Background: an optimization exercise with open tools, aiming at small area, a short achievable clock period and few clock cycles per item. Do not read the settings as production practice. At most, simulation tests tie the RTL to the original design; equivalence was not proved. The series may have gaps, and a smaller design here may also do less where the tests do not look. Function not checked in runs 4, 5, 10 and 11: the RTL went through the layout flow alone. No activity file was given, so power comes from the tool's default toggle rates.

$ cat flow/constraint.sdc
create_clock -name core_clock -period 12.0 [get_ports {clk}]
set_input_delay 2.4000 -clock core_clock [delete_from_list [all_inputs] [get_ports {clk}]]
set_output_delay 2.4000 -clock core_clock [all_outputs]
set_load 0.01 [all_outputs]
$ cat flow/standard.sh
#!/bin/bash
# synth_recipe.tcl (not shown) runs the flow's synth.tcl, then flattens the netlist and writes it again
# the make line also repeats each setting of config.mk as NAME=value (left out here)
make -C /OpenROAD-flow-scripts/flow DESIGN_CONFIG=/design/flow/config.mk WORK_HOME=/design/flow/orfs CLKGATE_MAP_FILE= SYNTH_SCRIPT=/design/flow/synth_recipe.tcl "${@:-finish}"
$ cat flow/design.v
module sha256(
    input clk,
    input reset,
    input [71:0] input_number,
    output done,
    output [255:0] hash,
    output [71:0] answer_number
);
    localparam [31:0] IV0 = 32'h6a09e667, IV1 = 32'hbb67ae85,
                      IV2 = 32'h3c6ef372, IV3 = 32'ha54ff53a,
                      IV4 = 32'h510e527f, IV5 = 32'h9b05688c,
                      IV6 = 32'h1f83d9ab, IV7 = 32'h5be0cd19;
    reg [71:0]  msg;             
    reg         done_r;
    reg [7:0]   lo;              
    reg [8:0]   hi;              
    reg         ph_pre, ph_rnd, ph_fin, ph_wmsg, idle;
    reg [31:0]  a, b, c, d, e, f, g, h;
    reg [31:0]  hkw;             
    reg [31:0]  w [0:15];        
    assign done = done_r;
    assign hash = {e, f, g, h, a, b, c, d};
    assign answer_number = msg;
    wire [31:0] kc;
    assign kc[0] = (hi[0] & (lo[1] | lo[2] | lo[3] | lo[4] | lo[5] | lo[7])) | (hi[1] & (lo[1] | lo[3] | lo[6])) | (hi[2] & (lo[0] | lo[4])) | (hi[3] & (lo[1] | lo[3] | lo[4] | lo[5] | lo[6] | lo[7])) | (hi[4] & (lo[0] | lo[3] | lo[5] | lo[7])) | (hi[5] & (lo[0] | lo[1] | lo[3] | lo[4] | lo[6])) | (hi[6] & (lo[3] | lo[4] | lo[6] | lo[7])) | (hi[7] & (lo[1] | lo[5] | lo[6])) | (hi[8] & (lo[0] | lo[1] | lo[3]));
    assign kc[1] = (hi[0] & (lo[2] | lo[4])) | (hi[1] & (lo[2] | lo[3] | lo[5] | lo[6])) | (hi[2] & (lo[1] | lo[2] | lo[4] | lo[5] | lo[7])) | (hi[3] & (lo[0] | lo[3] | lo[4] | lo[5] | lo[7])) | (hi[4] & (lo[3] | lo[5] | lo[6])) | (hi[5] & (lo[1] | lo[3])) | (hi[6] & (lo[0] | lo[4] | lo[5] | lo[6] | lo[7])) | (hi[7] & (lo[0] | lo[1] | lo[4] | lo[5] | lo[6] | lo[7])) | (hi[8] & (lo[1] | lo[3]));
    assign kc[2] = (hi[0] & (lo[2] | lo[3] | lo[6] | lo[7])) | (hi[1] & (lo[2] | lo[4] | lo[5] | lo[6] | lo[7])) | (hi[2] & (lo[1] | lo[2] | lo[3] | lo[4] | lo[6])) | (hi[3] & (lo[1] | lo[3] | lo[5] | lo[7])) | (hi[4] & (lo[0] | lo[2] | lo[4] | lo[6] | lo[7])) | (hi[5] & (lo[5] | lo[6])) | (hi[6] & (lo[0] | lo[2] | lo[3] | lo[6])) | (hi[7] & (lo[0] | lo[1] | lo[2] | lo[6])) | (hi[8] & (lo[2] | lo[3]));
    assign kc[3] = (hi[0] & (lo[0] | lo[2] | lo[4])) | (hi[1] & (lo[0] | lo[2] | lo[5])) | (hi[2] & (lo[3] | lo[4] | lo[5] | lo[6] | lo[7])) | (hi[3] & (lo[1] | lo[2])) | (hi[4] & (lo[1] | lo[2] | lo[5] | lo[6])) | (hi[5] & (lo[1] | lo[4])) | (hi[6] & (lo[1] | lo[2] | lo[5] | lo[6])) | (hi[7] & (lo[0] | lo[1] | lo[3] | lo[4] | lo[5])) | (hi[8] & (lo[0] | lo[1] | lo[2] | lo[3]));
    assign kc[4] = (hi[0] & (lo[0] | lo[1] | lo[4] | lo[5] | lo[7])) | (hi[1] & (lo[0] | lo[2] | lo[4] | lo[5] | lo[7])) | (hi[2] & (lo[6] | lo[7])) | (hi[3] & (lo[0] | lo[4] | lo[6])) | (hi[4] & (lo[1] | lo[2] | lo[3] | lo[4] | lo[5])) | (hi[5] & (lo[2] | lo[4] | lo[7])) | (hi[6] & (lo[0] | lo[3] | lo[4] | lo[7])) | (hi[7] & (lo[2] | lo[4] | lo[6] | lo[7])) | (hi[8] & (lo[0] | lo[3]));
    assign kc[5] = (hi[0] & (lo[3] | lo[5] | lo[6])) | (hi[1] & (lo[2] | lo[4] | lo[5] | lo[6] | lo[7])) | (hi[2] & (lo[4] | lo[5])) | (hi[3] & (lo[1] | lo[4] | lo[7])) | (hi[4] & (lo[1] | lo[2] | lo[5] | lo[6])) | (hi[5] & (lo[0] | lo[2] | lo[3] | lo[5] | lo[7])) | (hi[6] & (lo[3] | lo[4] | lo[7])) | (hi[7] & (lo[0] | lo[1] | lo[4] | lo[5] | lo[6] | lo[7])) | (hi[8] & (lo[1] | lo[3]));
    assign kc[6] = (hi[0] & (lo[2] | lo[4] | lo[5] | lo[7])) | (hi[1] & (lo[3] | lo[4] | lo[5] | lo[7])) | (hi[2] & (lo[0] | lo[2] | lo[3] | lo[4] | lo[6] | lo[7])) | hi[3] | (hi[4] & (lo[2] | lo[4])) | (hi[5] & (lo[1] | lo[2] | lo[7])) | (hi[6] & (lo[2] | lo[5] | lo[6] | lo[7])) | (hi[7] & (lo[0] | lo[1] | lo[4] | lo[5] | lo[6] | lo[7])) | (hi[8] & (lo[3]));
    assign kc[7] = (hi[0] & (lo[0] | lo[1] | lo[2] | lo[3] | lo[5] | lo[6] | lo[7])) | (hi[1] & (lo[0] | lo[2] | lo[3] | lo[5] | lo[6])) | (hi[2] & (lo[0] | lo[1] | lo[2] | lo[3] | lo[5] | lo[6] | lo[7])) | (hi[3] & (lo[2] | lo[3] | lo[4])) | (hi[4] & (lo[0] | lo[2] | lo[5] | lo[7])) | (hi[5] & (lo[0] | lo[3] | lo[6])) | (hi[6] & (lo[3] | lo[4] | lo[7])) | (hi[7] & (lo[0] | lo[4] | lo[5] | lo[6] | lo[7])) | (hi[8] & (lo[1] | lo[2]));
    assign kc[8] = (hi[0] & (lo[0] | lo[2] | lo[3] | lo[5])) | (hi[1] & (lo[1] | lo[2] | lo[3] | lo[4] | lo[5] | lo[7])) | (hi[2] & (lo[0] | lo[1] | lo[2] | lo[3] | lo[6])) | (hi[3] & (lo[0] | lo[2] | lo[3] | lo[4] | lo[5] | lo[6] | lo[7])) | (hi[4] & (lo[1] | lo[2] | lo[3] | lo[4] | lo[6])) | (hi[5] & (lo[2] | lo[3] | lo[6])) | (hi[6] & (lo[0] | lo[2] | lo[7])) | (hi[7] & (lo[1] | lo[4] | lo[6])) | (hi[8] & (lo[0] | lo[1]));
    assign kc[9] = (hi[0] & (lo[0] | lo[2] | lo[3] | lo[4] | lo[6] | lo[7])) | (hi[1] & (lo[0] | lo[1] | lo[6])) | (hi[2] & (lo[1])) | (hi[3] & (lo[1] | lo[2] | lo[3] | lo[4] | lo[6])) | (hi[4] & (lo[0] | lo[4] | lo[5])) | (hi[5] & (lo[1] | lo[2] | lo[5])) | (hi[6] & (lo[2] | lo[5] | lo[6] | lo[7])) | (hi[7] & (lo[0] | lo[1] | lo[3] | lo[4] | lo[6])) | (hi[8] & (lo[3]));
    assign kc[10] = (hi[0] & (lo[0] | lo[1] | lo[7])) | (hi[1] & (lo[2] | lo[3] | lo[4] | lo[6])) | (hi[2] & (lo[1] | lo[2] | lo[4] | lo[5])) | (hi[3] & (lo[1] | lo[2] | lo[3])) | (hi[4] & (lo[2] | lo[3] | lo[7])) | (hi[5] & (lo[1] | lo[5] | lo[6])) | (hi[6] & (lo[1] | lo[2] | lo[3] | lo[4] | lo[7])) | (hi[7] & (lo[4] | lo[5])) | (hi[8] & (lo[0]));
    assign kc[11] = (hi[0] & (lo[0] | lo[2] | lo[3] | lo[7])) | (hi[1] & (lo[0] | lo[1] | lo[3] | lo[4])) | (hi[2] & (lo[0] | lo[2] | lo[4] | lo[6] | lo[7])) | (hi[3] & (lo[3] | lo[4] | lo[7])) | (hi[4] & (lo[0] | lo[2] | lo[3] | lo[5] | lo[6] | lo[7])) | (hi[5] & (lo[0] | lo[2] | lo[4])) | (hi[6] & (lo[1] | lo[3] | lo[4] | lo[5] | lo[6] | lo[7])) | (hi[7] & (lo[2] | lo[4] | lo[5] | lo[7])) | (hi[8] & (lo[0] | lo[1] | lo[2]));
    assign kc[12] = (hi[0] & (lo[2] | lo[3] | lo[5] | lo[7])) | (hi[1] & (lo[1] | lo[3] | lo[4] | lo[5] | lo[7])) | (hi[2] & (lo[2])) | (hi[3] & (lo[0] | lo[3] | lo[5])) | (hi[4] & (lo[4])) | (hi[5] & (lo[3] | lo[6])) | (hi[6] & (lo[2] | lo[3])) | (hi[7] & (lo[2] | lo[4] | lo[7])) | (hi[8] & (lo[1] | lo[3]));
    assign kc[13] = (hi[0] & (lo[0] | lo[2])) | (hi[1] & (lo[0] | lo[3] | lo[5] | lo[7])) | (hi[2] & (lo[0] | lo[3] | lo[4] | lo[6])) | (hi[3] & (lo[2] | lo[3] | lo[6] | lo[7])) | (hi[4] & (lo[1] | lo[2] | lo[4] | lo[7])) | (hi[5] & (lo[0] | lo[1] | lo[4] | lo[6] | lo[7])) | (hi[6] & (lo[1] | lo[2] | lo[3] | lo[5] | lo[7])) | (hi[7] & (lo[1] | lo[2] | lo[4] | lo[5] | lo[6] | lo[7])) | (hi[8] & (lo[2]));
    assign kc[14] = (hi[0] & (lo[1] | lo[2] | lo[3] | lo[4] | lo[7])) | (hi[1] & (lo[1] | lo[3] | lo[4] | lo[7])) | (hi[2] & (lo[0] | lo[1])) | (hi[3] & (lo[0] | lo[1] | lo[3] | lo[6])) | (hi[4] & (lo[2] | lo[4] | lo[6])) | (hi[5] & (lo[0] | lo[1] | lo[3] | lo[4])) | (hi[6] & (lo[0] | lo[1] | lo[2] | lo[6] | lo[7])) | (hi[7] & (lo[1] | lo[2] | lo[4] | lo[5] | lo[7])) | (hi[8] & (lo[0] | lo[1] | lo[2] | lo[3]));
    assign kc[15] = (hi[0] & (lo[2] | lo[3] | lo[4] | lo[6])) | (hi[1] & (lo[0] | lo[2] | lo[5] | lo[7])) | (hi[2] & (lo[2] | lo[3] | lo[5] | lo[6] | lo[7])) | (hi[3] & (lo[1] | lo[5])) | (hi[4] & (lo[6])) | (hi[5] & (lo[0] | lo[2] | lo[4] | lo[7])) | (hi[6] & (lo[0] | lo[3] | lo[5] | lo[6])) | (hi[7] & (lo[0] | lo[4] | lo[6])) | (hi[8] & (lo[0] | lo[1]));
    assign kc[16] = (hi[0] & (lo[1] | lo[3] | lo[5] | lo[6])) | (hi[1] & (lo[0] | lo[1] | lo[2] | lo[7])) | (hi[2] & (lo[0] | lo[2] | lo[4] | lo[7])) | (hi[3] & (lo[1] | lo[2] | lo[3] | lo[5] | lo[7])) | (hi[4] & (lo[0] | lo[1])) | (hi[5] & (lo[0] | lo[2] | lo[5])) | (hi[6] & (lo[1])) | (hi[7] & (lo[0] | lo[1] | lo[3] | lo[6] | lo[7])) | (hi[8] & (lo[1] | lo[2]));
    assign kc[17] = (hi[0] & (lo[0] | lo[1] | lo[4] | lo[6])) | (hi[1] & (lo[0] | lo[1] | lo[4] | lo[5] | lo[7])) | (hi[2] & (lo[0] | lo[1])) | (hi[3] & (lo[0] | lo[2] | lo[5] | lo[6])) | (hi[4] & (lo[0] | lo[1] | lo[4] | lo[5] | lo[6] | lo[7])) | (hi[5] & (lo[0] | lo[1] | lo[2] | lo[4] | lo[6] | lo[7])) | (hi[6] & (lo[1] | lo[7])) | (hi[7] & (lo[0] | lo[3] | lo[4])) | (hi[8] & (lo[1] | lo[3]));
    assign kc[18] = (hi[0] & (lo[1] | lo[3] | lo[4] | lo[6] | lo[7])) | (hi[1] & (lo[0] | lo[3] | lo[4] | lo[5] | lo[6])) | (hi[2] & (lo[1] | lo[3] | lo[5])) | (hi[3] & (lo[0] | lo[5])) | (hi[4] & (lo[0] | lo[2])) | (hi[5] & (lo[0] | lo[3] | lo[6])) | (hi[6] & (lo[0] | lo[1] | lo[4] | lo[6] | lo[7])) | (hi[7] & (lo[0] | lo[1] | lo[3] | lo[4])) | (hi[8] & (lo[2] | lo[3]));
    assign kc[19] = (hi[0] & (lo[0] | lo[6] | lo[7])) | (hi[1] & (lo[3] | lo[4] | lo[5] | lo[6] | lo[7])) | (hi[2] & (lo[0] | lo[1] | lo[3] | lo[4] | lo[7])) | (hi[3] & (lo[0] | lo[3] | lo[6] | lo[7])) | (hi[4] & (lo[1] | lo[2] | lo[3] | lo[4] | lo[5])) | (hi[5] & (lo[0] | lo[1] | lo[2] | lo[3] | lo[5] | lo[6] | lo[7])) | (hi[6] & (lo[2] | lo[4] | lo[5] | lo[6] | lo[7])) | (hi[7] & (lo[0] | lo[2] | lo[4] | lo[6])) | (hi[8] & (lo[3]));
    assign kc[20] = (hi[0] & (lo[1] | lo[3] | lo[4] | lo[5] | lo[6] | lo[7])) | (hi[1] & (lo[2] | lo[4] | lo[5] | lo[6] | lo[7])) | (hi[2] & (lo[0] | lo[1] | lo[5] | lo[6] | lo[7])) | (hi[3] & (lo[0] | lo[1] | lo[3])) | (hi[4] & (lo[0] | lo[1] | lo[3] | lo[7])) | (hi[5] & (lo[0] | lo[1] | lo[4] | lo[5])) | (hi[6] & (lo[1] | lo[3] | lo[4] | lo[5] | lo[6])) | (hi[7] & (lo[4] | lo[5] | lo[6] | lo[7]));
    assign kc[21] = (hi[0] & (lo[1] | lo[3] | lo[5] | lo[6])) | (hi[1] & (lo[2] | lo[4])) | (hi[2] & (lo[1] | lo[4] | lo[5] | lo[6] | lo[7])) | (hi[3] & (lo[0] | lo[1] | lo[4] | lo[5] | lo[7])) | (hi[4] & (lo[0] | lo[2] | lo[3] | lo[5] | lo[7])) | (hi[5] & (lo[0] | lo[3] | lo[7])) | (hi[6] & (lo[0] | lo[1] | lo[3] | lo[7])) | (hi[7] & (lo[1] | lo[4] | lo[6] | lo[7])) | (hi[8] & (lo[0]));
    assign kc[22] = (hi[0] & (lo[2] | lo[4] | lo[5])) | (hi[1] & (lo[5] | lo[6])) | (hi[2] & (lo[2] | lo[4] | lo[5] | lo[7])) | (hi[3] & (lo[3] | lo[4] | lo[6])) | (hi[4] & (lo[5] | lo[6] | lo[7])) | (hi[5] & (lo[2] | lo[3] | lo[7])) | (hi[6] & (lo[2] | lo[5])) | (hi[7] & (lo[2] | lo[3] | lo[5] | lo[6] | lo[7])) | (hi[8] & (lo[0]));
    assign kc[23] = (hi[0] & (lo[0] | lo[2] | lo[3] | lo[5])) | (hi[1] & (lo[1] | lo[4] | lo[5] | lo[6] | lo[7])) | (hi[2] & (lo[0] | lo[1] | lo[2] | lo[4] | lo[6] | lo[7])) | (hi[3] & (lo[4] | lo[5] | lo[6])) | (hi[4] & (lo[0] | lo[6])) | (hi[5] & (lo[0] | lo[4] | lo[5])) | (hi[6] & (lo[0] | lo[3] | lo[5] | lo[6])) | (hi[7] & (lo[0] | lo[1] | lo[2] | lo[3] | lo[4] | lo[6])) | (hi[8] & (lo[0] | lo[1]));
    assign kc[24] = (hi[0] & (lo[1] | lo[2] | lo[3] | lo[4] | lo[5] | lo[7])) | (hi[1] & (lo[3] | lo[6] | lo[7])) | (hi[2] & (lo[1] | lo[2] | lo[4])) | (hi[3] & (lo[3] | lo[5])) | (hi[4] & (lo[0] | lo[2] | lo[3] | lo[4] | lo[6])) | (hi[5] & (lo[3] | lo[4])) | (hi[6] & (lo[0] | lo[2] | lo[4] | lo[6])) | (hi[8] & (lo[0] | lo[1] | lo[2] | lo[3]));
    assign kc[25] = (hi[0] & (lo[0] | lo[6] | lo[7])) | (hi[1] & (lo[1] | lo[4] | lo[6])) | (hi[2] & (lo[1] | lo[2] | lo[5] | lo[7])) | (hi[3] & (lo[3] | lo[4] | lo[6])) | (hi[4] & (lo[0] | lo[1] | lo[3] | lo[5] | lo[7])) | (hi[5] & (lo[0] | lo[2] | lo[3] | lo[5])) | (hi[6] & (lo[1] | lo[2] | lo[5] | lo[6])) | (hi[7] & (lo[6] | lo[7])) | (hi[8] & (lo[0] | lo[1] | lo[2]));
    assign kc[26] = (hi[0] & (lo[2])) | (hi[1] & (lo[2] | lo[3])) | (hi[2] & (lo[0] | lo[1] | lo[2] | lo[3] | lo[4] | lo[6] | lo[7])) | (hi[3] & (lo[3] | lo[4] | lo[5] | lo[6] | lo[7])) | (hi[4] & (lo[0] | lo[1] | lo[2] | lo[4] | lo[5])) | (hi[5] & (lo[3] | lo[5] | lo[6])) | (hi[6] & (lo[1] | lo[2] | lo[3] | lo[5])) | (hi[7] & (lo[0] | lo[2] | lo[3] | lo[5] | lo[6] | lo[7])) | (hi[8] & (lo[1]));
    assign kc[27] = (hi[0] & (lo[3] | lo[4] | lo[5] | lo[7])) | (hi[1] & (lo[0] | lo[6])) | (hi[2] & (lo[1] | lo[2] | lo[4] | lo[5] | lo[6])) | (hi[3] & (lo[0] | lo[1] | lo[3])) | (hi[4] & (lo[1] | lo[2])) | (hi[5] & (lo[1])) | (hi[6] & (lo[0] | lo[1] | lo[4] | lo[5] | lo[6] | lo[7])) | (hi[7] & (lo[1] | lo[3] | lo[6])) | (hi[8] & (lo[0] | lo[1] | lo[2]));
    assign kc[28] = (hi[0] & (lo[1] | lo[2] | lo[4] | lo[5] | lo[6])) | (hi[1] & (lo[0] | lo[1] | lo[3] | lo[4] | lo[6])) | (hi[2] & (lo[6] | lo[7])) | (hi[3] & (lo[0] | lo[2] | lo[3] | lo[5] | lo[7])) | (hi[4] & (lo[3] | lo[5] | lo[7])) | (hi[5] & (lo[4] | lo[5] | lo[6] | lo[7])) | (hi[6] & (lo[0] | lo[1] | lo[3] | lo[4] | lo[6])) | (hi[7] & (lo[0] | lo[1] | lo[4] | lo[6])) | (hi[8] & (lo[0] | lo[1] | lo[2] | lo[3]));
    assign kc[29] = (hi[0] & (lo[1] | lo[2] | lo[3] | lo[4] | lo[7])) | (hi[1] & (lo[2] | lo[4])) | (hi[2] & (lo[0] | lo[1] | lo[3] | lo[4] | lo[7])) | (hi[3] & (lo[1] | lo[2] | lo[3])) | (hi[4] & (lo[0] | lo[1] | lo[4] | lo[5])) | (hi[5] & (lo[0] | lo[1] | lo[6])) | (hi[6] & (lo[2] | lo[3] | lo[4] | lo[7])) | (hi[7] & (lo[0] | lo[1] | lo[5] | lo[6]));
    assign kc[30] = (hi[0] & (lo[0] | lo[1] | lo[3] | lo[5])) | (hi[1] & (lo[0] | lo[3] | lo[4] | lo[7])) | (hi[2] & (lo[0] | lo[1] | lo[5] | lo[6] | lo[7])) | (hi[3] & (lo[4] | lo[5])) | (hi[4] & (lo[2] | lo[3] | lo[4] | lo[5])) | (hi[5] & (lo[2] | lo[3] | lo[4] | lo[5] | lo[6])) | (hi[6] & (lo[5] | lo[6] | lo[7])) | (hi[7] & (lo[0] | lo[1] | lo[7])) | (hi[8] & (lo[0] | lo[3]));
    assign kc[31] = (hi[0] & (lo[2] | lo[3] | lo[6] | lo[7])) | (hi[1] & (lo[0] | lo[5] | lo[6] | lo[7])) | (hi[2] & (lo[0] | lo[1])) | (hi[3] & (lo[0] | lo[1] | lo[2] | lo[3] | lo[4] | lo[5])) | (hi[4] & (lo[6] | lo[7])) | (hi[5] & (lo[0] | lo[1] | lo[2] | lo[3] | lo[4] | lo[5] | lo[6])) | (hi[7] & (lo[2] | lo[3] | lo[4] | lo[5] | lo[6] | lo[7])) | (hi[8] & (lo[2]));
    function [31:0] rotr(input [31:0] x, input integer n);
        rotr = (x >> n) | (x << (32 - n));
    endfunction
    function [31:0] add_bk(input [31:0] x, input [31:0] y);
        reg [31:0] gg, pp, G, P;
        integer i, l, st;
        begin
            gg = x & y; pp = x ^ y;
            G = gg; P = pp;
            for (l = 0; l < 5; l = l + 1) begin
                st = 1 << l;
                for (i = 31; i >= 0; i = i - 1) if (i % (2*st) == 2*st - 1) begin
                    G[i] = G[i] | (P[i] & G[i-st]);
                    P[i] = P[i] & P[i-st];
                end
            end
            for (l = 3; l >= 0; l = l - 1) begin
                st = 1 << l;
                for (i = 31; i >= 0; i = i - 1) if (i >= 3*st - 1 && i % (2*st) == st - 1) begin
                    G[i] = G[i] | (P[i] & G[i-st]);
                    P[i] = P[i] & P[i-st];
                end
            end
            add_bk = pp ^ {G[30:0], 1'b0};
        end
    endfunction
    wire [31:0] S0  = rotr(a, 2) ^ rotr(a, 13) ^ rotr(a, 22);
    wire [31:0] S1  = rotr(e, 6) ^ rotr(e, 11) ^ rotr(e, 25);
    wire [31:0] ch  = (e & f) ^ (~e & g);
    wire [31:0] maj = (a & b) | (c & (a | b));
    wire [31:0] t1s, t1c_r;
    csa32 u_t1s (.x(hkw), .y(ch), .z(S1), .s(t1s), .c(t1c_r));
    wire [31:0] t1c = t1c_r << 1;
    wire [31:0] a2s, a2c_r;
    csa32 u_a2s (.x(t1s), .y(t1c), .z(maj), .s(a2s), .c(a2c_r));
    wire [31:0] a2c = a2c_r << 1;
    wire [31:0] a3s, a3c_r;
    csa32 u_a3s (.x(a2s), .y(a2c), .z(S0), .s(a3s), .c(a3c_r));
    wire [31:0] a3c = a3c_r << 1;
    wire [31:0] a_new = a3s + a3c;
    wire [31:0] ivd = ({32{lo[1]}} & IV3) | ({32{lo[2]}} & IV2) |
                      ({32{lo[3]}} & IV1) | ({32{lo[4]}} & IV0);
    wire [31:0] ex  = ph_fin ? ivd : t1s;
    wire [31:0] ey  = t1c & {32{~ph_fin}};
    wire [31:0] e2s, e2c_r;
    csa32 u_e2s (.x(ex), .y(ey), .z(d), .s(e2s), .c(e2c_r));
    wire [31:0] e2c = e2c_r << 1;
    wire [31:0] e_new = e2s + e2c;
    wire [31:0] s0w = rotr(w[14], 7) ^ rotr(w[14], 18) ^ (w[14] >> 3);
    wire [31:0] s1w = rotr(w[1], 17) ^ rotr(w[1], 19) ^ (w[1] >> 10);
    wire [31:0] w1s, w1c_r;
    csa32 u_w1s (.x(w[6]), .y(w[15]), .z(s0w), .s(w1s), .c(w1c_r));
    wire [31:0] w1c = w1c_r << 1;
    wire [31:0] w2s, w2c_r;
    csa32 u_w2s (.x(w1s), .y(w1c), .z(s1w), .s(w2s), .c(w2c_r));
    wire [31:0] w2c = w2c_r << 1;
    wire [31:0] w_sched;
    add32bk u_w_sched (.x(w2s), .y(w2c), .s(w_sched));
    wire [31:0] w_msg = ({32{hi[0] & lo[0]}} & msg[39:8]) |
                        ({32{hi[0] & lo[1]}} & {msg[7:0], 8'h80, 16'h0}) |
                        ({32{hi[1] & lo[6]}} & 32'd72);
    wire [31:0] w0_next = idle ? input_number[71:40]
                        : ph_wmsg ? w_msg : w_sched;
    wire [31:0] hx = ph_pre ? IV7 : g;
    wire [31:0] hz = w[0] & {32{~hi[8]}};
    wire [31:0] h1s, h1c_r;
    csa32 u_h1s (.x(hx), .y(kc), .z(hz), .s(h1s), .c(h1c_r));
    wire [31:0] h1c = h1c_r << 1;
    wire [31:0] hkw_next;
    add32bk u_hkw_next (.x(h1s), .y(h1c), .s(hkw_next));
    integer j;
    always @(posedge clk) begin
        for (j = 15; j > 0; j = j - 1) w[j] <= w[j-1];
        w[0] <= w0_next;
        hkw <= hkw_next;
    end
    always @(posedge clk) begin
        if (ph_pre) begin
            a <= IV0; b <= IV1; c <= IV2; d <= IV3;
            e <= IV4; f <= IV5; g <= IV6; h <= IV7;
        end else if (ph_rnd | ph_fin) begin
            a <= ph_fin ? hkw : a_new;
            b <= a; c <= b; d <= c;
            e <= e_new;
            f <= e; g <= f; h <= g;
        end
    end
    wire start = (input_number != msg);
    wire c64 = hi[8] & lo[0];
    wire c68 = hi[8] & lo[4];
    always @(posedge clk) begin
        if (start) begin
            lo <= 8'd1;
            hi <= 9'd1;
        end else begin
            lo <= {lo[6:0], lo[7]};
            if (lo[7]) hi <= {hi[7:0], hi[8]};
        end
    end
    always @(posedge clk or posedge reset) begin
        if (reset) begin
            msg <= 72'h0;
            done_r <= 1'b0;
            ph_pre <= 1'b0;
            ph_rnd <= 1'b0;
            ph_fin <= 1'b0;
            ph_wmsg <= 1'b0;
            idle <= 1'b1;
        end else begin
            msg <= input_number;
            done_r <= start ? 1'b0 : (ph_fin & c68) ? 1'b1 : done_r;
            ph_pre <= start;
            ph_rnd <= ~start & (ph_pre | (ph_rnd & ~c64));
            ph_fin <= ~start & ((ph_rnd & c64) | (ph_fin & ~c68));
            idle <= ~start & (idle | (ph_fin & c68));
            ph_wmsg <= start | (~start & (ph_pre | ph_rnd) & (hi[0] | (hi[1] & ~lo[6] & ~lo[7])));
        end
    end
endmodule
module csa32(input [31:0] x, input [31:0] y, input [31:0] z,
             output [31:0] s, output [31:0] c);
    assign s = ~(~x ^ y ^ z);
    assign c = ~((~x & ~y) | (~z & (~x | ~y)));
endmodule
module add32bk(input [31:0] x, input [31:0] y, output [31:0] s);
    wire [31:0] p0 = x ^ y;
    wire [31:0] g0 = x & y;
    wire g1_1 = g0[1] | (p0[1] & g0[0]);
    wire p1_1 = p0[1] & p0[0];
    wire g1_3 = g0[3] | (p0[3] & g0[2]);
    wire p1_3 = p0[3] & p0[2];
    wire g1_5 = g0[5] | (p0[5] & g0[4]);
    wire p1_5 = p0[5] & p0[4];
    wire g1_7 = g0[7] | (p0[7] & g0[6]);
    wire p1_7 = p0[7] & p0[6];
    wire g1_9 = g0[9] | (p0[9] & g0[8]);
    wire p1_9 = p0[9] & p0[8];
    wire g1_11 = g0[11] | (p0[11] & g0[10]);
    wire p1_11 = p0[11] & p0[10];
    wire g1_13 = g0[13] | (p0[13] & g0[12]);
    wire p1_13 = p0[13] & p0[12];
    wire g1_15 = g0[15] | (p0[15] & g0[14]);
    wire p1_15 = p0[15] & p0[14];
    wire g1_17 = g0[17] | (p0[17] & g0[16]);
    wire p1_17 = p0[17] & p0[16];
    wire g1_19 = g0[19] | (p0[19] & g0[18]);
    wire p1_19 = p0[19] & p0[18];
    wire g1_21 = g0[21] | (p0[21] & g0[20]);
    wire p1_21 = p0[21] & p0[20];
    wire g1_23 = g0[23] | (p0[23] & g0[22]);
    wire p1_23 = p0[23] & p0[22];
    wire g1_25 = g0[25] | (p0[25] & g0[24]);
    wire p1_25 = p0[25] & p0[24];
    wire g1_27 = g0[27] | (p0[27] & g0[26]);
    wire p1_27 = p0[27] & p0[26];
    wire g1_29 = g0[29] | (p0[29] & g0[28]);
    wire p1_29 = p0[29] & p0[28];
    wire g1_31 = g0[31] | (p0[31] & g0[30]);
    wire p1_31 = p0[31] & p0[30];
    wire g2_3 = g1_3 | (p1_3 & g1_1);
    wire p2_3 = p1_3 & p1_1;
    wire g2_7 = g1_7 | (p1_7 & g1_5);
    wire p2_7 = p1_7 & p1_5;
    wire g2_11 = g1_11 | (p1_11 & g1_9);
    wire p2_11 = p1_11 & p1_9;
    wire g2_15 = g1_15 | (p1_15 & g1_13);
    wire p2_15 = p1_15 & p1_13;
    wire g2_19 = g1_19 | (p1_19 & g1_17);
    wire p2_19 = p1_19 & p1_17;
    wire g2_23 = g1_23 | (p1_23 & g1_21);
    wire p2_23 = p1_23 & p1_21;
    wire g2_27 = g1_27 | (p1_27 & g1_25);
    wire p2_27 = p1_27 & p1_25;
    wire g2_31 = g1_31 | (p1_31 & g1_29);
    wire p2_31 = p1_31 & p1_29;
    wire g3_7 = g2_7 | (p2_7 & g2_3);
    wire p3_7 = p2_7 & p2_3;
    wire g3_15 = g2_15 | (p2_15 & g2_11);
    wire p3_15 = p2_15 & p2_11;
    wire g3_23 = g2_23 | (p2_23 & g2_19);
    wire p3_23 = p2_23 & p2_19;
    wire g3_31 = g2_31 | (p2_31 & g2_27);
    wire p3_31 = p2_31 & p2_27;
    wire g4_15 = g3_15 | (p3_15 & g3_7);
    wire p4_15 = p3_15 & p3_7;
    wire g4_31 = g3_31 | (p3_31 & g3_23);
    wire p4_31 = p3_31 & p3_23;
    wire g5_31 = g4_31 | (p4_31 & g4_15);
    wire p5_31 = p4_31 & p4_15;
    wire g6_23 = g3_23 | (p3_23 & g4_15);
    wire p6_23 = p3_23 & p4_15;
    wire g7_11 = g2_11 | (p2_11 & g3_7);
    wire p7_11 = p2_11 & p3_7;
    wire g7_19 = g2_19 | (p2_19 & g4_15);
    wire p7_19 = p2_19 & p4_15;
    wire g7_27 = g2_27 | (p2_27 & g6_23);
    wire p7_27 = p2_27 & p6_23;
    wire g8_5 = g1_5 | (p1_5 & g2_3);
    wire p8_5 = p1_5 & p2_3;
    wire g8_9 = g1_9 | (p1_9 & g3_7);
    wire p8_9 = p1_9 & p3_7;
    wire g8_13 = g1_13 | (p1_13 & g7_11);
    wire p8_13 = p1_13 & p7_11;
    wire g8_17 = g1_17 | (p1_17 & g4_15);
    wire p8_17 = p1_17 & p4_15;
    wire g8_21 = g1_21 | (p1_21 & g7_19);
    wire p8_21 = p1_21 & p7_19;
    wire g8_25 = g1_25 | (p1_25 & g6_23);
    wire p8_25 = p1_25 & p6_23;
    wire g8_29 = g1_29 | (p1_29 & g7_27);
    wire p8_29 = p1_29 & p7_27;
    wire g9_2 = g0[2] | (p0[2] & g1_1);
    wire p9_2 = p0[2] & p1_1;
    wire g9_4 = g0[4] | (p0[4] & g2_3);
    wire p9_4 = p0[4] & p2_3;
    wire g9_6 = g0[6] | (p0[6] & g8_5);
    wire p9_6 = p0[6] & p8_5;
    wire g9_8 = g0[8] | (p0[8] & g3_7);
    wire p9_8 = p0[8] & p3_7;
    wire g9_10 = g0[10] | (p0[10] & g8_9);
    wire p9_10 = p0[10] & p8_9;
    wire g9_12 = g0[12] | (p0[12] & g7_11);
    wire p9_12 = p0[12] & p7_11;
    wire g9_14 = g0[14] | (p0[14] & g8_13);
    wire p9_14 = p0[14] & p8_13;
    wire g9_16 = g0[16] | (p0[16] & g4_15);
    wire p9_16 = p0[16] & p4_15;
    wire g9_18 = g0[18] | (p0[18] & g8_17);
    wire p9_18 = p0[18] & p8_17;
    wire g9_20 = g0[20] | (p0[20] & g7_19);
    wire p9_20 = p0[20] & p7_19;
    wire g9_22 = g0[22] | (p0[22] & g8_21);
    wire p9_22 = p0[22] & p8_21;
    wire g9_24 = g0[24] | (p0[24] & g6_23);
    wire p9_24 = p0[24] & p6_23;
    wire g9_26 = g0[26] | (p0[26] & g8_25);
    wire p9_26 = p0[26] & p8_25;
    wire g9_28 = g0[28] | (p0[28] & g7_27);
    wire p9_28 = p0[28] & p7_27;
    wire g9_30 = g0[30] | (p0[30] & g8_29);
    wire p9_30 = p0[30] & p8_29;
    wire [31:0] cg = {g5_31, g9_30, g8_29, g9_28, g7_27, g9_26, g8_25, g9_24, g6_23, g9_22, g8_21, g9_20, g7_19, g9_18, g8_17, g9_16, g4_15, g9_14, g8_13, g9_12, g7_11, g9_10, g8_9, g9_8, g3_7, g9_6, g8_5, g9_4, g2_3, g9_2, g1_1, g0[0]};
    assign s = p0 ^ {cg[30:0], 1'b0};
endmodule
$ cat flow/flow/run.sh
#!/bin/bash
set -uo pipefail
cd "$(dirname "$0")/.."
bash standard.sh \
  "BUFFER_PORTS_ARGS=-buffer_cell sky130_fd_sc_hd__buf_1" \
  SETUP_SLACK_MARGIN=7.9 \
  finish > standard.log 2>&1
$ cat flow/config.mk
export PLATFORM = sky130hd
export DESIGN_NAME = sha256
export DESIGN_NICKNAME = sha256
export VERILOG_FILES = /design/flow/design.v
export SDC_FILE = /design/flow/constraint.sdc
export NUM_CORES = 4
export LEC_CHECK = 0
export ABC_AREA = 1
export CAP_MARGIN = 20
export CORE_MARGIN = 2
export CORE_UTILIZATION = 45
export CTS_BUF_LIST = sky130_fd_sc_hd__clkbuf_8
export CTS_CLUSTER_SIZE = 30
export PLACE_DENSITY = 0.55
export SLEW_MARGIN = 20
export SYNTH_HIERARCHICAL = 1
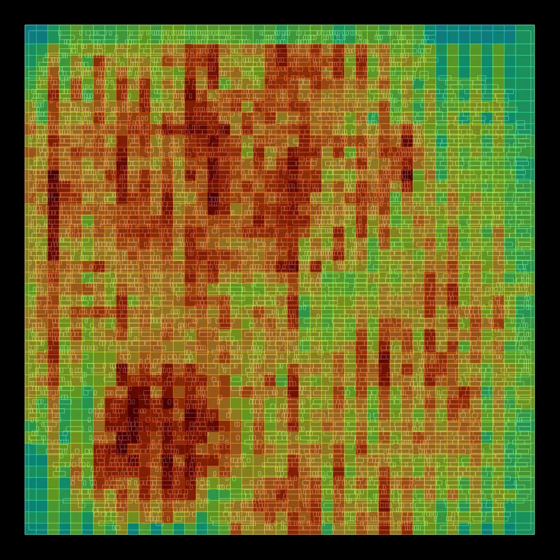
**Above:** run 1 (track usage over the die).
DR WL/cell: 25.52 µm
GRT Util Overall: 0.3400
Core Util, Final: 0.5479
Global Route met1 Usage: 0.4598

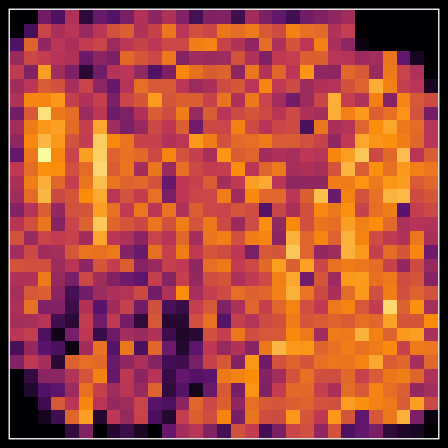
**Above:** run 1 (cell area per tile).
31 x 31 tiles, from black (low) to pale yellow (high), 0 to 100% covered.
tiles over 75% full: 9.2%
mean over tiles: 51%
emptiest ninth of the die: lower left

==> reports/metrics.yaml, run 1 <==
cts_sinks: 895
switching_share: 0.3369
final_common_cell: "nand2_1"
p_clk_frac: 0.333
crit_path_frequent_cell: "nand2_2"
grt_pass1_vias: 33424
synth_edf_count: 0
final_area_mm2: 0.05022
skew_ns: 0.04432
final_cell_mix: "nand2_1 (834), dfxtp_1 (733), inv_1 (440), buf_1 (400), nor2_1 (325)"
ctsHoldBuffers: 0
dr.pass1.iters: 8
worst-setup-path-type: "flip-flop to flip-flop"
relSlewSlack: 0.2409
portBuffers: 402
numCtsBuffers: 147
ant_nets: 0
power.share.sequential: 0.384
hpwl_mm: 126.4
leakage_uw: 0.02135
drv_slew: 0
crit_path_start_kind: "flip-flop"
p_comb_frac: 0.283
synth_cells: 4609
status: "finished clean"
drc: 0
internal_power_uw: 5521
endpoint: "hkw[31]"
critPathBufInv: 2
Testbench counts for the RTL of run 1, summed over its fixed seeds: cycles 26,880, items 384.
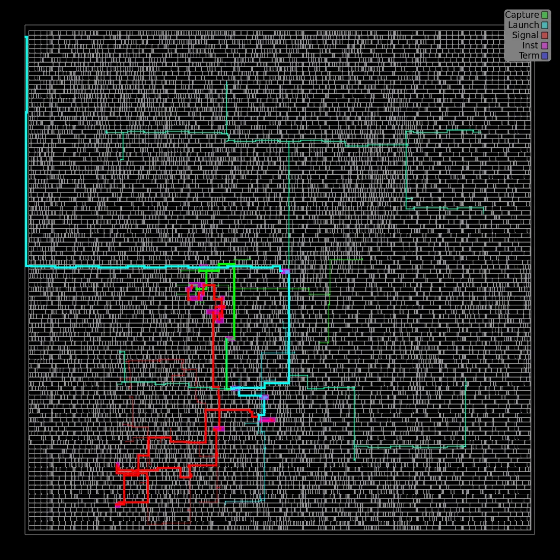
**Above:** run 1 (worst path highlighted).
Tmin final: 4.130 ns
Layout Cells excl Fill: 6399
post-route setup slack: 7.870 ns
TNS Setup: 0 ns

run 1: kinds of logic (layout without fill, tap and decap cells):
group / Yosys count / count (layout) / share of synthesized area
buffers and inverters: 659 / 1254 / 0.06242
xor gates and xnor gates: 362 / 362 / 0.07619
adders and majority gates: 408 / 408 / 0.1673
other: 1 / 10 / 0.00009011
and+or+nand+nor: 1574 / 1574 / 0.1601
AOI/OAI and AO/OA: 710 / 710 / 0.09398
DFF: 895 / 895 / 0.4399
run 1: final cells by class:
cell class                 instances  area [µm²]
timing repair buffer             535        2623
clock inverter                    79       514.2
clock buffer                     188        2587
tap                             1186        1484
fill                            8574       41440
sequential                       895       18550
timing repair inverter             2       10.01
antenna                            4       10.01
multi-input combinational       3060       22610
inverter                         450        1822
run 1: stage by stage:
stage                     hold WS (ns)  cells
after floorplan                 0.3096   4614
after global placement          0.3096   6024
after detailed placement        0.3121   6024
after CTS                       0.3005   6336
after global routing            0.3010   6396
final                           0.3000   6399
run 1: flip-flops by register name, summed over array words and instances (netlist names), 8 cells and up:
| register | flops |
|---|---|
| hkw | 32 |
| e | 32 |
| w | 512 |
| h | 32 |
| hi | 9 |
| f | 32 |
| b | 32 |
| lo | 8 |
| d | 32 |
| msg | 72 |
| c | 32 |
| g | 32 |
| a | 32 |
run 1: worst register-to-register path, cell delays in order (launching register included):
cell        delay [ns]
dfxtp_1           0.30
buf_4             0.36
clkinvlp_4        0.42
o21ai_0           0.66
a221oi_1          0.10
o2111ai_1         0.23
fa_1              0.48
ha_1              0.34
nand2_1           0.10
nor2_1            0.05
a211oi_1          0.25
nand2_2           0.12
nand2_2           0.07
nand2_2           0.05
fa_1              0.38
xnor2_1           0.13
run 1: worst min-delay path by stage:
stage,from,to,slack (ns),depth (start not counted)
after global placement,w[8][3],w[9][3],0.31,0
after detailed placement,w[13][12],w[14][12],0.31,0
after floorplan,w[9][0],w[10][0],0.31,0
after global routing,w[2][18],w[3][18],0.30,0
final,w[8][5],w[9][5],0.30,0
after CTS,w[8][5],w[9][5],0.30,0
run 1: power by group through the flow:
| stage | sequential, µW | combinational (µW) | clock [µW] |
|---|---|---|---|
| after floorplan | 3210 | 1410 | 0 |
| after global placement | 3260 | 2060 | 0 |
| after detailed placement | 3260 | 2060 | 0 |
| after CTS | 3200 | 2120 | 2840 |
| after global routing | 3200 | 2590 | 2960 |
| final | 3190 | 2360 | 2770 |
run 1: Yosys stat by module (local to each module, per instance):
module | flops+latches | cells | area, µm²
sha256 | 895 | 4039 | 34450
csa32 | 0 | 32 | 640.6
add32bk | 0 | 173 | 1341
run 1: per-layer routing:
layer,track usage,up-vias
li1,-,15693
met1,0.4598,16614
met2,0.5196,1803
met3,0.07737,427
met4,0.1520,0
met5,0,-
run 1: synthesized netlist by cell type (all sizes together) (6+ instances only):
cell     number  area, µm²
o211ai       18      135.1
nand4        54      337.8
ha          118       1476
a31oi         8      50.05
a221oi       16      152.7
xor2         69      604.3
a211oi       13      97.59
nand3b        7      52.55
fa          258       5165
o21bai       14      112.6
o2111ai       6      52.55
inv         447       1680
nor2        389       1622
a21oi       267       1344
clkbuf      154      578.1
dfrtp        77       1927
a22oi        21      157.7
buf          55      325.3
xnor2       293       2566
nand3       191      960.9
o21ai       324       1629
a21o          6      45.04
o22ai         7      43.79
dfxtp       817      16360
nand2       894       3456
maj3         32      320.3
nor3         18      101.4
or2           9      56.31
nor4          7      43.79
run 1: what timing repair did:
action	4_1_cts	5_1_grt
setup buffers	44	58
endpoints found under the hold margin	0	0
gates cloned	1	1
pin swaps	51	120
endpoints found under the setup margin	134	82
resized for setup	287	310
**Run 1: wires at chosen ports, followed through buffers**

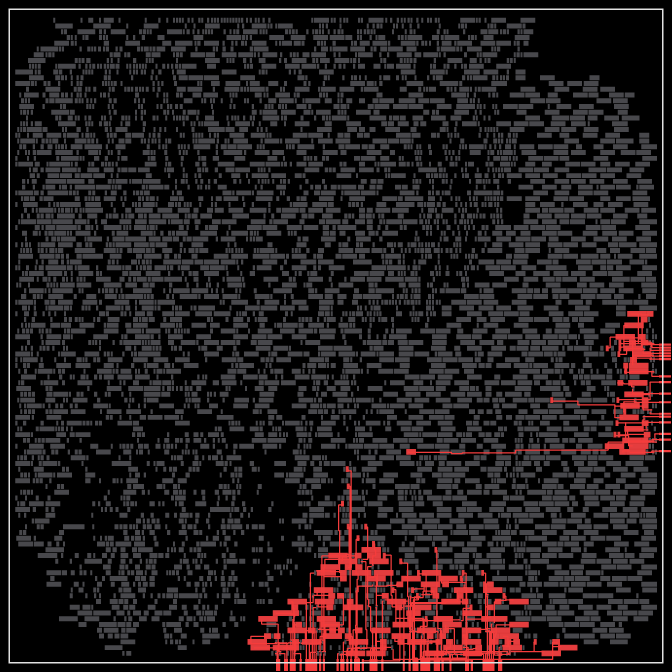

==> run 1 -> run 2 <==
==> flow/flow/run.sh (replaced) <==
#!/bin/bash
set -uo pipefail
cd "$(dirname "$0")/.."
bash standard.sh \
  "BUFFER_PORTS_ARGS=-buffer_cell sky130_fd_sc_hd__buf_1" \
  SETUP_SLACK_MARGIN=7.7 \
  finish > standard.log 2>&1
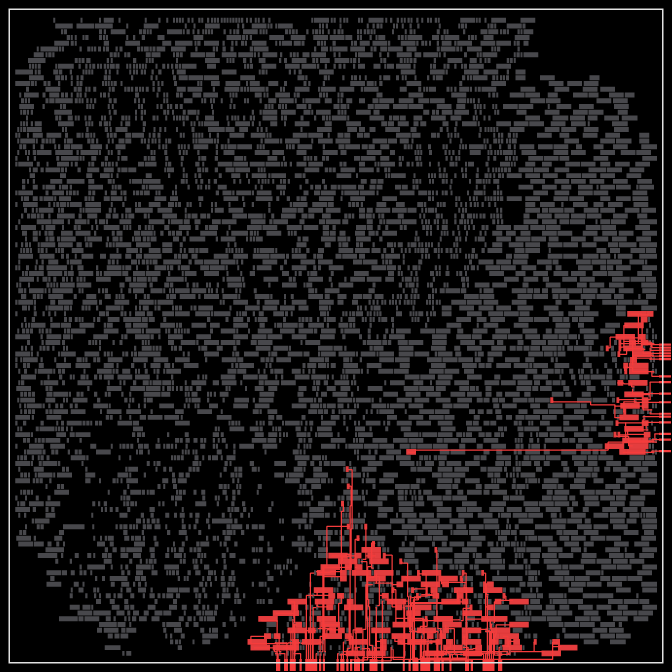
**Above:** run 2 (wires at chosen ports, followed through buffers).
[red] `input_number` | bits: 72 | direction: input | end cells: 177 | buffers: 72 | wire: 3210 µm
I/O pins: 403
Port Buffer Count: 402

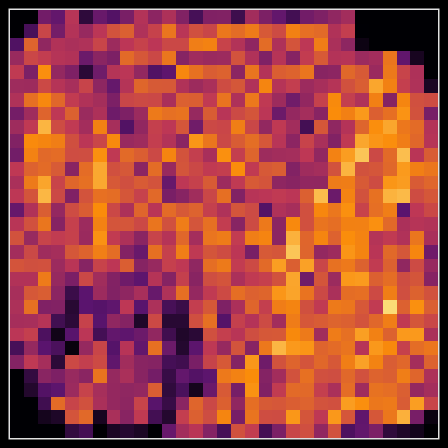
**Above:** run 2 (cell area per tile).
31 x 31 tiles, from black (low) to pale yellow (high), 0 to 100% covered.
nearly empty tiles: 3.6%
tiles over 75% full: 6.5%
emptiest ninth of the die: lower left
fullest tile: 92%
Initial Util: 0.4540
Core Util, Final: 0.5273

==> run 2 against run 1 <==
Compared with the run above: still clean; sequential power hardly changed; core utilization decreased by 2.1 points; combinational power fell by 9.3%; count of clock-buffer cells in the layout unchanged; worst setup slack worse by 0.17 ns; sequential share of layout area rose by 1.3 points; cell area fell by 3.7%; total power decreased by 2.6%; clock skew fell by 0.0023 ns; die area stayed put; worst hold slack better by 0.0017 ns; flip-flop and latch count unchanged; largest power group unchanged.
==> reports/metrics.yaml, run 2 <==
synth_top_family_by_area: "adder cells"
holdPathStages: 0  # unchanged
yosys.area.top_type: "dfxtp_1"
min_path_type: "flip-flop to flip-flop"
regMostFlops: "w"
final_common_cell: "nand2_1"
wire_per_inst_um: 25.56  # +0.14%
fillers: 8808  # +2.7%
hold_viol: 0
synth_common_cells: "nand2_1 (866), dfxtp_1 (817), inv_1 (433)"
drv_cap: 0
critPathBufInv: 2  # unchanged
synth_compound_area_frac: 0.09398  # unchanged
synth_top_area_frac: 0.3930  # unchanged
reg_top3: "w: 512 flops, msg: 72 flops"
leakage_uw: 0.02080  # -2.6%
core_mm2: 0.09166
synthAdderAreaFrac: 0.1673  # unchanged
worst-setup-path-type: "flip-flop to flip-flop"
largest_reg_flops: 512  # unchanged
drv_slew: 0  # unchanged
total_power_uw: 8110
cts_sinks: 895  # unchanged
synth_xor_area_frac: 0.07619  # unchanged
synth_cells: 4609  # unchanged
skew_ns: 0.04201  # -0.002313 ns
dr.pass1.iters: 7  # -1
grt_pass1_vias: 33160  # -0.79%
synth_edf_count: 0  # unchanged
muxShareOfSynthArea: 0  # unchanged
synth_area_leaders: "dfxtp_1 (39%), fa_1 (12%), nand2_1 (7.8%), xnor2_1 (6.2%), dfrtp_1 (4.6%)"
synth.most_common_cell: "nand2_1"
numCtsBuffers: 147  # unchanged
yosys.area_share.simple: 0.1601  # unchanged
drc: 0  # unchanged
status: "finished clean"
grt_usage: 0.3384  # -0.001667
final_cell_mix: "nand2_1 (857), dfxtp_1 (751), inv_1 (454), buf_1 (402), nor2_1 (341)"
tns_ns: 0  # unchanged
ant_nets: 0  # unchanged
run 2: report_power, final:
| part | internal, µW | switching [µW] | leakage (µW) |
|---|---|---|---|
| registers | 3090 | 104 | 0.00772 |
| logic | 792 | 1350 | 0.0113 |
| clock network | 1510 | 1260 | 0.00178 |
| total | 5390 | 2720 | 0.0208 |
run 2: metrics by stage:
stage / std cells / hold WS [ns] / setup slack (ns) / area [µm²]
6_report: 6331 / 0.3018 / 7.696 / 48340
5_1_grt: 6331 / 0.3010 / 7.647 / 48340
3_5_place_dp: 6024 / 0.3121 / 6.997 / 43990
2_1_floorplan: 4614 / 0.3096 / 8.129 / 41640
3_3_place_gp: 6024 / 0.3096 / 6.942 / 43990
4_1_cts: 6303 / 0.3005 / 7.636 / 47440
run 2: metal layers:
metal  routed length, µm  track usage
met4                7695       0.1475
met1               67990       0.4575
met5                  13            0
met3               14810      0.07600
met2               71320       0.5195
run 2: worst paths after layout:
check | start | to | slack [ns]
max | g[29] | a[30] | 7.70
min | w[8][5] | w[9][5] | 0.30
max reg2reg | g[29] | a[30] | 7.70
min reg2reg | w[8][5] | w[9][5] | 0.30
max in group asynchronous | reset | msg[56] | 9.18
min in group asynchronous | reset | msg[31] | 1.63
run 2: per-module statistics from Yosys (local to each module, per instance):
module	copies in the design	cells
csa32	7	32
sha256	1	4039
add32bk	2	173
run 2: layout make-up:
cell class,instances,area (µm²),share of cell area
timing repair buffer,471,2073,0.04289
antenna,1,2.502,0.00005177
multi-input combinational,3060,21410,0.4430
tap,1186,1484,0.03070
clock buffer,188,2587,0.05353
sequential,895,18480,0.3823
clock inverter,79,514.2,0.01064
timing repair inverter,1,5.005,0.0001035
inverter,450,1780,0.03683
run 2: kinds of logic (layout without fill, tap and decap cells):
family | after synthesis | count (layout)
xor+xnor | 362 | 362
other cells | 1 | 7
buf+inv | 659 | 1189
simple gates | 1574 | 1574
flops | 895 | 895
compound gates | 710 | 710
fa+ha+maj | 408 | 408
run 2: worst register-to-register path, stage by stage (launching register included):
cell     delay, ns
dfxtp_1       0.31
inv_1         0.31
o21ai_0       0.27
fa_1          0.78
fa_1          0.50
fa_1          0.45
ha_1          0.40
inv_1         0.12
nor3_1        0.26
nand2_1       0.11
nor2_1        0.18
nor2_1        0.08
nand3_1       0.07
nand3_1       0.19
nand2_1       0.11
nand2_1       0.05
run 2: repair_timing:
item | 4_1_cts | 5_1_grt
hold buffers | 0 | 0
pin swaps | 8 | 42
cloned | 1 | 0
setup endpoints to repair | 83 | 59
gates resized for setup | 104 | 196
buffers inserted | 11 | 27
**Run 2: track usage over the die**

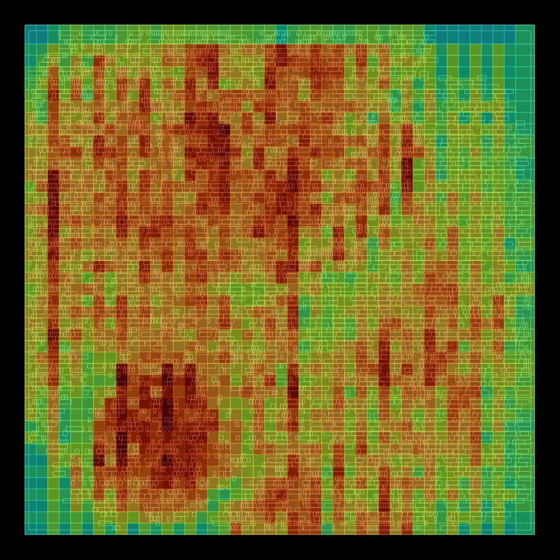

==> run 2 -> run 3 <==
--- a/flow/config.mk
+++ b/flow/config.mk
@@ -11,4 +11,4 @@
 export CORE_UTILIZATION = 45
-export CTS_BUF_LIST = sky130_fd_sc_hd__clkbuf_8
-export CTS_CLUSTER_SIZE = 30
+export CTS_BUF_LIST = sky130_fd_sc_hd__clkbuf_4
+export CTS_CLUSTER_SIZE = 20
 export PLACE_DENSITY = 0.55
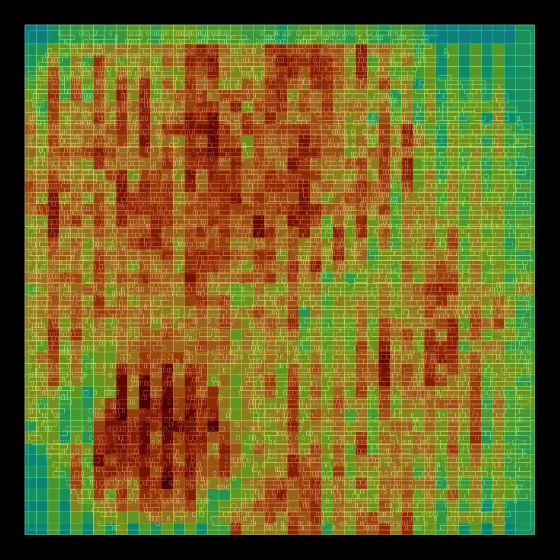
**Above:** run 3 (track usage over the die).
DR WL/cell: 25.13 µm
M2 GR Usage: 0.5228
GRT Util Overall: 0.3408
Top Usage Layer GRT: met2

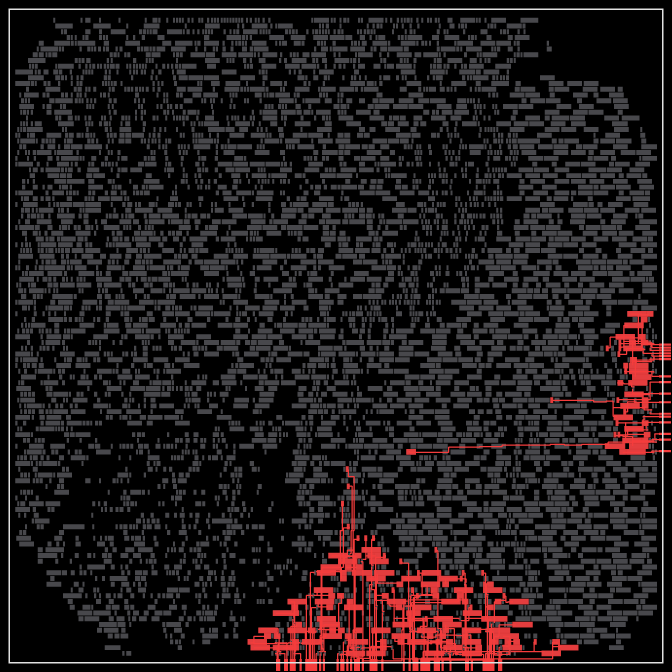
**Above:** run 3 (wires at chosen ports, followed through buffers).
[red] `input_number` | bits: 72 | direction: input | end cells: 177 | buffers: 72 | wire: 3220 µm

==> run 3 against run 2 <==
Compared with the run above: final cell count up 2.4%; register-to-register slack about the same; non-clock buffer count up 14; core utilization up 0.18 points; cell area up 0.34%; clock power down 7.6%; sequential power about the same; combinational power about the same; global-route usage up 0.24 points.
==> reports/metrics.yaml, run 3 <==
min_path_type: "flip-flop to flip-flop"
final_cell_mix: "nand2_1 (856), dfxtp_1 (702), inv_1 (409), buf_1 (386), nor2_1 (343)"
ant_nets: 0  # unchanged
whs_ns: 0.2684  # -0.03336 ns
dr.pass1.iters: 8  # +1
grt_pass1_vias: 33887  # +2.2%
synth_area_leaders: "dfxtp_1 (39%), fa_1 (12%), nand2_1 (7.8%), xnor2_1 (6.2%), dfrtp_1 (4.6%)"
hold_viol: 0  # unchanged
start_util: 0.4540  # unchanged
vias: 34805
power.share.sequential: 0.403  # +0.009
numCtsBuffers: 224  # +52%
regMostFlops: "w"
drv_cap: 0  # unchanged
reg_top3: "w: 512 flops, msg: 72 flops"
drc: 0  # unchanged
p_clk_frac: 0.323  # -0.018
final_common_cell: "nand2_1"
p_switching_uw: 2732  # +0.54%
synth_edf_count: 0  # unchanged
portBuffers: 402  # unchanged
status: "finished clean"
synth_cells: 4609  # unchanged
leakage_uw: 0.02082  # +0.13%
core_mm2: 0.09166  # unchanged
synth_top_area_frac: 0.3930  # unchanged
utilization: 0.5291  # +0.001802
tns_ns: 0  # unchanged
synth_common_cells: "nand2_1 (866), dfxtp_1 (817), inv_1 (433)"
final_area_mm2: 0.04850  # +0.34%
p_comb_frac: 0.274  # +0.010
io_pins: 403  # unchanged
placed_cell_area_mm2: 0.04399  # unchanged
largest_reg_flops: 512  # unchanged
ctsHoldBuffers: 0  # unchanged
yosys.area.top_type: "dfxtp_1"
cts_sinks: 895  # unchanged
drv_slew: 0  # unchanged
==> run 3: cell count changes in the layout (fill, tap and decap cells not counted), sizes merged, moves of 3 or more <==
cell      delta
inv         -49
clkbuf     +137
diode        +6
buf         +13
clkinv      +45
clkinvlp     +3
==> run 3: stage by stage <==
step,instances,power (µW),worst slack (ns)
finish,6484,7926,7.689
global route,6480,8386,7.645
CTS,6451,7914,7.555
detailed placement,6024,5323,6.997
global placement,6024,5323,6.942
floorplan,4614,4625,8.129
==> run 3: path summary, 6_finish.rpt <==
| path | startpoint | to | slack (ns) | cells after the start |
|---|---|---|---|---|
| setup / recovery | e[12] | a[26] | 7.69 | 14 |
| hold / removal | w[2][12] | w[3][12] | 0.27 | 0 |
| setup reg to reg | e[12] | a[26] | 7.69 | 14 |
| hold reg to reg | w[2][12] | w[3][12] | 0.27 | 0 |
| max in group asynchronous | reset | msg[27] | 9.47 | 3 |
| min in group asynchronous | reset | msg[69] | 1.29 | 2 |
==> run 3: cell families (layout without fill, tap and decap cells) <==
kind of cell	count (synthesis)	count (layout)	share of synthesized area
buffers and inverters	659	1336	0.06242
flip-flops	895	895	0.4399
other	1	13	0.00009011
AO/OA/AOI/OAI	710	710	0.09398
XOR/XNOR	362	362	0.07619
AND/OR/NAND/NOR	1574	1574	0.1601
adder cells (fa/ha/maj)	408	408	0.1673
==> run 3: power groups by stage <==
stage	combinational (µW)	sequential, µW	clock, µW
2_1_floorplan	1410	3210	0
3_3_place_gp	2060	3260	0
3_5_place_dp	2060	3260	0
4_1_cts	2090	3190	2630
5_1_grt	2400	3200	2790
6_report	2170	3190	2560
==> run 3: worst max-delay path, stage by stage, from the launching register on <==
cell,delay (ns)
dfxtp_4,0.41
xnor2_1,0.25
xor2_1,0.36
fa_2,0.58
fa_1,0.52
fa_1,0.42
ha_1,0.37
nand2_1,0.15
nor2_1,0.18
nand3_1,0.12
nand3b_1,0.24
nand2_1,0.13
nand3_1,0.10
nand3_1,0.19
a21oi_1,0.19
==> run 3: timing repair <==
item                       in CTS  in global routing
gates resized for setup       218                194
setup buffers                  26                 26
setup endpoints to repair     176                 59
cloned                          1                  0
pin swaps                       8                 50
==> run 3: final cells by class <==
class,count,area [µm²]
repair buffers,485,2243
repair inverters,1,5.005
flip-flops and latches,895,18570
multi-input cells,3060,21510
clock buffers,324,2432
inverters,450,1790
clock inverters,76,449.2
fillers,8869,43160
well taps,1186,1484
diodes,7,17.52
==> run 3: modules after synthesis, one instance, submodules excluded <==
module / copies in the design / flops+latches / area [µm²]
add32bk: 2 / 0 / 1341
csa32: 7 / 0 / 640.6
sha256: 1 / 895 / 34450
==> run 3: metal layers <==
layer  routed length, µm  part of all wire  vias up  track usage
met4                7504             0.046        2       0.1502
met3               15530             0.095      384      0.08170
li1                    -                 -    15872            -
met2               71950              0.44     1836       0.5228
met1               67960              0.42    16711       0.4571
met5                  13          0.000080        -            0
**Run 3: worst path highlighted**

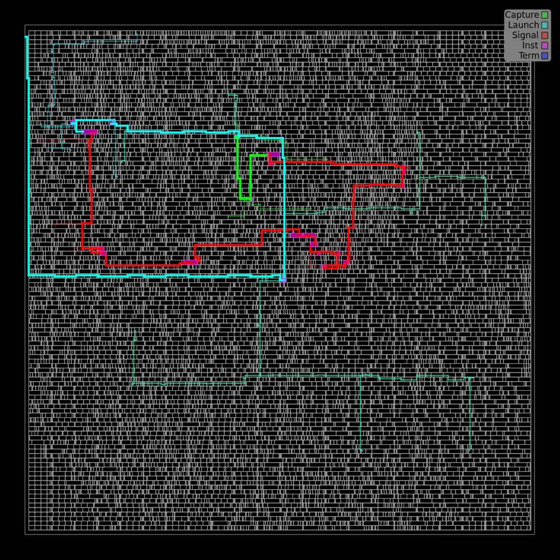

==> run 3 -> run 4 <==
--- a/flow/design.v
+++ b/flow/design.v
@@ -95,3 +95,4 @@
     wire [31:0] a3c = a3c_r << 1;
-    wire [31:0] a_new = a3s + a3c;
+    wire [31:0] a_new;
+    add32 u_a_new (.x(a3s), .y(a3c), .s(a_new));
     wire [31:0] ivd = ({32{lo[1]}} & IV3) | ({32{lo[2]}} & IV2) |
@@ -103,3 +104,4 @@
     wire [31:0] e2c = e2c_r << 1;
-    wire [31:0] e_new = e2s + e2c;
+    wire [31:0] e_new;
+    add32 u_e_new (.x(e2s), .y(e2c), .s(e_new));
     wire [31:0] s0w = rotr(w[14], 7) ^ rotr(w[14], 18) ^ (w[14] >> 3);
@@ -300 +302,4 @@
 endmodule
+module add32(input [31:0] x, input [31:0] y, output [31:0] s);
+    assign s = x + y;
+endmodule
==> flow/flow/run.sh (replaced) <==
#!/bin/bash
set -uo pipefail
cd "$(dirname "$0")/.."
bash standard.sh \
  "BUFFER_PORTS_ARGS=-buffer_cell sky130_fd_sc_hd__buf_1" \
  SETUP_SLACK_MARGIN=7.8 \
  finish > standard.log 2>&1
--- a/flow/config.mk
+++ b/flow/config.mk
@@ -11,4 +11,4 @@
 export CORE_UTILIZATION = 45
-export CTS_BUF_LIST = sky130_fd_sc_hd__clkbuf_4
-export CTS_CLUSTER_SIZE = 20
+export CTS_BUF_LIST = sky130_fd_sc_hd__clkbuf_8
+export CTS_CLUSTER_SIZE = 30
 export PLACE_DENSITY = 0.55
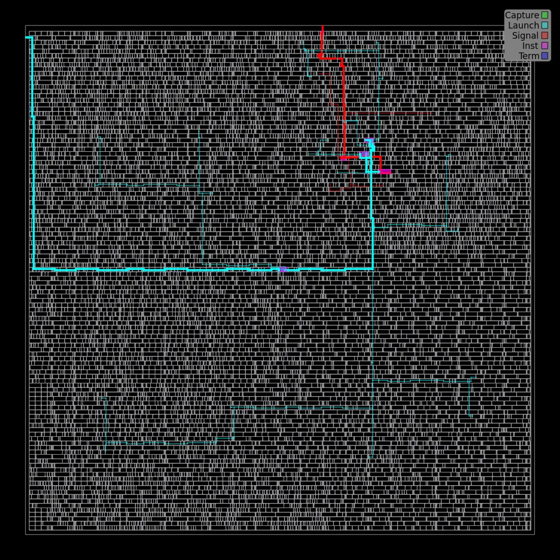
**Above:** run 4 (worst path highlighted).
post-route setup slack: 7.840 ns
Tmin final: 4.160 ns

==> run 4 against run 3 <==
Compared with the run above: core utilization is 1.5 points higher; count of clock-buffer cells in the layout fell by 132; register-to-register slack better by 0.18 ns; sequential power hardly changed; worst hold slack gained 0.027 ns; non-clock buffer count is 47 higher; clock power up 16%; sequential share of layout area down 1.8 points; final cell count rose by 4.2%; flip-flop and latch count unchanged; highest routed layer unchanged.
==> reports/metrics.yaml, run 4 <==
regMostFlops: "w"
placed_cell_area_mm2: 0.04484  # +1.9%
ant_nets: 0  # unchanged
largest_reg_flops: 512  # unchanged
final_common_cell: "nand2_1"
reg2reg_setup_slack_ns: 7.87  # +0.18 ns
core_mm2: 0.09333  # +1.8%
synth_common_cells: "nand2_1 (1104), dfxtp_1 (817), inv_1 (525)"
synth_area_leaders: "dfxtp_1 (39%), fa_1 (12%), nand2_1 (9.8%), xnor2_1 (5.7%), inv_1 (4.6%)"
drv_slew: 0  # unchanged
portBuffers: 402  # unchanged
synth_cells: 4905  # +6.4%
dr.pass1.iters: 7  # -1
min_path_type: "flip-flop to flip-flop"
synth_edf_count: 0  # unchanged
hold_viol: 0  # unchanged
start_util: 0.4541  # about the same
cts_sinks: 895  # unchanged
whs_ns: 0.2955  # +0.02709 ns
grt_usage: 0.3455  # +0.004662
vias: 36004  # +3.4%
status: "finished clean"
fillers: 8854  # -0.17%
reg_top3: "w: 512 flops, msg: 72 flops"
yosys.area.top_type: "dfxtp_1"
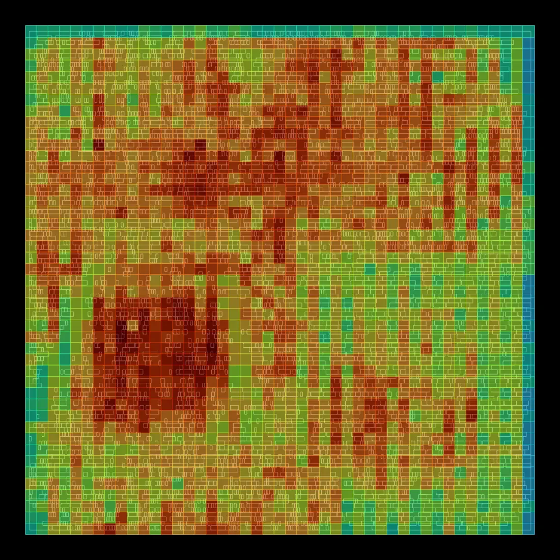
**Above:** run 4 (track usage over the die).
M2 GR Usage: 0.4912
Global Route met1 Usage: 0.5028
DR WL/cell: 25.37 µm
met3 Usage GRT: 0.08778
Top Usage Layer GRT: met1

[run 4: cell types whose count changed after synthesis, moves of 18 or more]
cell	previous run	this run
o21ai_0	310	271
inv_1	433	525
nand2_1	866	1104
a21oi_1	265	186
nor2_1	354	473
nand2_2	22	40
nand3_1	190	167
[run 4: routing by layer]
layer	vias to the layer above	share of wire
met4	8	0.041
li1	16355	-
met2	2041	0.41
met3	369	0.11
met5	-	0.00030
met1	17231	0.43
[run 4: worst max-delay path, stage by stage (launching register included)]
cell and delay (ns):
dfxtp_1 0.46, buf_4 0.26, buf_1 0.17
[run 4: repair_timing]
| action | 4_1_cts | 5_1_grt |
|---|---|---|
| resized for setup | 186 | 315 |
| buffers inserted | 30 | 67 |
| gates cloned | 0 | 2 |
| pin swaps | 9 | 82 |
| hold buffers | 0 | 0 |
| endpoints found under the setup margin | 98 | 72 |
[run 4: layout make-up]
type	instances	area (µm²)	share of cell area
antenna	4	10.01	0.0001971
tap	1254	1569	0.03089
clock buffer	192	2643	0.05203
multi-input combinational	3259	22510	0.4432
timing repair buffer	532	2633	0.05183
sequential	895	18530	0.3649
inverter	542	2180	0.04291
clock inverter	78	716.9	0.01412
[run 4: logic make-up (layout without fill, tap and decap cells)]
group / Yosys count / in the layout / synth area share
XOR/XNOR: 335 / 335 / 0.06923
other: 1 / 12 / 0.00008848
buffers and inverters: 758 / 1344 / 0.06961
adder cells (fa/ha/maj): 410 / 410 / 0.1648
AO/OA/AOI/OAI: 602 / 602 / 0.07947
AND/OR/NAND/NOR: 1904 / 1904 / 0.1848
flip-flops: 895 / 895 / 0.4320
[run 4: power breakdown]
group	switching, µW	internal (µW)
registers	106	3090
clock network	1330	1640
logic	1680	956
[run 4: Yosys stat by module, one instance, submodules excluded]
module	times used	flip-flops and latches	area (µm²)	cells inside
add32	2	0	2364	491
add32bk	2	0	1341	173
csa32	7	0	640.6	32
sha256	1	895	30490	3353
[run 4: final timing paths]
check                           from  cells after the start        end
setup / recovery               a[20]                      2  hash[116]
hold / removal             w[13][26]                      0  w[14][26]
setup reg to reg               e[14]                     17      a[30]
hold reg to reg            w[13][26]                      0  w[14][26]
max in group asynchronous      reset                      3    msg[47]
min in group asynchronous      reset                      3     msg[7]
[run 4: metrics by stage]
step / util / power (µW) / std cells / worst slack [ns]
finish: 0.5442 / 8809 / 6756 / 7.840
global placement: 0.4804 / 5647 / 6383 / 7.261
CTS: 0.5238 / 8654 / 6683 / 7.779
floorplan: - / 4731 / 4912 / 8.257
detailed placement: 0.4804 / 5650 / 6383 / 7.358
global route: 0.5442 / 9233 / 6754 / 7.740
**Run 4: cell area per tile**

31 x 31 tiles, from black (low) to pale yellow (high), 0 to 100% covered.
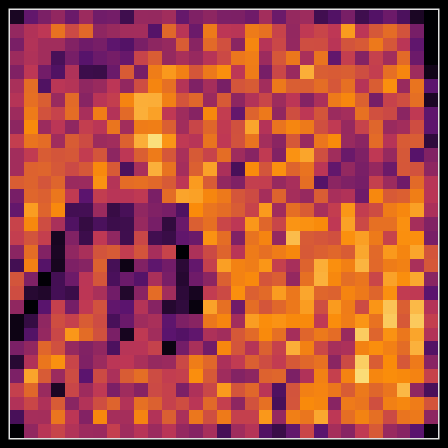

==> run 4 -> run 5 <==
--- a/flow/design.v
+++ b/flow/design.v
@@ -17,2 +17,3 @@
     reg         ph_pre, ph_rnd, ph_fin, ph_wmsg, idle;
+    reg         ph_sh;           
     reg [31:0]  a, b, c, d, e, f, g, h;
@@ -134,12 +135,15 @@
     end
+    function [31:0] pick(input [31:0] v_sh, input [31:0] v_hold, input [31:0] v_iv);
+        pick = ({32{ph_sh}} & v_sh) | ({32{idle}} & v_hold) | ({32{ph_pre}} & v_iv);
+    endfunction
     always @(posedge clk) begin
-        if (ph_pre) begin
-            a <= IV0; b <= IV1; c <= IV2; d <= IV3;
-            e <= IV4; f <= IV5; g <= IV6; h <= IV7;
-        end else if (ph_rnd | ph_fin) begin
-            a <= ph_fin ? hkw : a_new;
-            b <= a; c <= b; d <= c;
-            e <= e_new;
-            f <= e; g <= f; h <= g;
-        end
+        a <= ({32{ph_rnd}} & a_new) | ({32{ph_fin}} & hkw) |
+             ({32{idle}} & a) | ({32{ph_pre}} & IV0);
+        b <= pick(a, b, IV1);
+        c <= pick(b, c, IV2);
+        d <= pick(c, d, IV3);
+        e <= pick(e_new, e, IV4);
+        f <= pick(e, f, IV5);
+        g <= pick(f, g, IV6);
+        h <= pick(g, h, IV7);
     end
@@ -164,2 +168,3 @@
             ph_fin <= 1'b0;
+            ph_sh <= 1'b0;
             ph_wmsg <= 1'b0;
@@ -172,2 +177,3 @@
             ph_fin <= ~start & ((ph_rnd & c64) | (ph_fin & ~c68));
+            ph_sh <= ~start & (ph_pre | ph_rnd | (ph_fin & ~c68));
             idle <= ~start & (idle | (ph_fin & c68));
==> flow/flow/run.sh (replaced) <==
#!/bin/bash
set -uo pipefail
cd "$(dirname "$0")/.."
bash standard.sh \
  "BUFFER_PORTS_ARGS=-buffer_cell sky130_fd_sc_hd__buf_1" \
  SETUP_SLACK_MARGIN=7.7 \
  finish > standard.log 2>&1
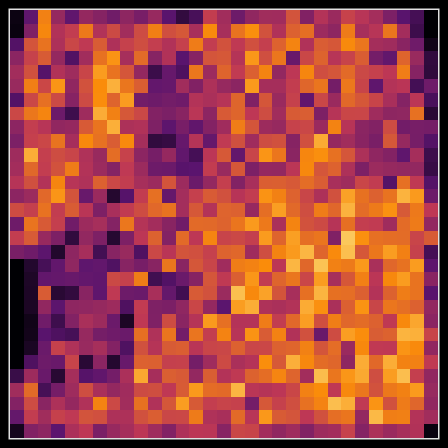
**Above:** run 5 (cell area per tile).
31 x 31 tiles, from black (low) to pale yellow (high), 0 to 100% covered.
nearly empty tiles: 1.0%
fullest tile: 88%
mean over tiles: 50%

==> run 5 against run 4 <==
Compared with the run above: still clean; cell area fell by 2.8%; sequential share of layout area is 0.94 points higher; first-iteration DRC count shrank 15%; final cell count is 4.2% lower; worst hold slack worse by 0.017 ns; via count fell by 5.0%; global-route usage down 0.25 points; total power decreased by 3.9%; synthesized area down 0.90%; clock power down 1%; worst setup slack got worse by 0.086 ns; critical endpoint is now a[27].
==> reports/metrics.yaml, run 5 <==
holdPathStages: 0  # unchanged
core_mm2: 0.09291  # -0.45%
portBuffers: 402  # unchanged
synth_common_cells: "nand2_1 (978), dfxtp_1 (817), inv_1 (583)"
internal_power_uw: 5538  # -2.7%
cts_sinks: 896  # +0.11%
status: "finished clean"
ctsHoldBuffers: 0  # unchanged
rows: 112
dr.pass1.iters: 6  # -1
synth_cells: 4648  # -5.2%
dp_slack_ns: 7.378  # +0.01986 ns
synth_edf_count: 0  # unchanged
start_util: 0.4521  # -0.002052
grt_usage: 0.3429  # -0.002548
hold_viol: 0  # unchanged
die_x_um: 309.5
regMostFlops: "w"
final_common_cell: "nand2_1"
fillers: 8856  # +0.023%
wire_per_inst_um: 25.75  # +1.5%
switching_share: 0.3457  # -0.008391
multi_input_area_mm2: 0.02141  # -4.9%
synth_area_leaders: "dfxtp_1 (39%), fa_1 (12%), nand2_1 (8.7%), xnor2_1 (5.3%), inv_1 (5.2%)"
yosys.area.top_type: "dfxtp_1"
seq_area_mm2: 0.01848  # -0.29%
drv_slew: 0  # unchanged
p_comb_frac: 0.276  # -0.024
vias: 34209  # -5.0%
min_period_ns: 4.246  # +0.08616 ns
ant_nets: 0  # unchanged
whs_ns: 0.2780  # -0.01746 ns
p_clk_frac: 0.346  # +0.009
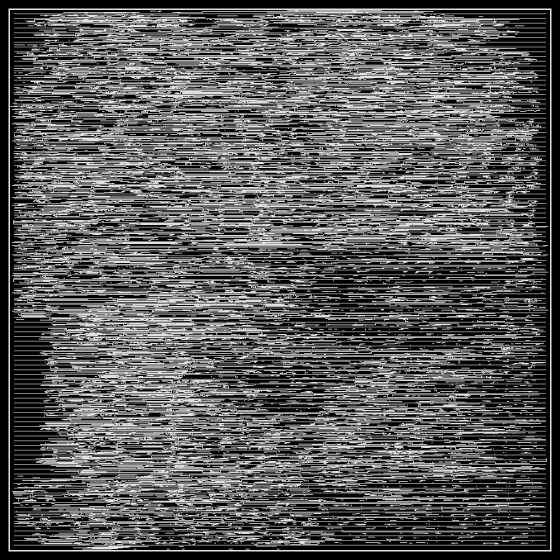
**Above:** run 5 (metal 1).
Supply wires on this layer in grey.
longest straight run: 153 µm
nets with wire on the layer: 5174

run 5: cell types whose count changed in the layout (fill, tap and decap cells not counted), sizes merged, moves of 23 or more:
cell / before / now
nand3: 176 / 120
o21ai: 272 / 249
a221o: 0 / 79
buf: 530 / 487
nor2: 497 / 332
a22o: 0 / 23
nand2: 1146 / 1022
inv: 557 / 643
run 5: final cells by class:
cell class	count	share of cell area
Tap cell	1254	0.03178
Inverter	611	0.04818
Clock buffer	179	0.04990
Clock inverter	81	0.01594
Timing Repair Buffer	487	0.04595
Antenna cell	6	0.0003041
Sequential cell	896	0.3743
Multi-Input combinational cell	2955	0.4337
run 5: cells by family (layout without fill, tap and decap cells):
logic type	count (synthesis)	in the layout	share of synthesized area
adder cells (fa/ha/maj)	410	410	0.1663
XOR/XNOR	335	335	0.06985
AO/OA/AOI/OAI	650	650	0.09637
AND/OR/NAND/NOR	1550	1550	0.1560
other	1	14	0.00008928
multiplexers	2	2	0.0005362
flip-flops	896	896	0.4365
buffers and inverters	804	1358	0.07435
run 5: what timing repair did:
action	4_1_cts	5_1_grt
gates resized for setup	75	250
buffers inserted	5	46
endpoints found under the hold margin	0	0
setup endpoints to repair	59	72
pin swaps	3	34
run 5: routing by layer:
| metal | track usage | wire, µm | vias to the layer above |
|---|---|---|---|
| li1 | - | - | 15636 |
| met1 | 0.5075 | 76060 | 16611 |
| met2 | 0.4778 | 68260 | 1702 |
| met3 | 0.09973 | 17000 | 254 |
| met4 | 0.1057 | 5209 | 6 |
| met5 | 0 | 41 | - |
run 5: worst paths after layout:
path	end	from	slack (ns)
setup / recovery	a[27]	g[14]	7.75
hold / removal	w[4][17]	w[3][17]	0.28
setup reg to reg	a[27]	g[14]	7.75
hold reg to reg	w[4][17]	w[3][17]	0.28
max in group asynchronous	ph_sh	reset	9.21
min in group asynchronous	msg[2]	reset	1.71
run 5: power by group through the flow:
stage	clock, µW	sequential (µW)	combinational [µW]
4_1_cts	2970	3210	2240
3_3_place_gp	0	3270	2220
3_5_place_dp	0	3270	2220
5_1_grt	3120	3210	2580
6_report	2930	3200	2330
2_1_floorplan	0	3220	1480
run 5: worst max-delay path, stage by stage (launching register included):
cell and delay [ns]:
dfxtp_1 0.31, inv_1 0.46, o21ai_2 0.24, fa_1 0.71
fa_1 0.47, fa_1 0.46, ha_1 0.35, nand2_1 0.11
inv_1 0.05, nand2_1 0.06, nand2_1 0.08, nand2_1 0.07
nand2_1 0.08, a21oi_1 0.20, nand2_1 0.08, nand2_1 0.06
nand2_1 0.09, a21oi_1 0.16, nand3_1 0.08
run 5: stage by stage:
| stage | std cells | util | power [µW] | instance area [µm²] |
|---|---|---|---|---|
| 5_1_grt | 6465 | 0.5313 | 8909 | 49360 |
| 3_3_place_gp | 6152 | 0.4795 | 5495 | 44550 |
| 6_report | 6469 | 0.5314 | 8464 | 49370 |
| 4_1_cts | 6417 | 0.5171 | 8425 | 48040 |
| 2_1_floorplan | 4655 | - | 4694 | 42030 |
| 3_5_place_dp | 6152 | 0.4795 | 5491 | 44550 |
run 5: per-module statistics from Yosys (local to each module, per instance):
| module | cells | area (µm²) | times used | flops+latches |
|---|---|---|---|---|
| add32bk | 173 | 1341 | 2 | 0 |
| add32 | 491 | 2364 | 2 | 0 |
| csa32 | 32 | 640.6 | 7 | 0 |
| sha256 | 3096 | 30110 | 1 | 896 |
**Run 5: worst path highlighted**

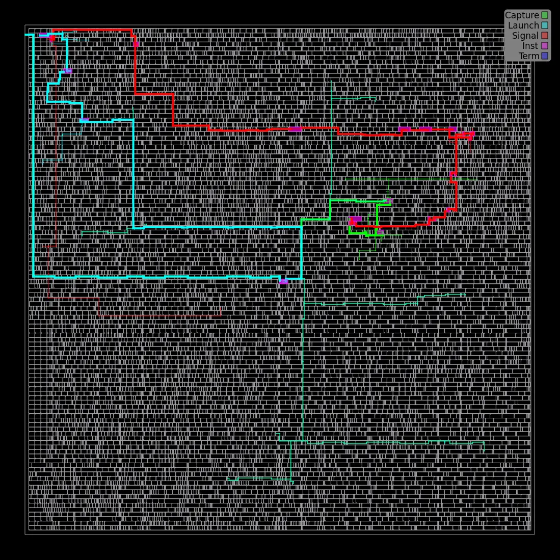

==> run 5 -> run 6 <==
--- a/flow/design.v
+++ b/flow/design.v
@@ -96,4 +96,3 @@
     wire [31:0] a3c = a3c_r << 1;
-    wire [31:0] a_new;
-    add32 u_a_new (.x(a3s), .y(a3c), .s(a_new));
+    wire [31:0] a_new = a3s + a3c;
     wire [31:0] ivd = ({32{lo[1]}} & IV3) | ({32{lo[2]}} & IV2) |
@@ -105,4 +104,3 @@
     wire [31:0] e2c = e2c_r << 1;
-    wire [31:0] e_new;
-    add32 u_e_new (.x(e2s), .y(e2c), .s(e_new));
+    wire [31:0] e_new = e2s + e2c;
     wire [31:0] s0w = rotr(w[14], 7) ^ rotr(w[14], 18) ^ (w[14] >> 3);
@@ -308,4 +306 @@
 endmodule
-module add32(input [31:0] x, input [31:0] y, output [31:0] s);
-    assign s = x + y;
-endmodule
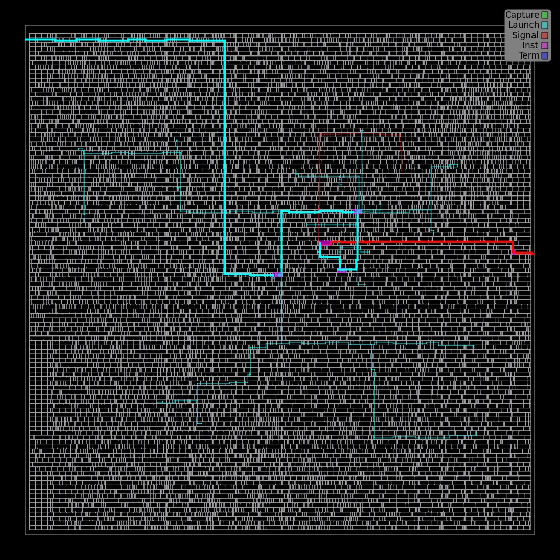
**Above:** run 6 (worst path highlighted).
post-route setup slack: 7.761 ns
Core Util, Final: 0.5316
Layout Cells excl Fill: 6219
Tmin final: 4.239 ns

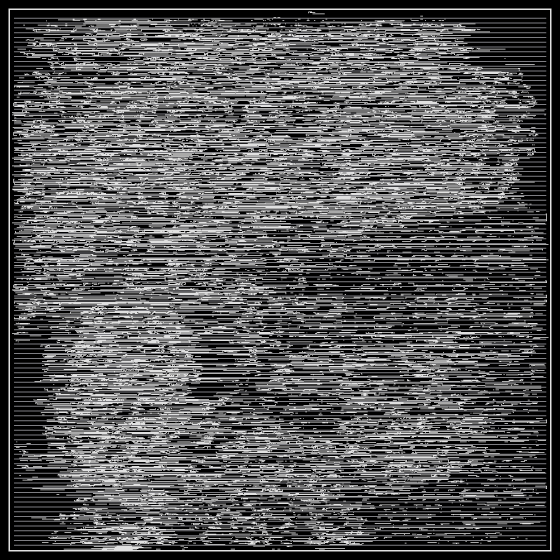
**Above:** run 6 (metal 1).
Supply wires on this layer in grey.
share of all routed wire: 44%
main direction: horizontal
wire length on this layer: 71.8 mm

==> run 6 against run 5 <==
Compared with the run above: register-to-register slack improved by 0.07 ns; die area decreased by 1.9%; global-route usage increased by 0.53 points; worst hold slack better by 0.034 ns; total power down 3.0%; critical path depth shrank 17; worst setup slack improved by 0.0062 ns; wire length decreased by 1.0%; count of clock-buffer cells in the layout grew 5; combinational power down 8%; critical path type is now flip-flop to output pin.
==> reports/metrics.yaml, run 6 <==
final_common_cell: "nand2_1"
crit_path_max_incr_delay_ns: 0.77  # +0.06 ns
wire_per_inst_um: 26.50  # +2.9%
fillers: 8567  # -3.3%
grt_usage: 0.3482  # +0.005321
synth_xor_area_frac: 0.06610  # -0.003758
drv_slew: 0  # unchanged
highest-signal-layer: "met5"
reg2reg_setup_slack_ns: 7.82  # +0.07 ns
dr_wl_met2_mm: 68.39  # +0.20%
hold_viol: 0  # unchanged
synth_common_cells: "nand2_1 (891), dfxtp_1 (817), inv_1 (484)"
synth_area_leaders: "dfxtp_1 (40%), fa_1 (13%), nand2_1 (8.1%), xnor2_1 (5.5%), dfrtp_1 (4.7%)"
timing.rr.end: "a[28]"
dp_slack_ns: 6.970  # -0.4080 ns
die_x_um: 306.6  # -0.94%
synth_compound_area_frac: 0.1067  # +0.01035
muxShareOfSynthArea: 0  # -0.0005362
rows: 110  # -1.8%
vias: 34031  # -0.52%
placed_cell_area_mm2: 0.04364  # -2.0%
cts_sinks: 896  # unchanged
start_util: 0.4557  # +0.003665
ant_nets: 0  # unchanged
critPathBufInv: 1  # -1
portBuffers: 402  # unchanged
met1_length_mm: 71.75  # -5.7%
hp-start: "w[11][20]"
holdPathStages: 0  # unchanged
path_delay_family: "flip-flops"
status: "finished clean"
yosys.area_share.simple: 0.1475  # -0.008479
regMostFlops: "w"
yosys.area.top_type: "dfxtp_1"
core_mm2: 0.09042  # -2.7%
crit_chain: "buf_1"
Testbench counts for the RTL of run 6, summed over its fixed seeds: cycles 26,880, items 384.
run 6: through the flow:
step	instances	total power (µW)	hold slack [ns]
2_1_floorplan	4488	4550	0.3096
3_3_place_gp	5900	5297	0.3095
3_5_place_dp	5901	5304	0.3121
4_1_cts	6178	8179	0.3163
5_1_grt	6219	8641	0.3237
6_report	6219	8214	0.3119
run 6: worst max-delay path by stage:
stage | startpoint | to | slack [ns] | depth (start not counted)
after floorplan | e[11] | a[29] | 8.15 | 21
after global placement | lo[1] | hkw[31] | 6.90 | 22
after detailed placement | lo[1] | hkw[31] | 6.97 | 22
after CTS | lo[2] | hkw[31] | 7.64 | 18
after global routing | lo[3] | hkw[31] | 7.62 | 21
final | a[0] | hash[96] | 7.76 | 1
run 6: cells by family after synthesis:
logic type	count (synthesis)
flops	896
fa+ha+maj	405
xor+xnor	311
simple gates	1444
compound gates	721
buf+inv	705
other cells	1
run 6: layout make-up:
cell class,instances,area [µm²],share of cell area
tap,1176,1471,0.03061
inverter,507,1986,0.04131
timing repair buffer,482,2166,0.04505
clock buffer,184,2532,0.05268
multi-input combinational,2887,20760,0.4319
antenna,4,10.01,0.0002082
clock inverter,83,646.9,0.01346
sequential,896,18500,0.3848
run 6: routing by layer:
layer / GRT usage / up-vias
met4: 0.1310 / 8
li1: - / 15336
met3: 0.09414 / 372
met1: 0.5008 / 16566
met2: 0.4979 / 1749
met5: 0 / -
run 6: timing repair:
action                                  CTS  global route
pin swaps                                 6            47
endpoints found under the setup margin   73            58
resized for setup                        89           200
buffers inserted                         10            37
gates cloned                              0             0
run 6: where the power goes:
group | switching, µW | total, µW | internal, µW
Sequential | 110 | 3210 | 3100
Clock | 1330 | 2860 | 1530
Combinational | 1380 | 2150 | 775
Total | 2820 | 8210 | 5400
run 6: modules after synthesis, one instance, submodules excluded:
module,cell area [µm²],cells inside,flops+latches,times used
sha256,34040,3913,896,1
add32bk,1341,173,0,2
csa32,640.6,32,0,7
**Run 6: wires at chosen ports, followed through buffers**

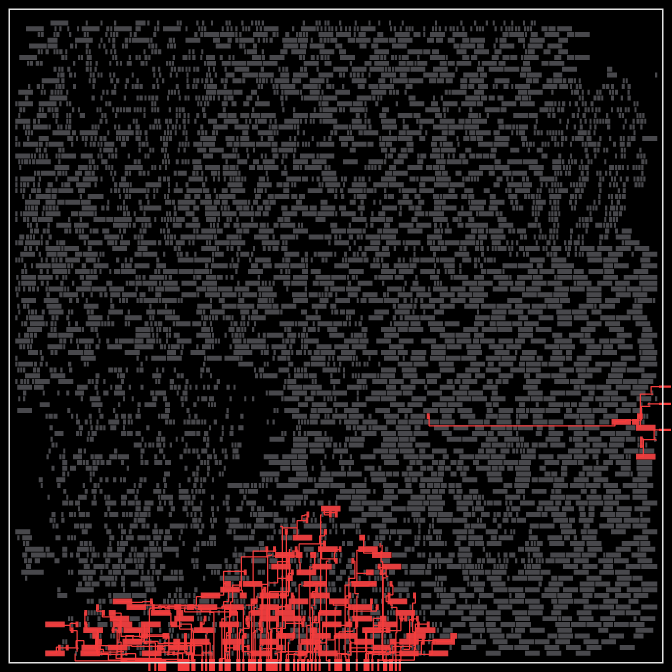

==> run 6 -> run 7 <==
==> flow/flow/run.sh (replaced) <==
#!/bin/bash
set -uo pipefail
cd "$(dirname "$0")/.."
bash standard.sh \
  "BUFFER_PORTS_ARGS=-buffer_cell sky130_fd_sc_hd__buf_1" \
  SETUP_SLACK_MARGIN=7.8 \
  finish > standard.log 2>&1
--- a/flow/config.mk
+++ b/flow/config.mk
@@ -10,6 +10,6 @@
 export CORE_MARGIN = 2
-export CORE_UTILIZATION = 45
+export CORE_UTILIZATION = 35
 export CTS_BUF_LIST = sky130_fd_sc_hd__clkbuf_8
 export CTS_CLUSTER_SIZE = 30
-export PLACE_DENSITY = 0.55
+export PLACE_DENSITY = 0.45
 export SLEW_MARGIN = 20
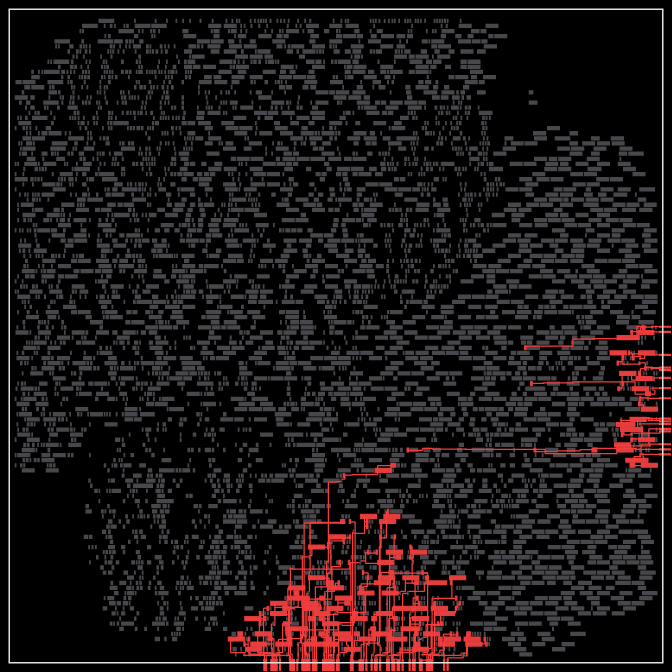
**Above:** run 7 (wires at chosen ports, followed through buffers).
[red] `input_number` | bits: 72 | direction: input | end cells: 189 | buffers: 72 | wire: 3620 µm

==> run 7 against run 6 <==
Compared with the run above: wire length increased by 6.8%; critical path depth up 24; synthesized cell count is the same; cell area up 2.5%; synthesized area is the same; global-route usage down 6.0 points; first-iteration DRC count decreased by 21%; core utilization shrank 11 points; worst setup slack improved by 0.079 ns; combinational power is 3% lower; maximum frequency up 1.9%; critical path type is now flip-flop to flip-flop; largest cell class unchanged.
==> reports/metrics.yaml, run 7 <==
reg2reg_setup_slack_ns: 7.84  # +0.02 ns
power.density_mw_per_mm2: 166.6
vias: 33694  # -0.99%
total_power_uw: 8209  # about the same
start_util: 0.3537  # -0.1021
min_path_type: "flip-flop to flip-flop"
rows: 125  # +14%
timing.rr.end: "hkw[31]"
placed_cell_area_mm2: 0.04415  # +1.2%
wire_per_inst_um: 26.61  # +0.41%
reg2reg_from: "lo[2]"
multi_input_area_mm2: 0.02113  # +1.8%
whs_ns: 0.2963  # -0.01565 ns
crit_path_start_kind: "flip-flop"
synth_common_cells: "nand2_1 (891), dfxtp_1 (817), inv_1 (484)"
holdPathStages: 0  # unchanged
hp-start: "w[10][6]"
ff2ff_path_depth: 25
core_mm2: 0.1165  # +29%
regMostFlops: "w"
dr.pass1.iters: 5
leakage_uw: 0.02136
seq_area_mm2: 0.01855  # +0.28%
grt_usage: 0.2883  # -0.05995
ant_nets: 0  # unchanged
fillers: 11740  # +37%
cts_sinks: 896  # unchanged
h-tree-depth: 4
die_x_um: 347.1  # +13%
synth_area_leaders: "dfxtp_1 (40%), fa_1 (13%), nand2_1 (8.1%), xnor2_1 (5.5%), dfrtp_1 (4.7%)"
worst-setup-path-type: "flip-flop to flip-flop"
portBuffers: 402  # unchanged
status: "finished clean"
yosys.area.top_type: "dfxtp_1"
drv_slew: 0  # unchanged
hold_viol: 0  # unchanged
final_common_cell: "nand2_1"
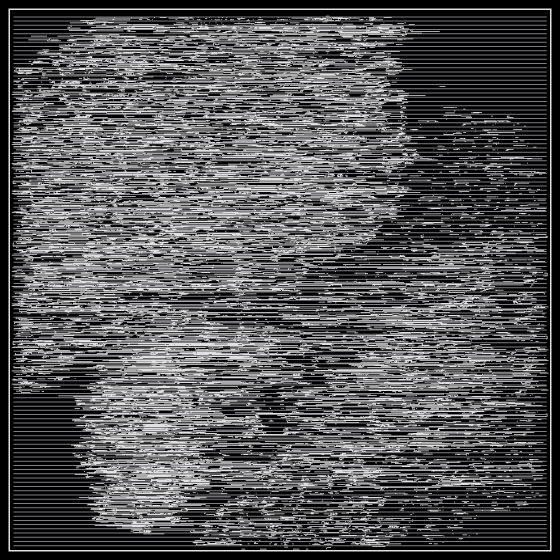
**Above:** run 7 (metal 1).
Supply wires on this layer in grey.
share of all routed wire: 45%
nets with wire on the layer: 5059
wire length on this layer: 78.4 mm

[run 7: worst max-delay path by stage]
stage / startpoint / end / slack [ns] / cells past startpoint
after global routing: lo[0] / hkw[23] / 7.72 / 22
after detailed placement: lo[1] / e[17] / 7.00 / 20
after CTS: lo[1] / hkw[31] / 7.80 / 22
final: lo[2] / hkw[31] / 7.84 / 25
after floorplan: e[11] / a[29] / 8.15 / 21
after global placement: lo[1] / e[17] / 7.07 / 20
[run 7: logic make-up after synthesis]
family	after synthesis	share of synthesized area
adder cells (fa/ha/maj)	405	0.1682
XOR/XNOR	311	0.06610
buffers and inverters	705	0.06652
AND/OR/NAND/NOR	1444	0.1475
flip-flops	896	0.4449
AO/OA/AOI/OAI	721	0.1067
other	1	0.00009100
[run 7: cell type report]
| type | count | share of cell area |
|---|---|---|
| Inverter | 507 | 0.03991 |
| Antenna cell | 7 | 0.0003554 |
| Tap cell | 1524 | 0.03869 |
| Clock buffer | 190 | 0.05306 |
| Multi-Input combinational cell | 2888 | 0.4288 |
| Timing Repair Buffer | 513 | 0.04925 |
| Sequential cell | 896 | 0.3764 |
| Clock inverter | 91 | 0.01358 |
[run 7: what timing repair did]
item | CTS | global route
gates cloned | 1 | 0
resized for setup | 158 | 235
pin swaps | 21 | 66
setup buffers | 24 | 45
setup endpoints to repair | 129 | 65
endpoints found under the hold margin | 0 | 0
[run 7: per-layer routing]
| metal | global-route usage | vias up | wire length (µm) |
|---|---|---|---|
| met1 | 0.3982 | 16562 | 78440 |
| met5 | 0 | - | 0 |
| li1 | - | 15405 | - |
| met2 | 0.4472 | 1419 | 78860 |
| met3 | 0.05352 | 308 | 12620 |
| met4 | 0.1083 | 0 | 6139 |
[run 7: power by group]
part           switching, µW  internal [µW]  total [µW]
combinational           1300            785        2080
clock                   1350           1570        2920
sequential               111           3100        3210
[run 7: per-stage QoR]
step                setup WS (ns)    util  std cells
floorplan                   8.150       -       4488
global placement            7.072  0.3790       6258
detailed placement          6.996  0.3790       6258
CTS                         7.800  0.4121       6564
global route                7.721  0.4230       6615
finish                      7.840  0.4230       6616
[run 7: per-module statistics from Yosys (local to each module, per instance)]
module / copies in the design / cells
csa32: 7 / 32
sha256: 1 / 3913
add32bk: 2 / 173
[run 7: critical path, cell delays in order, from the launching register on]
cell     delay [ns]
dfxtp_1        0.32
buf_8          0.18
inv_4          0.11
nand2_4        0.12
nor2_8         0.25
inv_2          0.15
o21ai_2        0.19
nand2_1        0.08
nor3_2         0.23
nand2_1        0.14
fa_1           0.60
ha_1           0.25
nand2_2        0.08
inv_1          0.04
nand2_1        0.05
nand2_1        0.05
a21oi_1        0.16
nand2_2        0.12
nand2_2        0.09
nand2_4        0.06
nand2_2        0.06
nand2_2        0.07
nand2_2        0.07
nand2_2        0.05
fa_1           0.37
xnor2_1        0.13
**Run 7: track usage over the die**

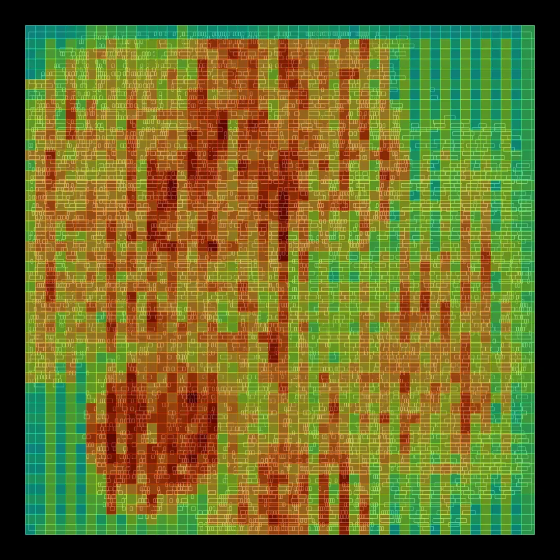

==> run 7 -> run 8 <==
--- a/flow/config.mk
+++ b/flow/config.mk
@@ -10,6 +10,6 @@
 export CORE_MARGIN = 2
-export CORE_UTILIZATION = 35
+export CORE_UTILIZATION = 40
 export CTS_BUF_LIST = sky130_fd_sc_hd__clkbuf_8
 export CTS_CLUSTER_SIZE = 30
-export PLACE_DENSITY = 0.45
+export PLACE_DENSITY = 0.5
 export SLEW_MARGIN = 20
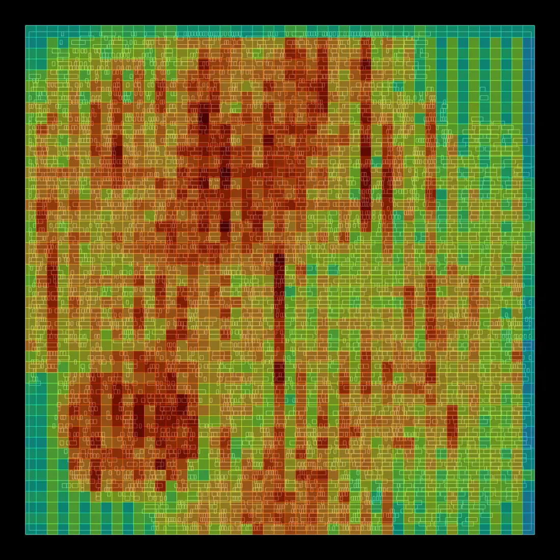
**Above:** run 8 (track usage over the die).
GRT Util Overall: 0.3137
Core Util, Final: 0.4784
DR WL/cell: 26.31 µm
M2 GR Usage: 0.4745

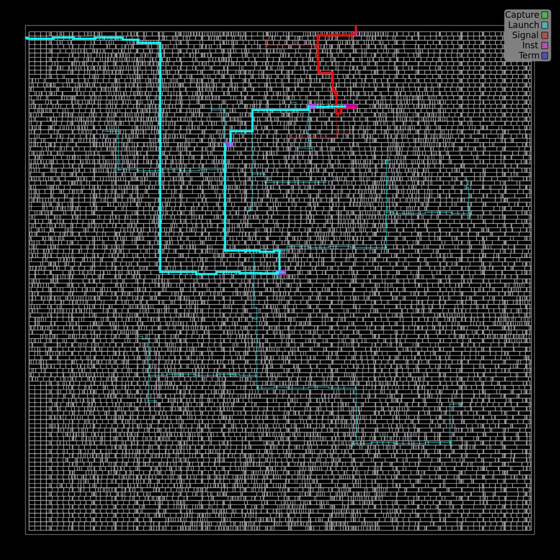
**Above:** run 8 (worst path highlighted).
post-route setup slack: 7.857 ns
Layout Cells excl Fill: 6429
Tmin final: 4.143 ns

==> run 8 against run 7 <==
Compared with the run above: flip-flop and latch count unchanged; clock power decreased by 4%; critical endpoint is now hash[125]; final cell count decreased by 2.8%; highest routed layer is now met5; combinational power increased by 3%; worst setup slack improved by 0.018 ns; register-to-register slack improved by 0.03 ns; first-iteration DRC count increased by 15%; wire length decreased by 3.9%; worst hold slack improved by 0.011 ns; largest cell class unchanged; total power decreased by 0.90%; sequential power about the same.
==> reports/metrics.yaml, run 8 <==
status: "finished clean"
h-tree-depth: 4  # unchanged
path_delay_family: "flip-flops"
regMostFlops: "w"
critPathSlowestCell: "dfxtp_1"
cts_sinks: 896  # unchanged
ant_nets: 0  # unchanged
critPathBufInv: 1  # -3
drive_gt1_frac: 0.1319
worst-setup-path-type: "flip-flop to output pin"
yosys.area.top_type: "dfxtp_1"
reg2reg_setup_slack_ns: 7.87  # +0.03 ns
dp.cells: 6097  # -2.6%
fillers: 9985  # -15%
multi_input_area_mm2: 0.02102  # -0.52%
rows: 117  # -6.4%
ys_types: 59
start_util: 0.4039  # +0.05021
hp-start: "w[5][17]"
syn_avg_cell_area_um2: 9.193
crit_path_max_incr_delay_ns: 0.68  # +0.08 ns
synth_area_leaders: "dfxtp_1 (40%), fa_1 (13%), nand2_1 (8.1%), xnor2_1 (5.5%), dfrtp_1 (4.7%)"
crit_chain: "buf_1"
portBuffers: 402  # unchanged
final_common_cell: "nand2_1"
required_ns: 9.60
core_mm2: 0.1020  # -12%
drv_slew: 0  # unchanged
leakage_uw: 0.02118  # -0.83%
yosysSeqAreaShare: 0.4449
crit_path_start_kind: "flip-flop"
final_cell_mix: "nand2_1 (870), dfxtp_1 (743), inv_1 (510), buf_1 (401), nor2_1 (246)"
ff2ff_path_depth: 21  # -16%
holdPathStages: 0  # unchanged
tns_ns: 0
vias: 33819  # +0.37%
setup_viol: 0
dr.pass1.iters: 6  # +1
reg2reg_from: "hi[4]"
power.density_mw_per_mm2: 166.7  # about the same
drv_cap: 0
timing.rr.end: "hkw[21]"
synth_common_cells: "nand2_1 (891), dfxtp_1 (817), inv_1 (484)"
seq_area_mm2: 0.01854  # about the same
min_path_type: "flip-flop to flip-flop"
-- run 8: cell count changes in the layout (fill, tap and decap cells not counted), sizes merged --
| cell | before | now |
|---|---|---|
| inv | 559 | 543 |
| buf | 513 | 498 |
| clkinv | 19 | 32 |
| clkbuf | 190 | 183 |
| diode | 7 | 4 |
| bufinv | 5 | 3 |
| nor2 | 289 | 288 |
-- run 8: timing repair --
| action | in CTS | in global routing |
|---|---|---|
| pin swaps | 10 | 75 |
| gates resized for setup | 135 | 243 |
| buffers inserted | 9 | 52 |
| cloned | 0 | 0 |
| endpoints found under the setup margin | 106 | 58 |
-- run 8: cells by family (layout without fill, tap and decap cells) --
group	after synthesis	count (layout)	synth area share
flip-flops	896	896	0.4449
AND/OR/NAND/NOR	1444	1444	0.1475
AO/OA/AOI/OAI	721	721	0.1067
buffers and inverters	705	1274	0.06652
other	1	10	0.00009100
adder cells (fa/ha/maj)	405	405	0.1682
XOR/XNOR	311	311	0.06610
-- run 8: cell type report --
class                           instances  area share
Inverter                              507     0.04076
Clock inverter                         86     0.01297
Antenna cell                            4   0.0002051
Tap cell                             1368     0.03507
Sequential cell                       896      0.3799
Timing Repair Buffer                  500     0.04927
Multi-Input combinational cell       2887      0.4307
Clock buffer                          181     0.05104
-- run 8: where the power goes --
| group | internal (µW) | switching, µW | total [µW] | leakage, µW |
|---|---|---|---|---|
| clock network | 1470 | 1320 | 2790 | 0.00178 |
| logic | 808 | 1330 | 2140 | 0.0117 |
| registers | 3100 | 109 | 3200 | 0.00773 |
| total | 5370 | 2770 | 8140 | 0.0212 |
-- run 8: worst max-delay path by stage --
stage          cells after the start  slack [ns]             start   endpoint
5_1_grt                           18        7.74          w[14][1]   w[0][22]
3_3_place_gp                       9        7.14  input_number[65]    ph_wmsg
6_report                           1        7.86             a[29]  hash[125]
4_1_cts                           19        7.74              e[0]      a[29]
3_5_place_dp                       9        7.12  input_number[65]    ph_wmsg
2_1_floorplan                     21        8.15             e[11]      a[29]
-- run 8: per-module statistics from Yosys (local to each module, per instance) --
module   area (µm²)  copies in the design  cells inside  flip-flops and latches
add32bk        1341                     2           173                       0
csa32         640.6                     7            32                       0
sha256        34040                     1          3913                     896
-- run 8: per-layer routing --
layer,global-route usage,vias up,part of all wire
met5,0,-,0.000041
met1,0.4426,16518,0.44
met3,0.06446,318,0.087
met2,0.4745,1612,0.44
li1,-,15369,-
met4,0.1137,2,0.039
-- run 8: metrics by stage --
stage	instance area (µm²)	setup slack, ns	util	total power (µW)	hold WS, ns
2_1_floorplan	41230	8.150	-	4550	0.3096
3_3_place_gp	43920	7.139	0.4305	5238	0.3096
3_5_place_dp	43920	7.121	0.4305	5241	0.3121
4_1_cts	47380	7.737	0.4643	8074	0.3061
5_1_grt	48810	7.744	0.4783	8571	0.3062
6_report	48810	7.857	0.4784	8136	0.3077
**Run 8: wires at chosen ports, followed through buffers**

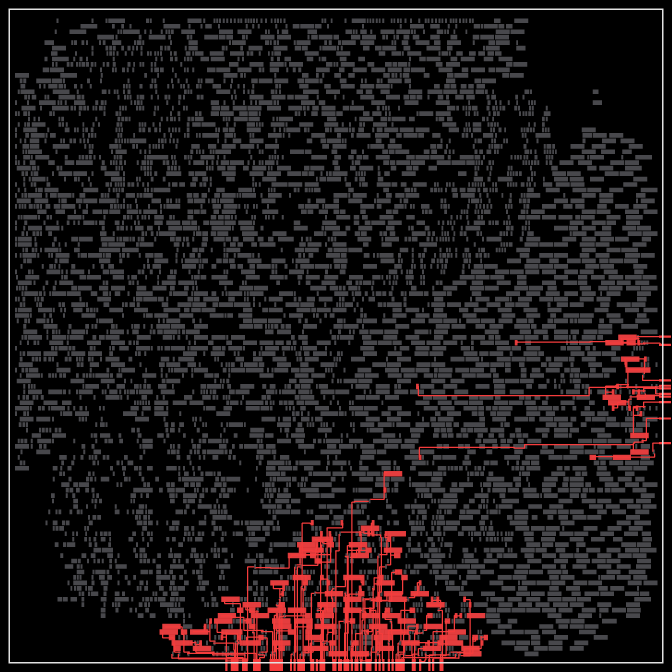

==> run 8 -> run 9 <==
==> flow/flow/run.sh (replaced) <==
#!/bin/bash
set -uo pipefail
cd "$(dirname "$0")/.."
bash standard.sh \
  "BUFFER_PORTS_ARGS=-buffer_cell sky130_fd_sc_hd__buf_1" \
  SETUP_SLACK_MARGIN=7.95 \
  finish > standard.log 2>&1
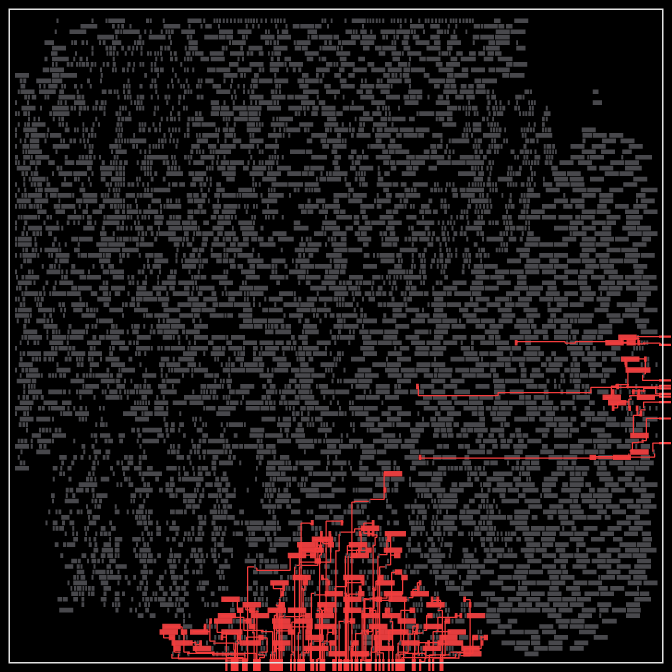
**Above:** run 9 (wires at chosen ports, followed through buffers).
[red] `input_number` | bits: 72 | direction: input | end cells: 189 | buffers: 72 | wire: 3490 µm

==> run 9 against run 8 <==
Compared with the run above: critical path type is now flip-flop to flip-flop; die area is the same; global-route usage grew 0.15 points; largest power group unchanged; highest routed layer unchanged; still clean; largest cell class unchanged; critical endpoint is now hkw[31]; core utilization grew 1.6 points.
==> reports/metrics.yaml, run 9 <==
status: "finished clean"
synth_compound_area_frac: 0.1067  # unchanged
core_mm2: 0.1020  # unchanged
final_cell_mix: "nand2_1 (846), dfxtp_1 (708), inv_1 (504), buf_1 (392), nor2_1 (232)"
wire_per_inst_um: 26.28  # -0.14%
p_comb_frac: 0.282  # +0.019
ant_nets: 0  # unchanged
cts_sinks: 896  # unchanged
internal_power_uw: 5500  # +2.5%
switching_share: 0.3411  # +0.0009123
synth_xor_area_frac: 0.06610  # unchanged
h-tree-depth: 4  # unchanged
ys_types: 59  # unchanged
reg2reg_setup_slack_ns: 7.96  # +0.09 ns
start_util: 0.4039  # unchanged
yosysSeqAreaShare: 0.4449  # unchanged
muxShareOfSynthArea: 0  # unchanged
timing.rr.end: "hkw[31]"
highest-signal-layer: "met5"
ff2ff_path_depth: 21  # unchanged
crit_path_start_kind: "flip-flop"
reg2reg_from: "lo[0]"
path_delay_family: "simple AND/OR/NAND/NOR gates"
holdPathStages: 0  # unchanged
whs_ns: 0.3072  # -0.0004910 ns
dr.pass1.iters: 6  # unchanged
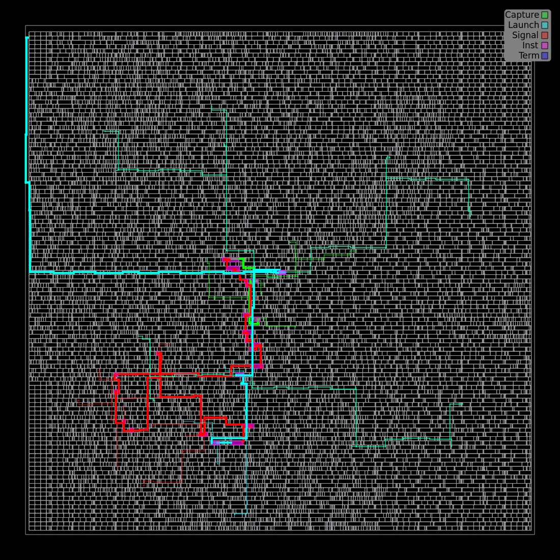
**Above:** run 9 (worst path highlighted).
Layout Cells excl Fill: 6500
Core Util, Final: 0.4942
Tmin final: 4.039 ns

run 9: timing repair:
action	4_1_cts	5_1_grt
setup buffers	39	92
pin swaps	41	137
hold buffers	0	0
setup endpoints to repair	167	77
resized for setup	349	307
gates cloned	0	2
run 9: metal layers:
metal / up-vias / global-route usage
met5: - / 0
met4: 10 / 0.1181
met3: 370 / 0.06610
met2: 1613 / 0.4765
met1: 16711 / 0.4426
li1: 15500 / -
run 9: worst max-delay path by stage:
stage | start | depth (start not counted) | slack, ns | end
global placement | input_number[65] | 9 | 7.14 | ph_wmsg
detailed placement | input_number[65] | 9 | 7.12 | ph_wmsg
CTS | e[7] | 20 | 7.85 | a[29]
finish | lo[0] | 21 | 7.96 | hkw[31]
global route | w[14][18] | 19 | 7.79 | w[0][20]
floorplan | e[11] | 21 | 8.15 | a[29]
run 9: area by class of cell:
type / instances / area [µm²] / share of cell area
Antenna cell: 3 / 7.507 / 0.0001489
Clock buffer: 181 / 2491 / 0.04941
Clock inverter: 86 / 633.1 / 0.01256
Inverter: 507 / 1997 / 0.03960
Multi-Input combinational cell: 2887 / 21930 / 0.4349
Sequential cell: 896 / 18630 / 0.3695
Tap cell: 1368 / 1712 / 0.03395
Timing Repair Buffer: 571 / 3014 / 0.05978
Timing Repair inverter: 1 / 7.507 / 0.0001489
run 9: Yosys stat by module (local to each module, per instance):
module   cell area (µm²)  cells  copies in the design  flops+latches
csa32              640.6     32                     7              0
sha256             34040   3913                     1            896
add32bk             1341    173                     2              0
run 9: cell families (layout without fill, tap and decap cells):
family          Yosys count  after routing
other cells               1              9
compound gates          721            721
fa+ha+maj               405            405
simple gates           1444           1444
flops                   896            896
xor+xnor                311            311
buf+inv                 705           1346
run 9: power groups by stage:
stage          Sequential, µW  Combinational (µW)  Clock [µW]
6_report                 3200                2360        2790
5_1_grt                  3210                2580        3000
4_1_cts                  3200                2090        2870
3_5_place_dp             3270                1970           0
3_3_place_gp             3270                1970           0
2_1_floorplan            3220                1330           0
run 9: stage by stage:
stage               instances  total power [µW]
floorplan                4488              4550
CTS                      6403              8163
finish                   6500              8348
global placement         6097              5238
global route             6499              8790
detailed placement       6097              5241
**Run 9: cell area per tile**

32 x 32 tiles, from black (low) to pale yellow (high), 0 to 100% covered.
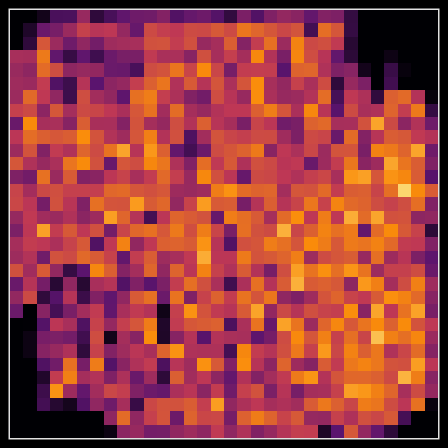

==> run 9 -> run 10 <==
--- a/flow/design.v
+++ b/flow/design.v
@@ -18,2 +18,3 @@
     reg         ph_sh;           
+    reg         ph_wsch;         
     reg [31:0]  a, b, c, d, e, f, g, h;
@@ -118,4 +119,4 @@
                         ({32{hi[1] & lo[6]}} & 32'd72);
-    wire [31:0] w0_next = idle ? input_number[71:40]
-                        : ph_wmsg ? w_msg : w_sched;
+    wire [31:0] w0_next = ({32{idle}} & input_number[71:40]) |
+                          ({32{ph_wmsg}} & w_msg) | ({32{ph_wsch}} & w_sched);
     wire [31:0] hx = ph_pre ? IV7 : g;
@@ -167,2 +168,3 @@
             ph_sh <= 1'b0;
+            ph_wsch <= 1'b0;
             ph_wmsg <= 1'b0;
@@ -178,2 +180,3 @@
             ph_wmsg <= start | (~start & (ph_pre | ph_rnd) & (hi[0] | (hi[1] & ~lo[6] & ~lo[7])));
+            ph_wsch <= ~start & (ph_pre | ph_rnd | ph_fin) & ~((ph_pre | ph_rnd) & (hi[0] | (hi[1] & ~lo[6] & ~lo[7]))) & ~(ph_fin & c68);
         end
==> flow/flow/run.sh (replaced) <==
#!/bin/bash
set -uo pipefail
cd "$(dirname "$0")/.."
bash standard.sh \
  "BUFFER_PORTS_ARGS=-buffer_cell sky130_fd_sc_hd__buf_1" \
  SETUP_SLACK_MARGIN=7.8 \
  finish > standard.log 2>&1
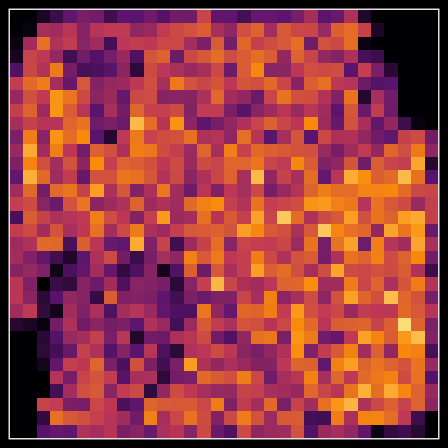
**Above:** run 10 (cell area per tile).
32 x 32 tiles, from black (low) to pale yellow (high), 0 to 100% covered.
fullest tile: 93%
nearly empty tiles: 5.4%
tiles over 75% full: 4.7%
mean over tiles: 45%
Core Util, Final: 0.4867
Initial Util: 0.4038
core area: 0.1019 mm²

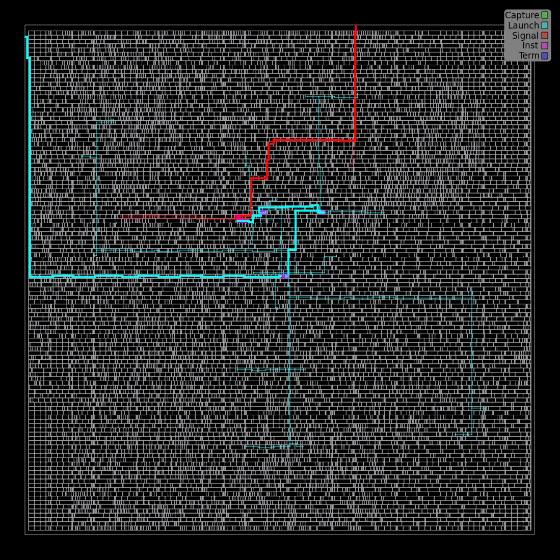
**Above:** run 10 (worst path highlighted).
post-route setup slack: 7.807 ns
Layout Cells excl Fill: 6441
Tmin final: 4.193 ns

==> run 10 against run 9 <==
Compared with the run above: via count shrank 0.72%; count of clock-buffer cells in the layout rose by 14; worst setup slack worse by 0.15 ns; core utilization down 0.75 points; first-iteration DRC count is 6.9% lower; flip-flop and latch count rose by 1; clock skew grew 0.015 ns; total power shrank 0.18%; cell area down 1.7%.
==> reports/metrics.yaml, run 10 <==
h-tree-depth: 4  # unchanged
synth_top_area_frac: 0.3975
ys_types: 61  # +3.4%
antenna_found_initial: 7
timing.rr.end: "hkw[23]"
clkSlewWorstSetupHoldPaths_ns: 0.06
die_area_mm2: 0.1054
p_comb_frac: 0.252  # -0.030
p_switching_uw: 2736
leakage_uw: 0.02135
cts_tree: "yes"
switching_share: 0.3284  # -0.01270
whs_ns: 0.2947  # -0.01247 ns
yosysWarnings: 9
synth_edf_count: 0
min_path_type: "flip-flop to flip-flop"
arrival_ns: 1.79
placed_cell_area_mm2: 0.04382
status: "finished clean"
synth-async-reset-ratio: 0.08919
worst-setup-path-type: "flip-flop to output pin"
internal_power_uw: 5596  # +1.7%
drv_slew: 0
crit_path_start_kind: "flip-flop"
seq_area_mm2: 0.01856  # -0.41%
endpoint: "hash[97]"
reg2reg_from: "lo[5]"
multi_input_area_mm2: 0.02133  # -2.7%
drv_cap: 0
ant_nets: 0  # unchanged
final_cell_mix: "nand2_1 (865), dfxtp_1 (746), inv_1 (455), buf_1 (401), nor2_1 (245)"
synth.most_common_cell: "nand2_1"
crit_path_start: "a[1]"
ff2ff_path_depth: 20  # -4.8%
netlist_area_mm2: 0.04114
synth_area_leaders: "dfxtp_1 (40%), fa_1 (13%), nand2_1 (8.2%), xnor2_1 (5.6%), dfrtp_1 (4.8%)"
synth_cells: 4439
p_clk_frac: 0.363
synth_common_cells: "nand2_1 (896), dfxtp_1 (817), inv_1 (449)"
reg2reg_setup_slack_ns: 7.85  # -0.11 ns
clock_latency_ns: 0.86
tns_ns: 0
synthFlopType: "dfxtp_1"
rows: 117
yosysSeqAreaShare: 0.4462  # +0.001352
io_pins: 403
cts_sinks: 897  # +0.11%
dr.pass1.iters: 6  # unchanged
grt_pass1_vias: 32303
grt_max_degree: 95
fillers: 9980
wire_per_inst_um: 26.64  # +1.4%
gp_congestion: 0.9873
## run 10: cell count changes after synthesis, sizes merged, moves of 6 or more
| cell | delta |
|---|---|
| clkbuf | -14 |
| o21ai | -42 |
| nand3 | +25 |
| o211ai | +7 |
| xor2 | +9 |
| a21oi | -12 |
| buf | +9 |
| inv | -32 |
| xnor2 | +6 |
| a221oi | -10 |
| nor2 | +8 |
## run 10: how the worst min path moves through the flow
stage	start	endpoint	slack [ns]	cells after the start
after floorplan	w[9][0]	w[10][0]	0.31	0
after global placement	w[10][19]	w[11][19]	0.31	0
after detailed placement	w[10][29]	w[11][29]	0.31	0
after CTS	w[3][6]	w[4][6]	0.29	0
after global routing	w[4][19]	w[5][19]	0.31	0
final	w[3][23]	w[4][23]	0.29	0
## run 10: routing by layer
layer  routed length [µm]  GRT usage
met1                75290     0.4537
met2                72780     0.4667
met3                17240    0.08122
met4                 6212     0.1098
met5                   36          0
## run 10: power by group through the flow
stage                     sequential, µW  clock, µW  combinational, µW
after floorplan                     3220          0               1330
after global placement              3280          0               1940
after detailed placement            3280          0               1930
after CTS                           3210       3090               1960
after global routing                3220       3230               2330
final                               3210       3020               2100
## run 10: worst max-delay path, cell delays in order (launching register included)
cell	delay [ns]
dfxtp_1	0.45
buf_4	0.29
buf_1	0.18
## run 10: repair_timing
item,in CTS,in global routing
buffers inserted,5,103
hold buffers,0,0
setup endpoints to repair,98,53
gates resized for setup,156,280
pin swaps,10,68
gates cloned,0,1
## run 10: area by class of cell
type                            instances  area share
Timing Repair Buffer                  542     0.05359
Clock buffer                          195     0.05412
Clock inverter                         78     0.01453
Antenna cell                            6   0.0003028
Tap cell                             1368     0.03452
Inverter                              475     0.03858
Multi-Input combinational cell       2880      0.4302
Sequential cell                       897      0.3742
## run 10: modules after synthesis, one instance, submodules excluded
module	area, µm²	cells	flip-flops and latches	times used
sha256	33980	3869	897	1
csa32	640.6	32	0	7
add32bk	1341	173	0	2
## run 10: per-stage QoR
step	instances	power (µW)
finish	6441	8332
floorplan	4444	4551
global route	6440	8781
global placement	6053	5216
CTS	6331	8257
detailed placement	6053	5208
## run 10: logic make-up (layout without fill, tap and decap cells)
family / after synthesis / in the layout / synth area share
flops: 897 / 897 / 0.4462
simple gates: 1485 / 1486 / 0.1537
compound gates: 657 / 657 / 0.09890
buf+inv: 668 / 1290 / 0.06323
fa+ha+maj: 405 / 405 / 0.1685
other cells: 1 / 12 / 0.00009115
xor+xnor: 326 / 326 / 0.06940
**Run 10: track usage over the die**

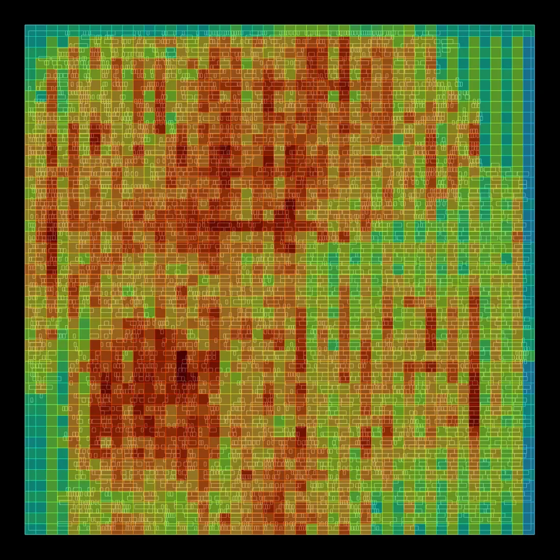

==> run 10 -> run 11 <==
--- a/flow/config.mk
+++ b/flow/config.mk
@@ -10,6 +10,6 @@
 export CORE_MARGIN = 2
-export CORE_UTILIZATION = 40
+export CORE_UTILIZATION = 45
 export CTS_BUF_LIST = sky130_fd_sc_hd__clkbuf_8
 export CTS_CLUSTER_SIZE = 30
-export PLACE_DENSITY = 0.5
+export PLACE_DENSITY = 0.55
 export SLEW_MARGIN = 20
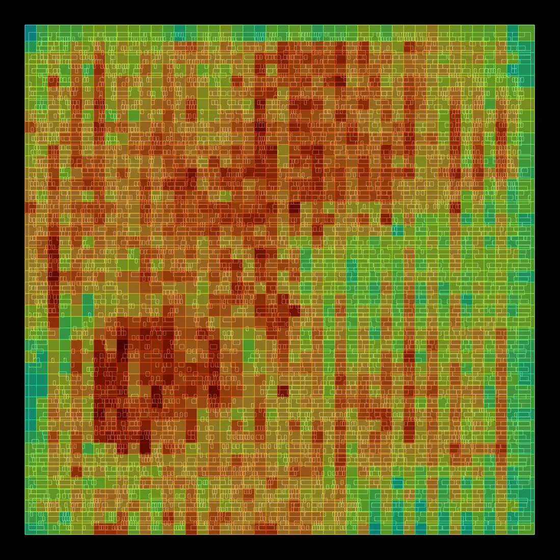
**Above:** run 11 (track usage over the die).
met3 Usage GRT: 0.08779
DR WL/cell: 27.17 µm
Core Util, Final: 0.5405
M2 GR Usage: 0.5117

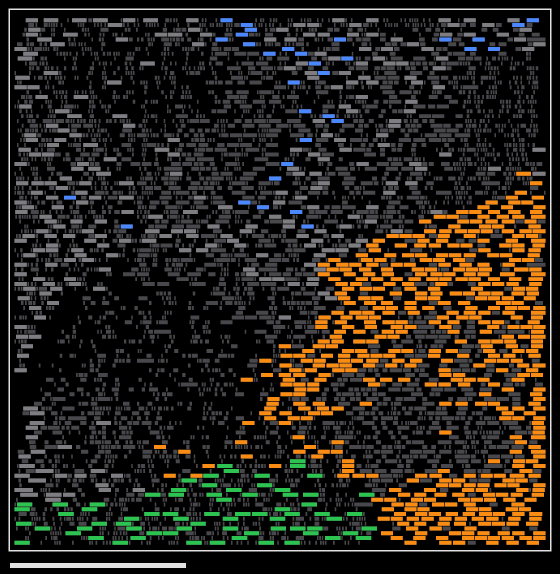
**Above:** run 11 (where the registers sit).
Bar = 100 µm. Other sequential cells in the stronger grey, the rest of the logic in the fainter grey.
[orange] `w` | placed flops: 512
[green] `msg` | placed flops: 72
[blue] `d` | placed flops: 32

==> run 11 against run 10 <==
Compared with the run above: sequential share of layout area is 0.67 points higher; core utilization is 5.4 points higher; critical path depth is 1 lower; global-route usage is 3.7 points higher; count of clock-buffer cells in the layout is 10 lower; wire length is 1.9% lower; final cell count is 3.8% lower; largest cell class unchanged; largest power group unchanged.
==> reports/metrics.yaml, run 11 <==
clock_latency_ns: 0.86  # about the same
tightest_slew_ns: 1.010
dr.pass1.iters: 6  # unchanged
final_cell_mix: "nand2_1 (873), dfxtp_1 (745), inv_1 (473), buf_1 (402), nor2_1 (246)"
worst-setup-path-type: "flip-flop to output pin"
yosysSeqAreaShare: 0.4462  # unchanged
drv_slew: 0  # unchanged
p_comb_frac: 0.265  # +0.013
crit_path_start_kind: "flip-flop"
synth-async-reset-ratio: 0.08919  # unchanged
yosysWarnings: 9  # unchanged
min_path_type: "flip-flop to flip-flop"
io_pins: 403  # unchanged
antenna_found_initial: 10  # +3
gp_congestion: 1.012  # +2.5%
critPathBufInv: 1  # -1
cts_tree: "yes"
cts_sinks: 897  # unchanged
power.density_mw_per_mm2: 170.6
synthFlopType: "dfxtp_1"
p_switching_uw: 2824  # +3.2%
leakage_uw: 0.02114  # -0.99%
arrival_ns: 1.76  # -0.03 ns
drv_cap: 0  # unchanged
whs_ns: 0.3104  # +0.01574 ns
ant_nets: 0  # unchanged
path_delay_family: "flip-flops"
h-tree-depth: 4  # unchanged
switching_share: 0.3392  # +0.01076
p_clk_frac: 0.350  # -0.013
portBuffers: 402
tns_ns: 0  # unchanged
synth_top_area_frac: 0.3975  # unchanged
relSlewSlack: 0.3269
crit_chain: "buf_1"
status: "finished clean"
crit_path_max_incr_delay_ns: 0.67  # +0.22 ns
finalCritPeriodShare: 0.3468
synth.most_common_cell: "nand2_1"
synth_edf_count: 0  # unchanged
grt_max_degree: 81  # -15%
rows: 110  # -6.0%
core_mm2: 0.09029  # -11%
min_period_ns: 4.161  # -0.03174 ns
netlist_area_mm2: 0.04114  # unchanged
grt_pass1_vias: 32593  # +0.90%
start_util: 0.4557  # +0.05188
total_power_uw: 8326  # about the same
internal_power_uw: 5502  # -1.7%
clkSlewWorstSetupHoldPaths_ns: 0.06  # about the same
synth_cells: 4439  # unchanged
[run 11: kinds of logic (layout without fill, tap and decap cells)]
kind of cell             Yosys count  count (layout)  share of synthesized area
flip-flops                       897             897                     0.4462
AO/OA/AOI/OAI                    657             657                    0.09890
buffers and inverters            668            1238                    0.06323
other                              1              10                 0.00009115
adder cells (fa/ha/maj)          405             405                     0.1685
AND/OR/NAND/NOR                 1485            1485                     0.1537
XOR/XNOR                         326             326                    0.06940
[run 11: cell type report]
class / instances / area [µm²]
Inverter: 475 / 1908
Fill cell: 8466 / 41480
Tap cell: 1176 / 1471
Timing Repair Buffer: 491 / 2225
Clock inverter: 86 / 710.7
Sequential cell: 897 / 18590
Antenna cell: 4 / 10.01
Timing Repair inverter: 1 / 5.005
Multi-Input combinational cell: 2879 / 21340
Clock buffer: 185 / 2546
[run 11: repair_timing]
action | 4_1_cts | 5_1_grt
gates cloned | 0 | 1
pin swaps | 14 | 65
setup buffers | 13 | 51
gates resized for setup | 154 | 276
setup endpoints to repair | 102 | 53
hold buffers | 0 | 0
[run 11: worst paths after layout]
check,startpoint,end,slack (ns),depth (start not counted)
min in group asynchronous,reset,done_r,1.48,2
max in group asynchronous,reset,msg[59],9.31,3
worst min-delay path,w[10][5],w[11][5],0.31,0
worst max-delay path,a[22],hash[118],7.84,1
worst max register to register,e[2],a[27],7.86,15
worst min register to register,w[10][5],w[11][5],0.31,0
[run 11: power groups by stage]
stage	Combinational (µW)	Clock, µW	Sequential [µW]
floorplan	1330	0	3220
global placement	2020	0	3280
detailed placement	2010	0	3280
CTS	2050	2970	3210
global route	2410	3120	3220
finish	2200	2920	3210
[run 11: per-stage QoR]
step | util | instances | setup WS [ns] | cell area [µm²]
6_report | 0.5405 | 6194 | 7.839 | 48800
5_1_grt | 0.5405 | 6192 | 7.745 | 48800
4_1_cts | 0.5234 | 6138 | 7.751 | 47250
3_5_place_dp | 0.4822 | 5854 | 6.933 | 43530
3_3_place_gp | 0.4822 | 5854 | 6.877 | 43530
2_1_floorplan | - | 4444 | 8.151 | 41160
[run 11: Yosys stat by module, one instance, submodules excluded]
| module | copies in the design | area (µm²) | flops+latches | cells |
|---|---|---|---|---|
| sha256 | 1 | 33980 | 897 | 3869 |
| csa32 | 7 | 640.6 | 0 | 32 |
| add32bk | 2 | 1341 | 0 | 173 |
[run 11: metal layers]
metal	vias to the layer above	wire, µm	part of all wire	global-route usage
li1	15239	-	-	-
met1	16651	74650	0.44	0.5195
met3	302	17460	0.10	0.08779
met4	10	5453	0.032	0.1147
met5	-	61	0.00036	0
met2	1703	70690	0.42	0.5117

==> gallery <==
Track usage over the die.
Plate I
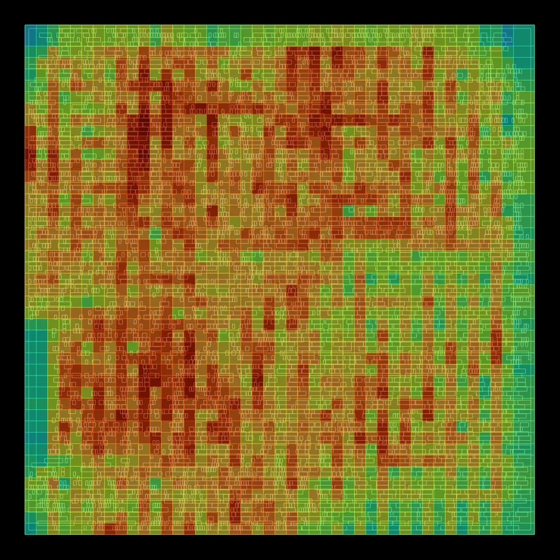
Plate II
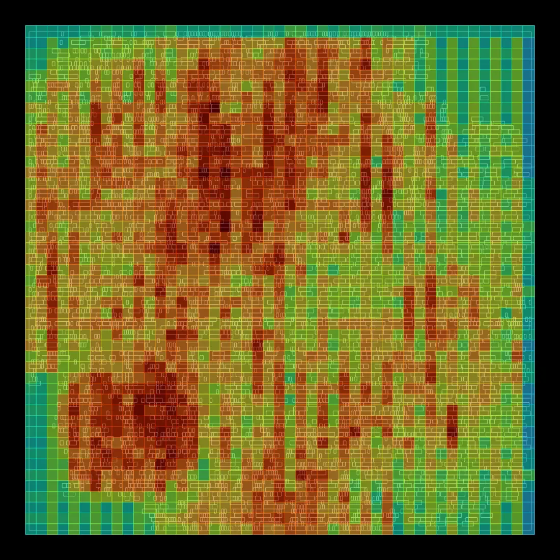
Plate II is run 9.
Plate I is run 5.

## static timing again, ports no longer ideal
In the flow no input, the clock included, has a driving cell. The finished layouts below were timed again as built, in two steps.
Step 1 (the two cells are an assumption about what drives the block):
set clk [get_ports {clk}]
set_driving_cell -lib_cell sky130_fd_sc_hd__clkbuf_16 $clk
set_driving_cell -lib_cell sky130_fd_sc_hd__buf_2 [delete_from_list [all_inputs] $clk]
Step 2 times the ports against the registers' clock, not the clock port: input delays grow and output delays shrink by t, the midpoint of the rising clock arrivals with the driver on.
a / b / c = ideal / step 1 / step 2; a / b = the first two.
run | t (ns) | slack for setup (ns) | hold WS [ns] | clock arrival spread, ns
run 1 | 0.893 | 7.870 / 7.863 / 7.226 | 0.300 / 0.300 / 0.300 | 0.046 / 0.045
run 2 | 0.893 | 7.696 / 7.696 / 7.232 | 0.302 / 0.302 / 0.302 | 0.043 / 0.043
run 3 | 1.202 | 7.689 / 7.659 / 7.266 | 0.268 / 0.268 / 0.268 | 0.111 / 0.110
run 4 | 0.921 | 7.840 / 7.765 / 7.509 | 0.295 / 0.295 / 0.295 | 0.046 / 0.047
run 5 | 0.912 | 7.754 / 7.736 / 7.543 | 0.278 / 0.278 / 0.278 | 0.067 / 0.067
run 6 | 0.913 | 7.761 / 7.689 / 7.376 | 0.312 / 0.312 / 0.312 | 0.046 / 0.047
run 7 | 0.925 | 7.840 / 7.791 / 7.165 | 0.296 / 0.296 / 0.296 | 0.053 / 0.053
run 8 | 0.922 | 7.857 / 7.781 / 7.114 | 0.308 / 0.308 / 0.308 | 0.038 / 0.038
run 9 | 0.917 | 7.961 / 7.933 / 7.345 | 0.307 / 0.307 / 0.307 | 0.035 / 0.036
run 10 | 0.916 | 7.807 / 7.731 / 7.123 | 0.295 / 0.295 / 0.295 | 0.051 / 0.052
run 11 | 0.920 | 7.839 / 7.762 / 7.600 | 0.310 / 0.310 / 0.310 | 0.066 / 0.066
After both steps setup and hold are still met in every run listed. For run 8, which loses most, drivers alone change the setup slack by -0.076 ns; drivers and shift together by -0.743 ns.
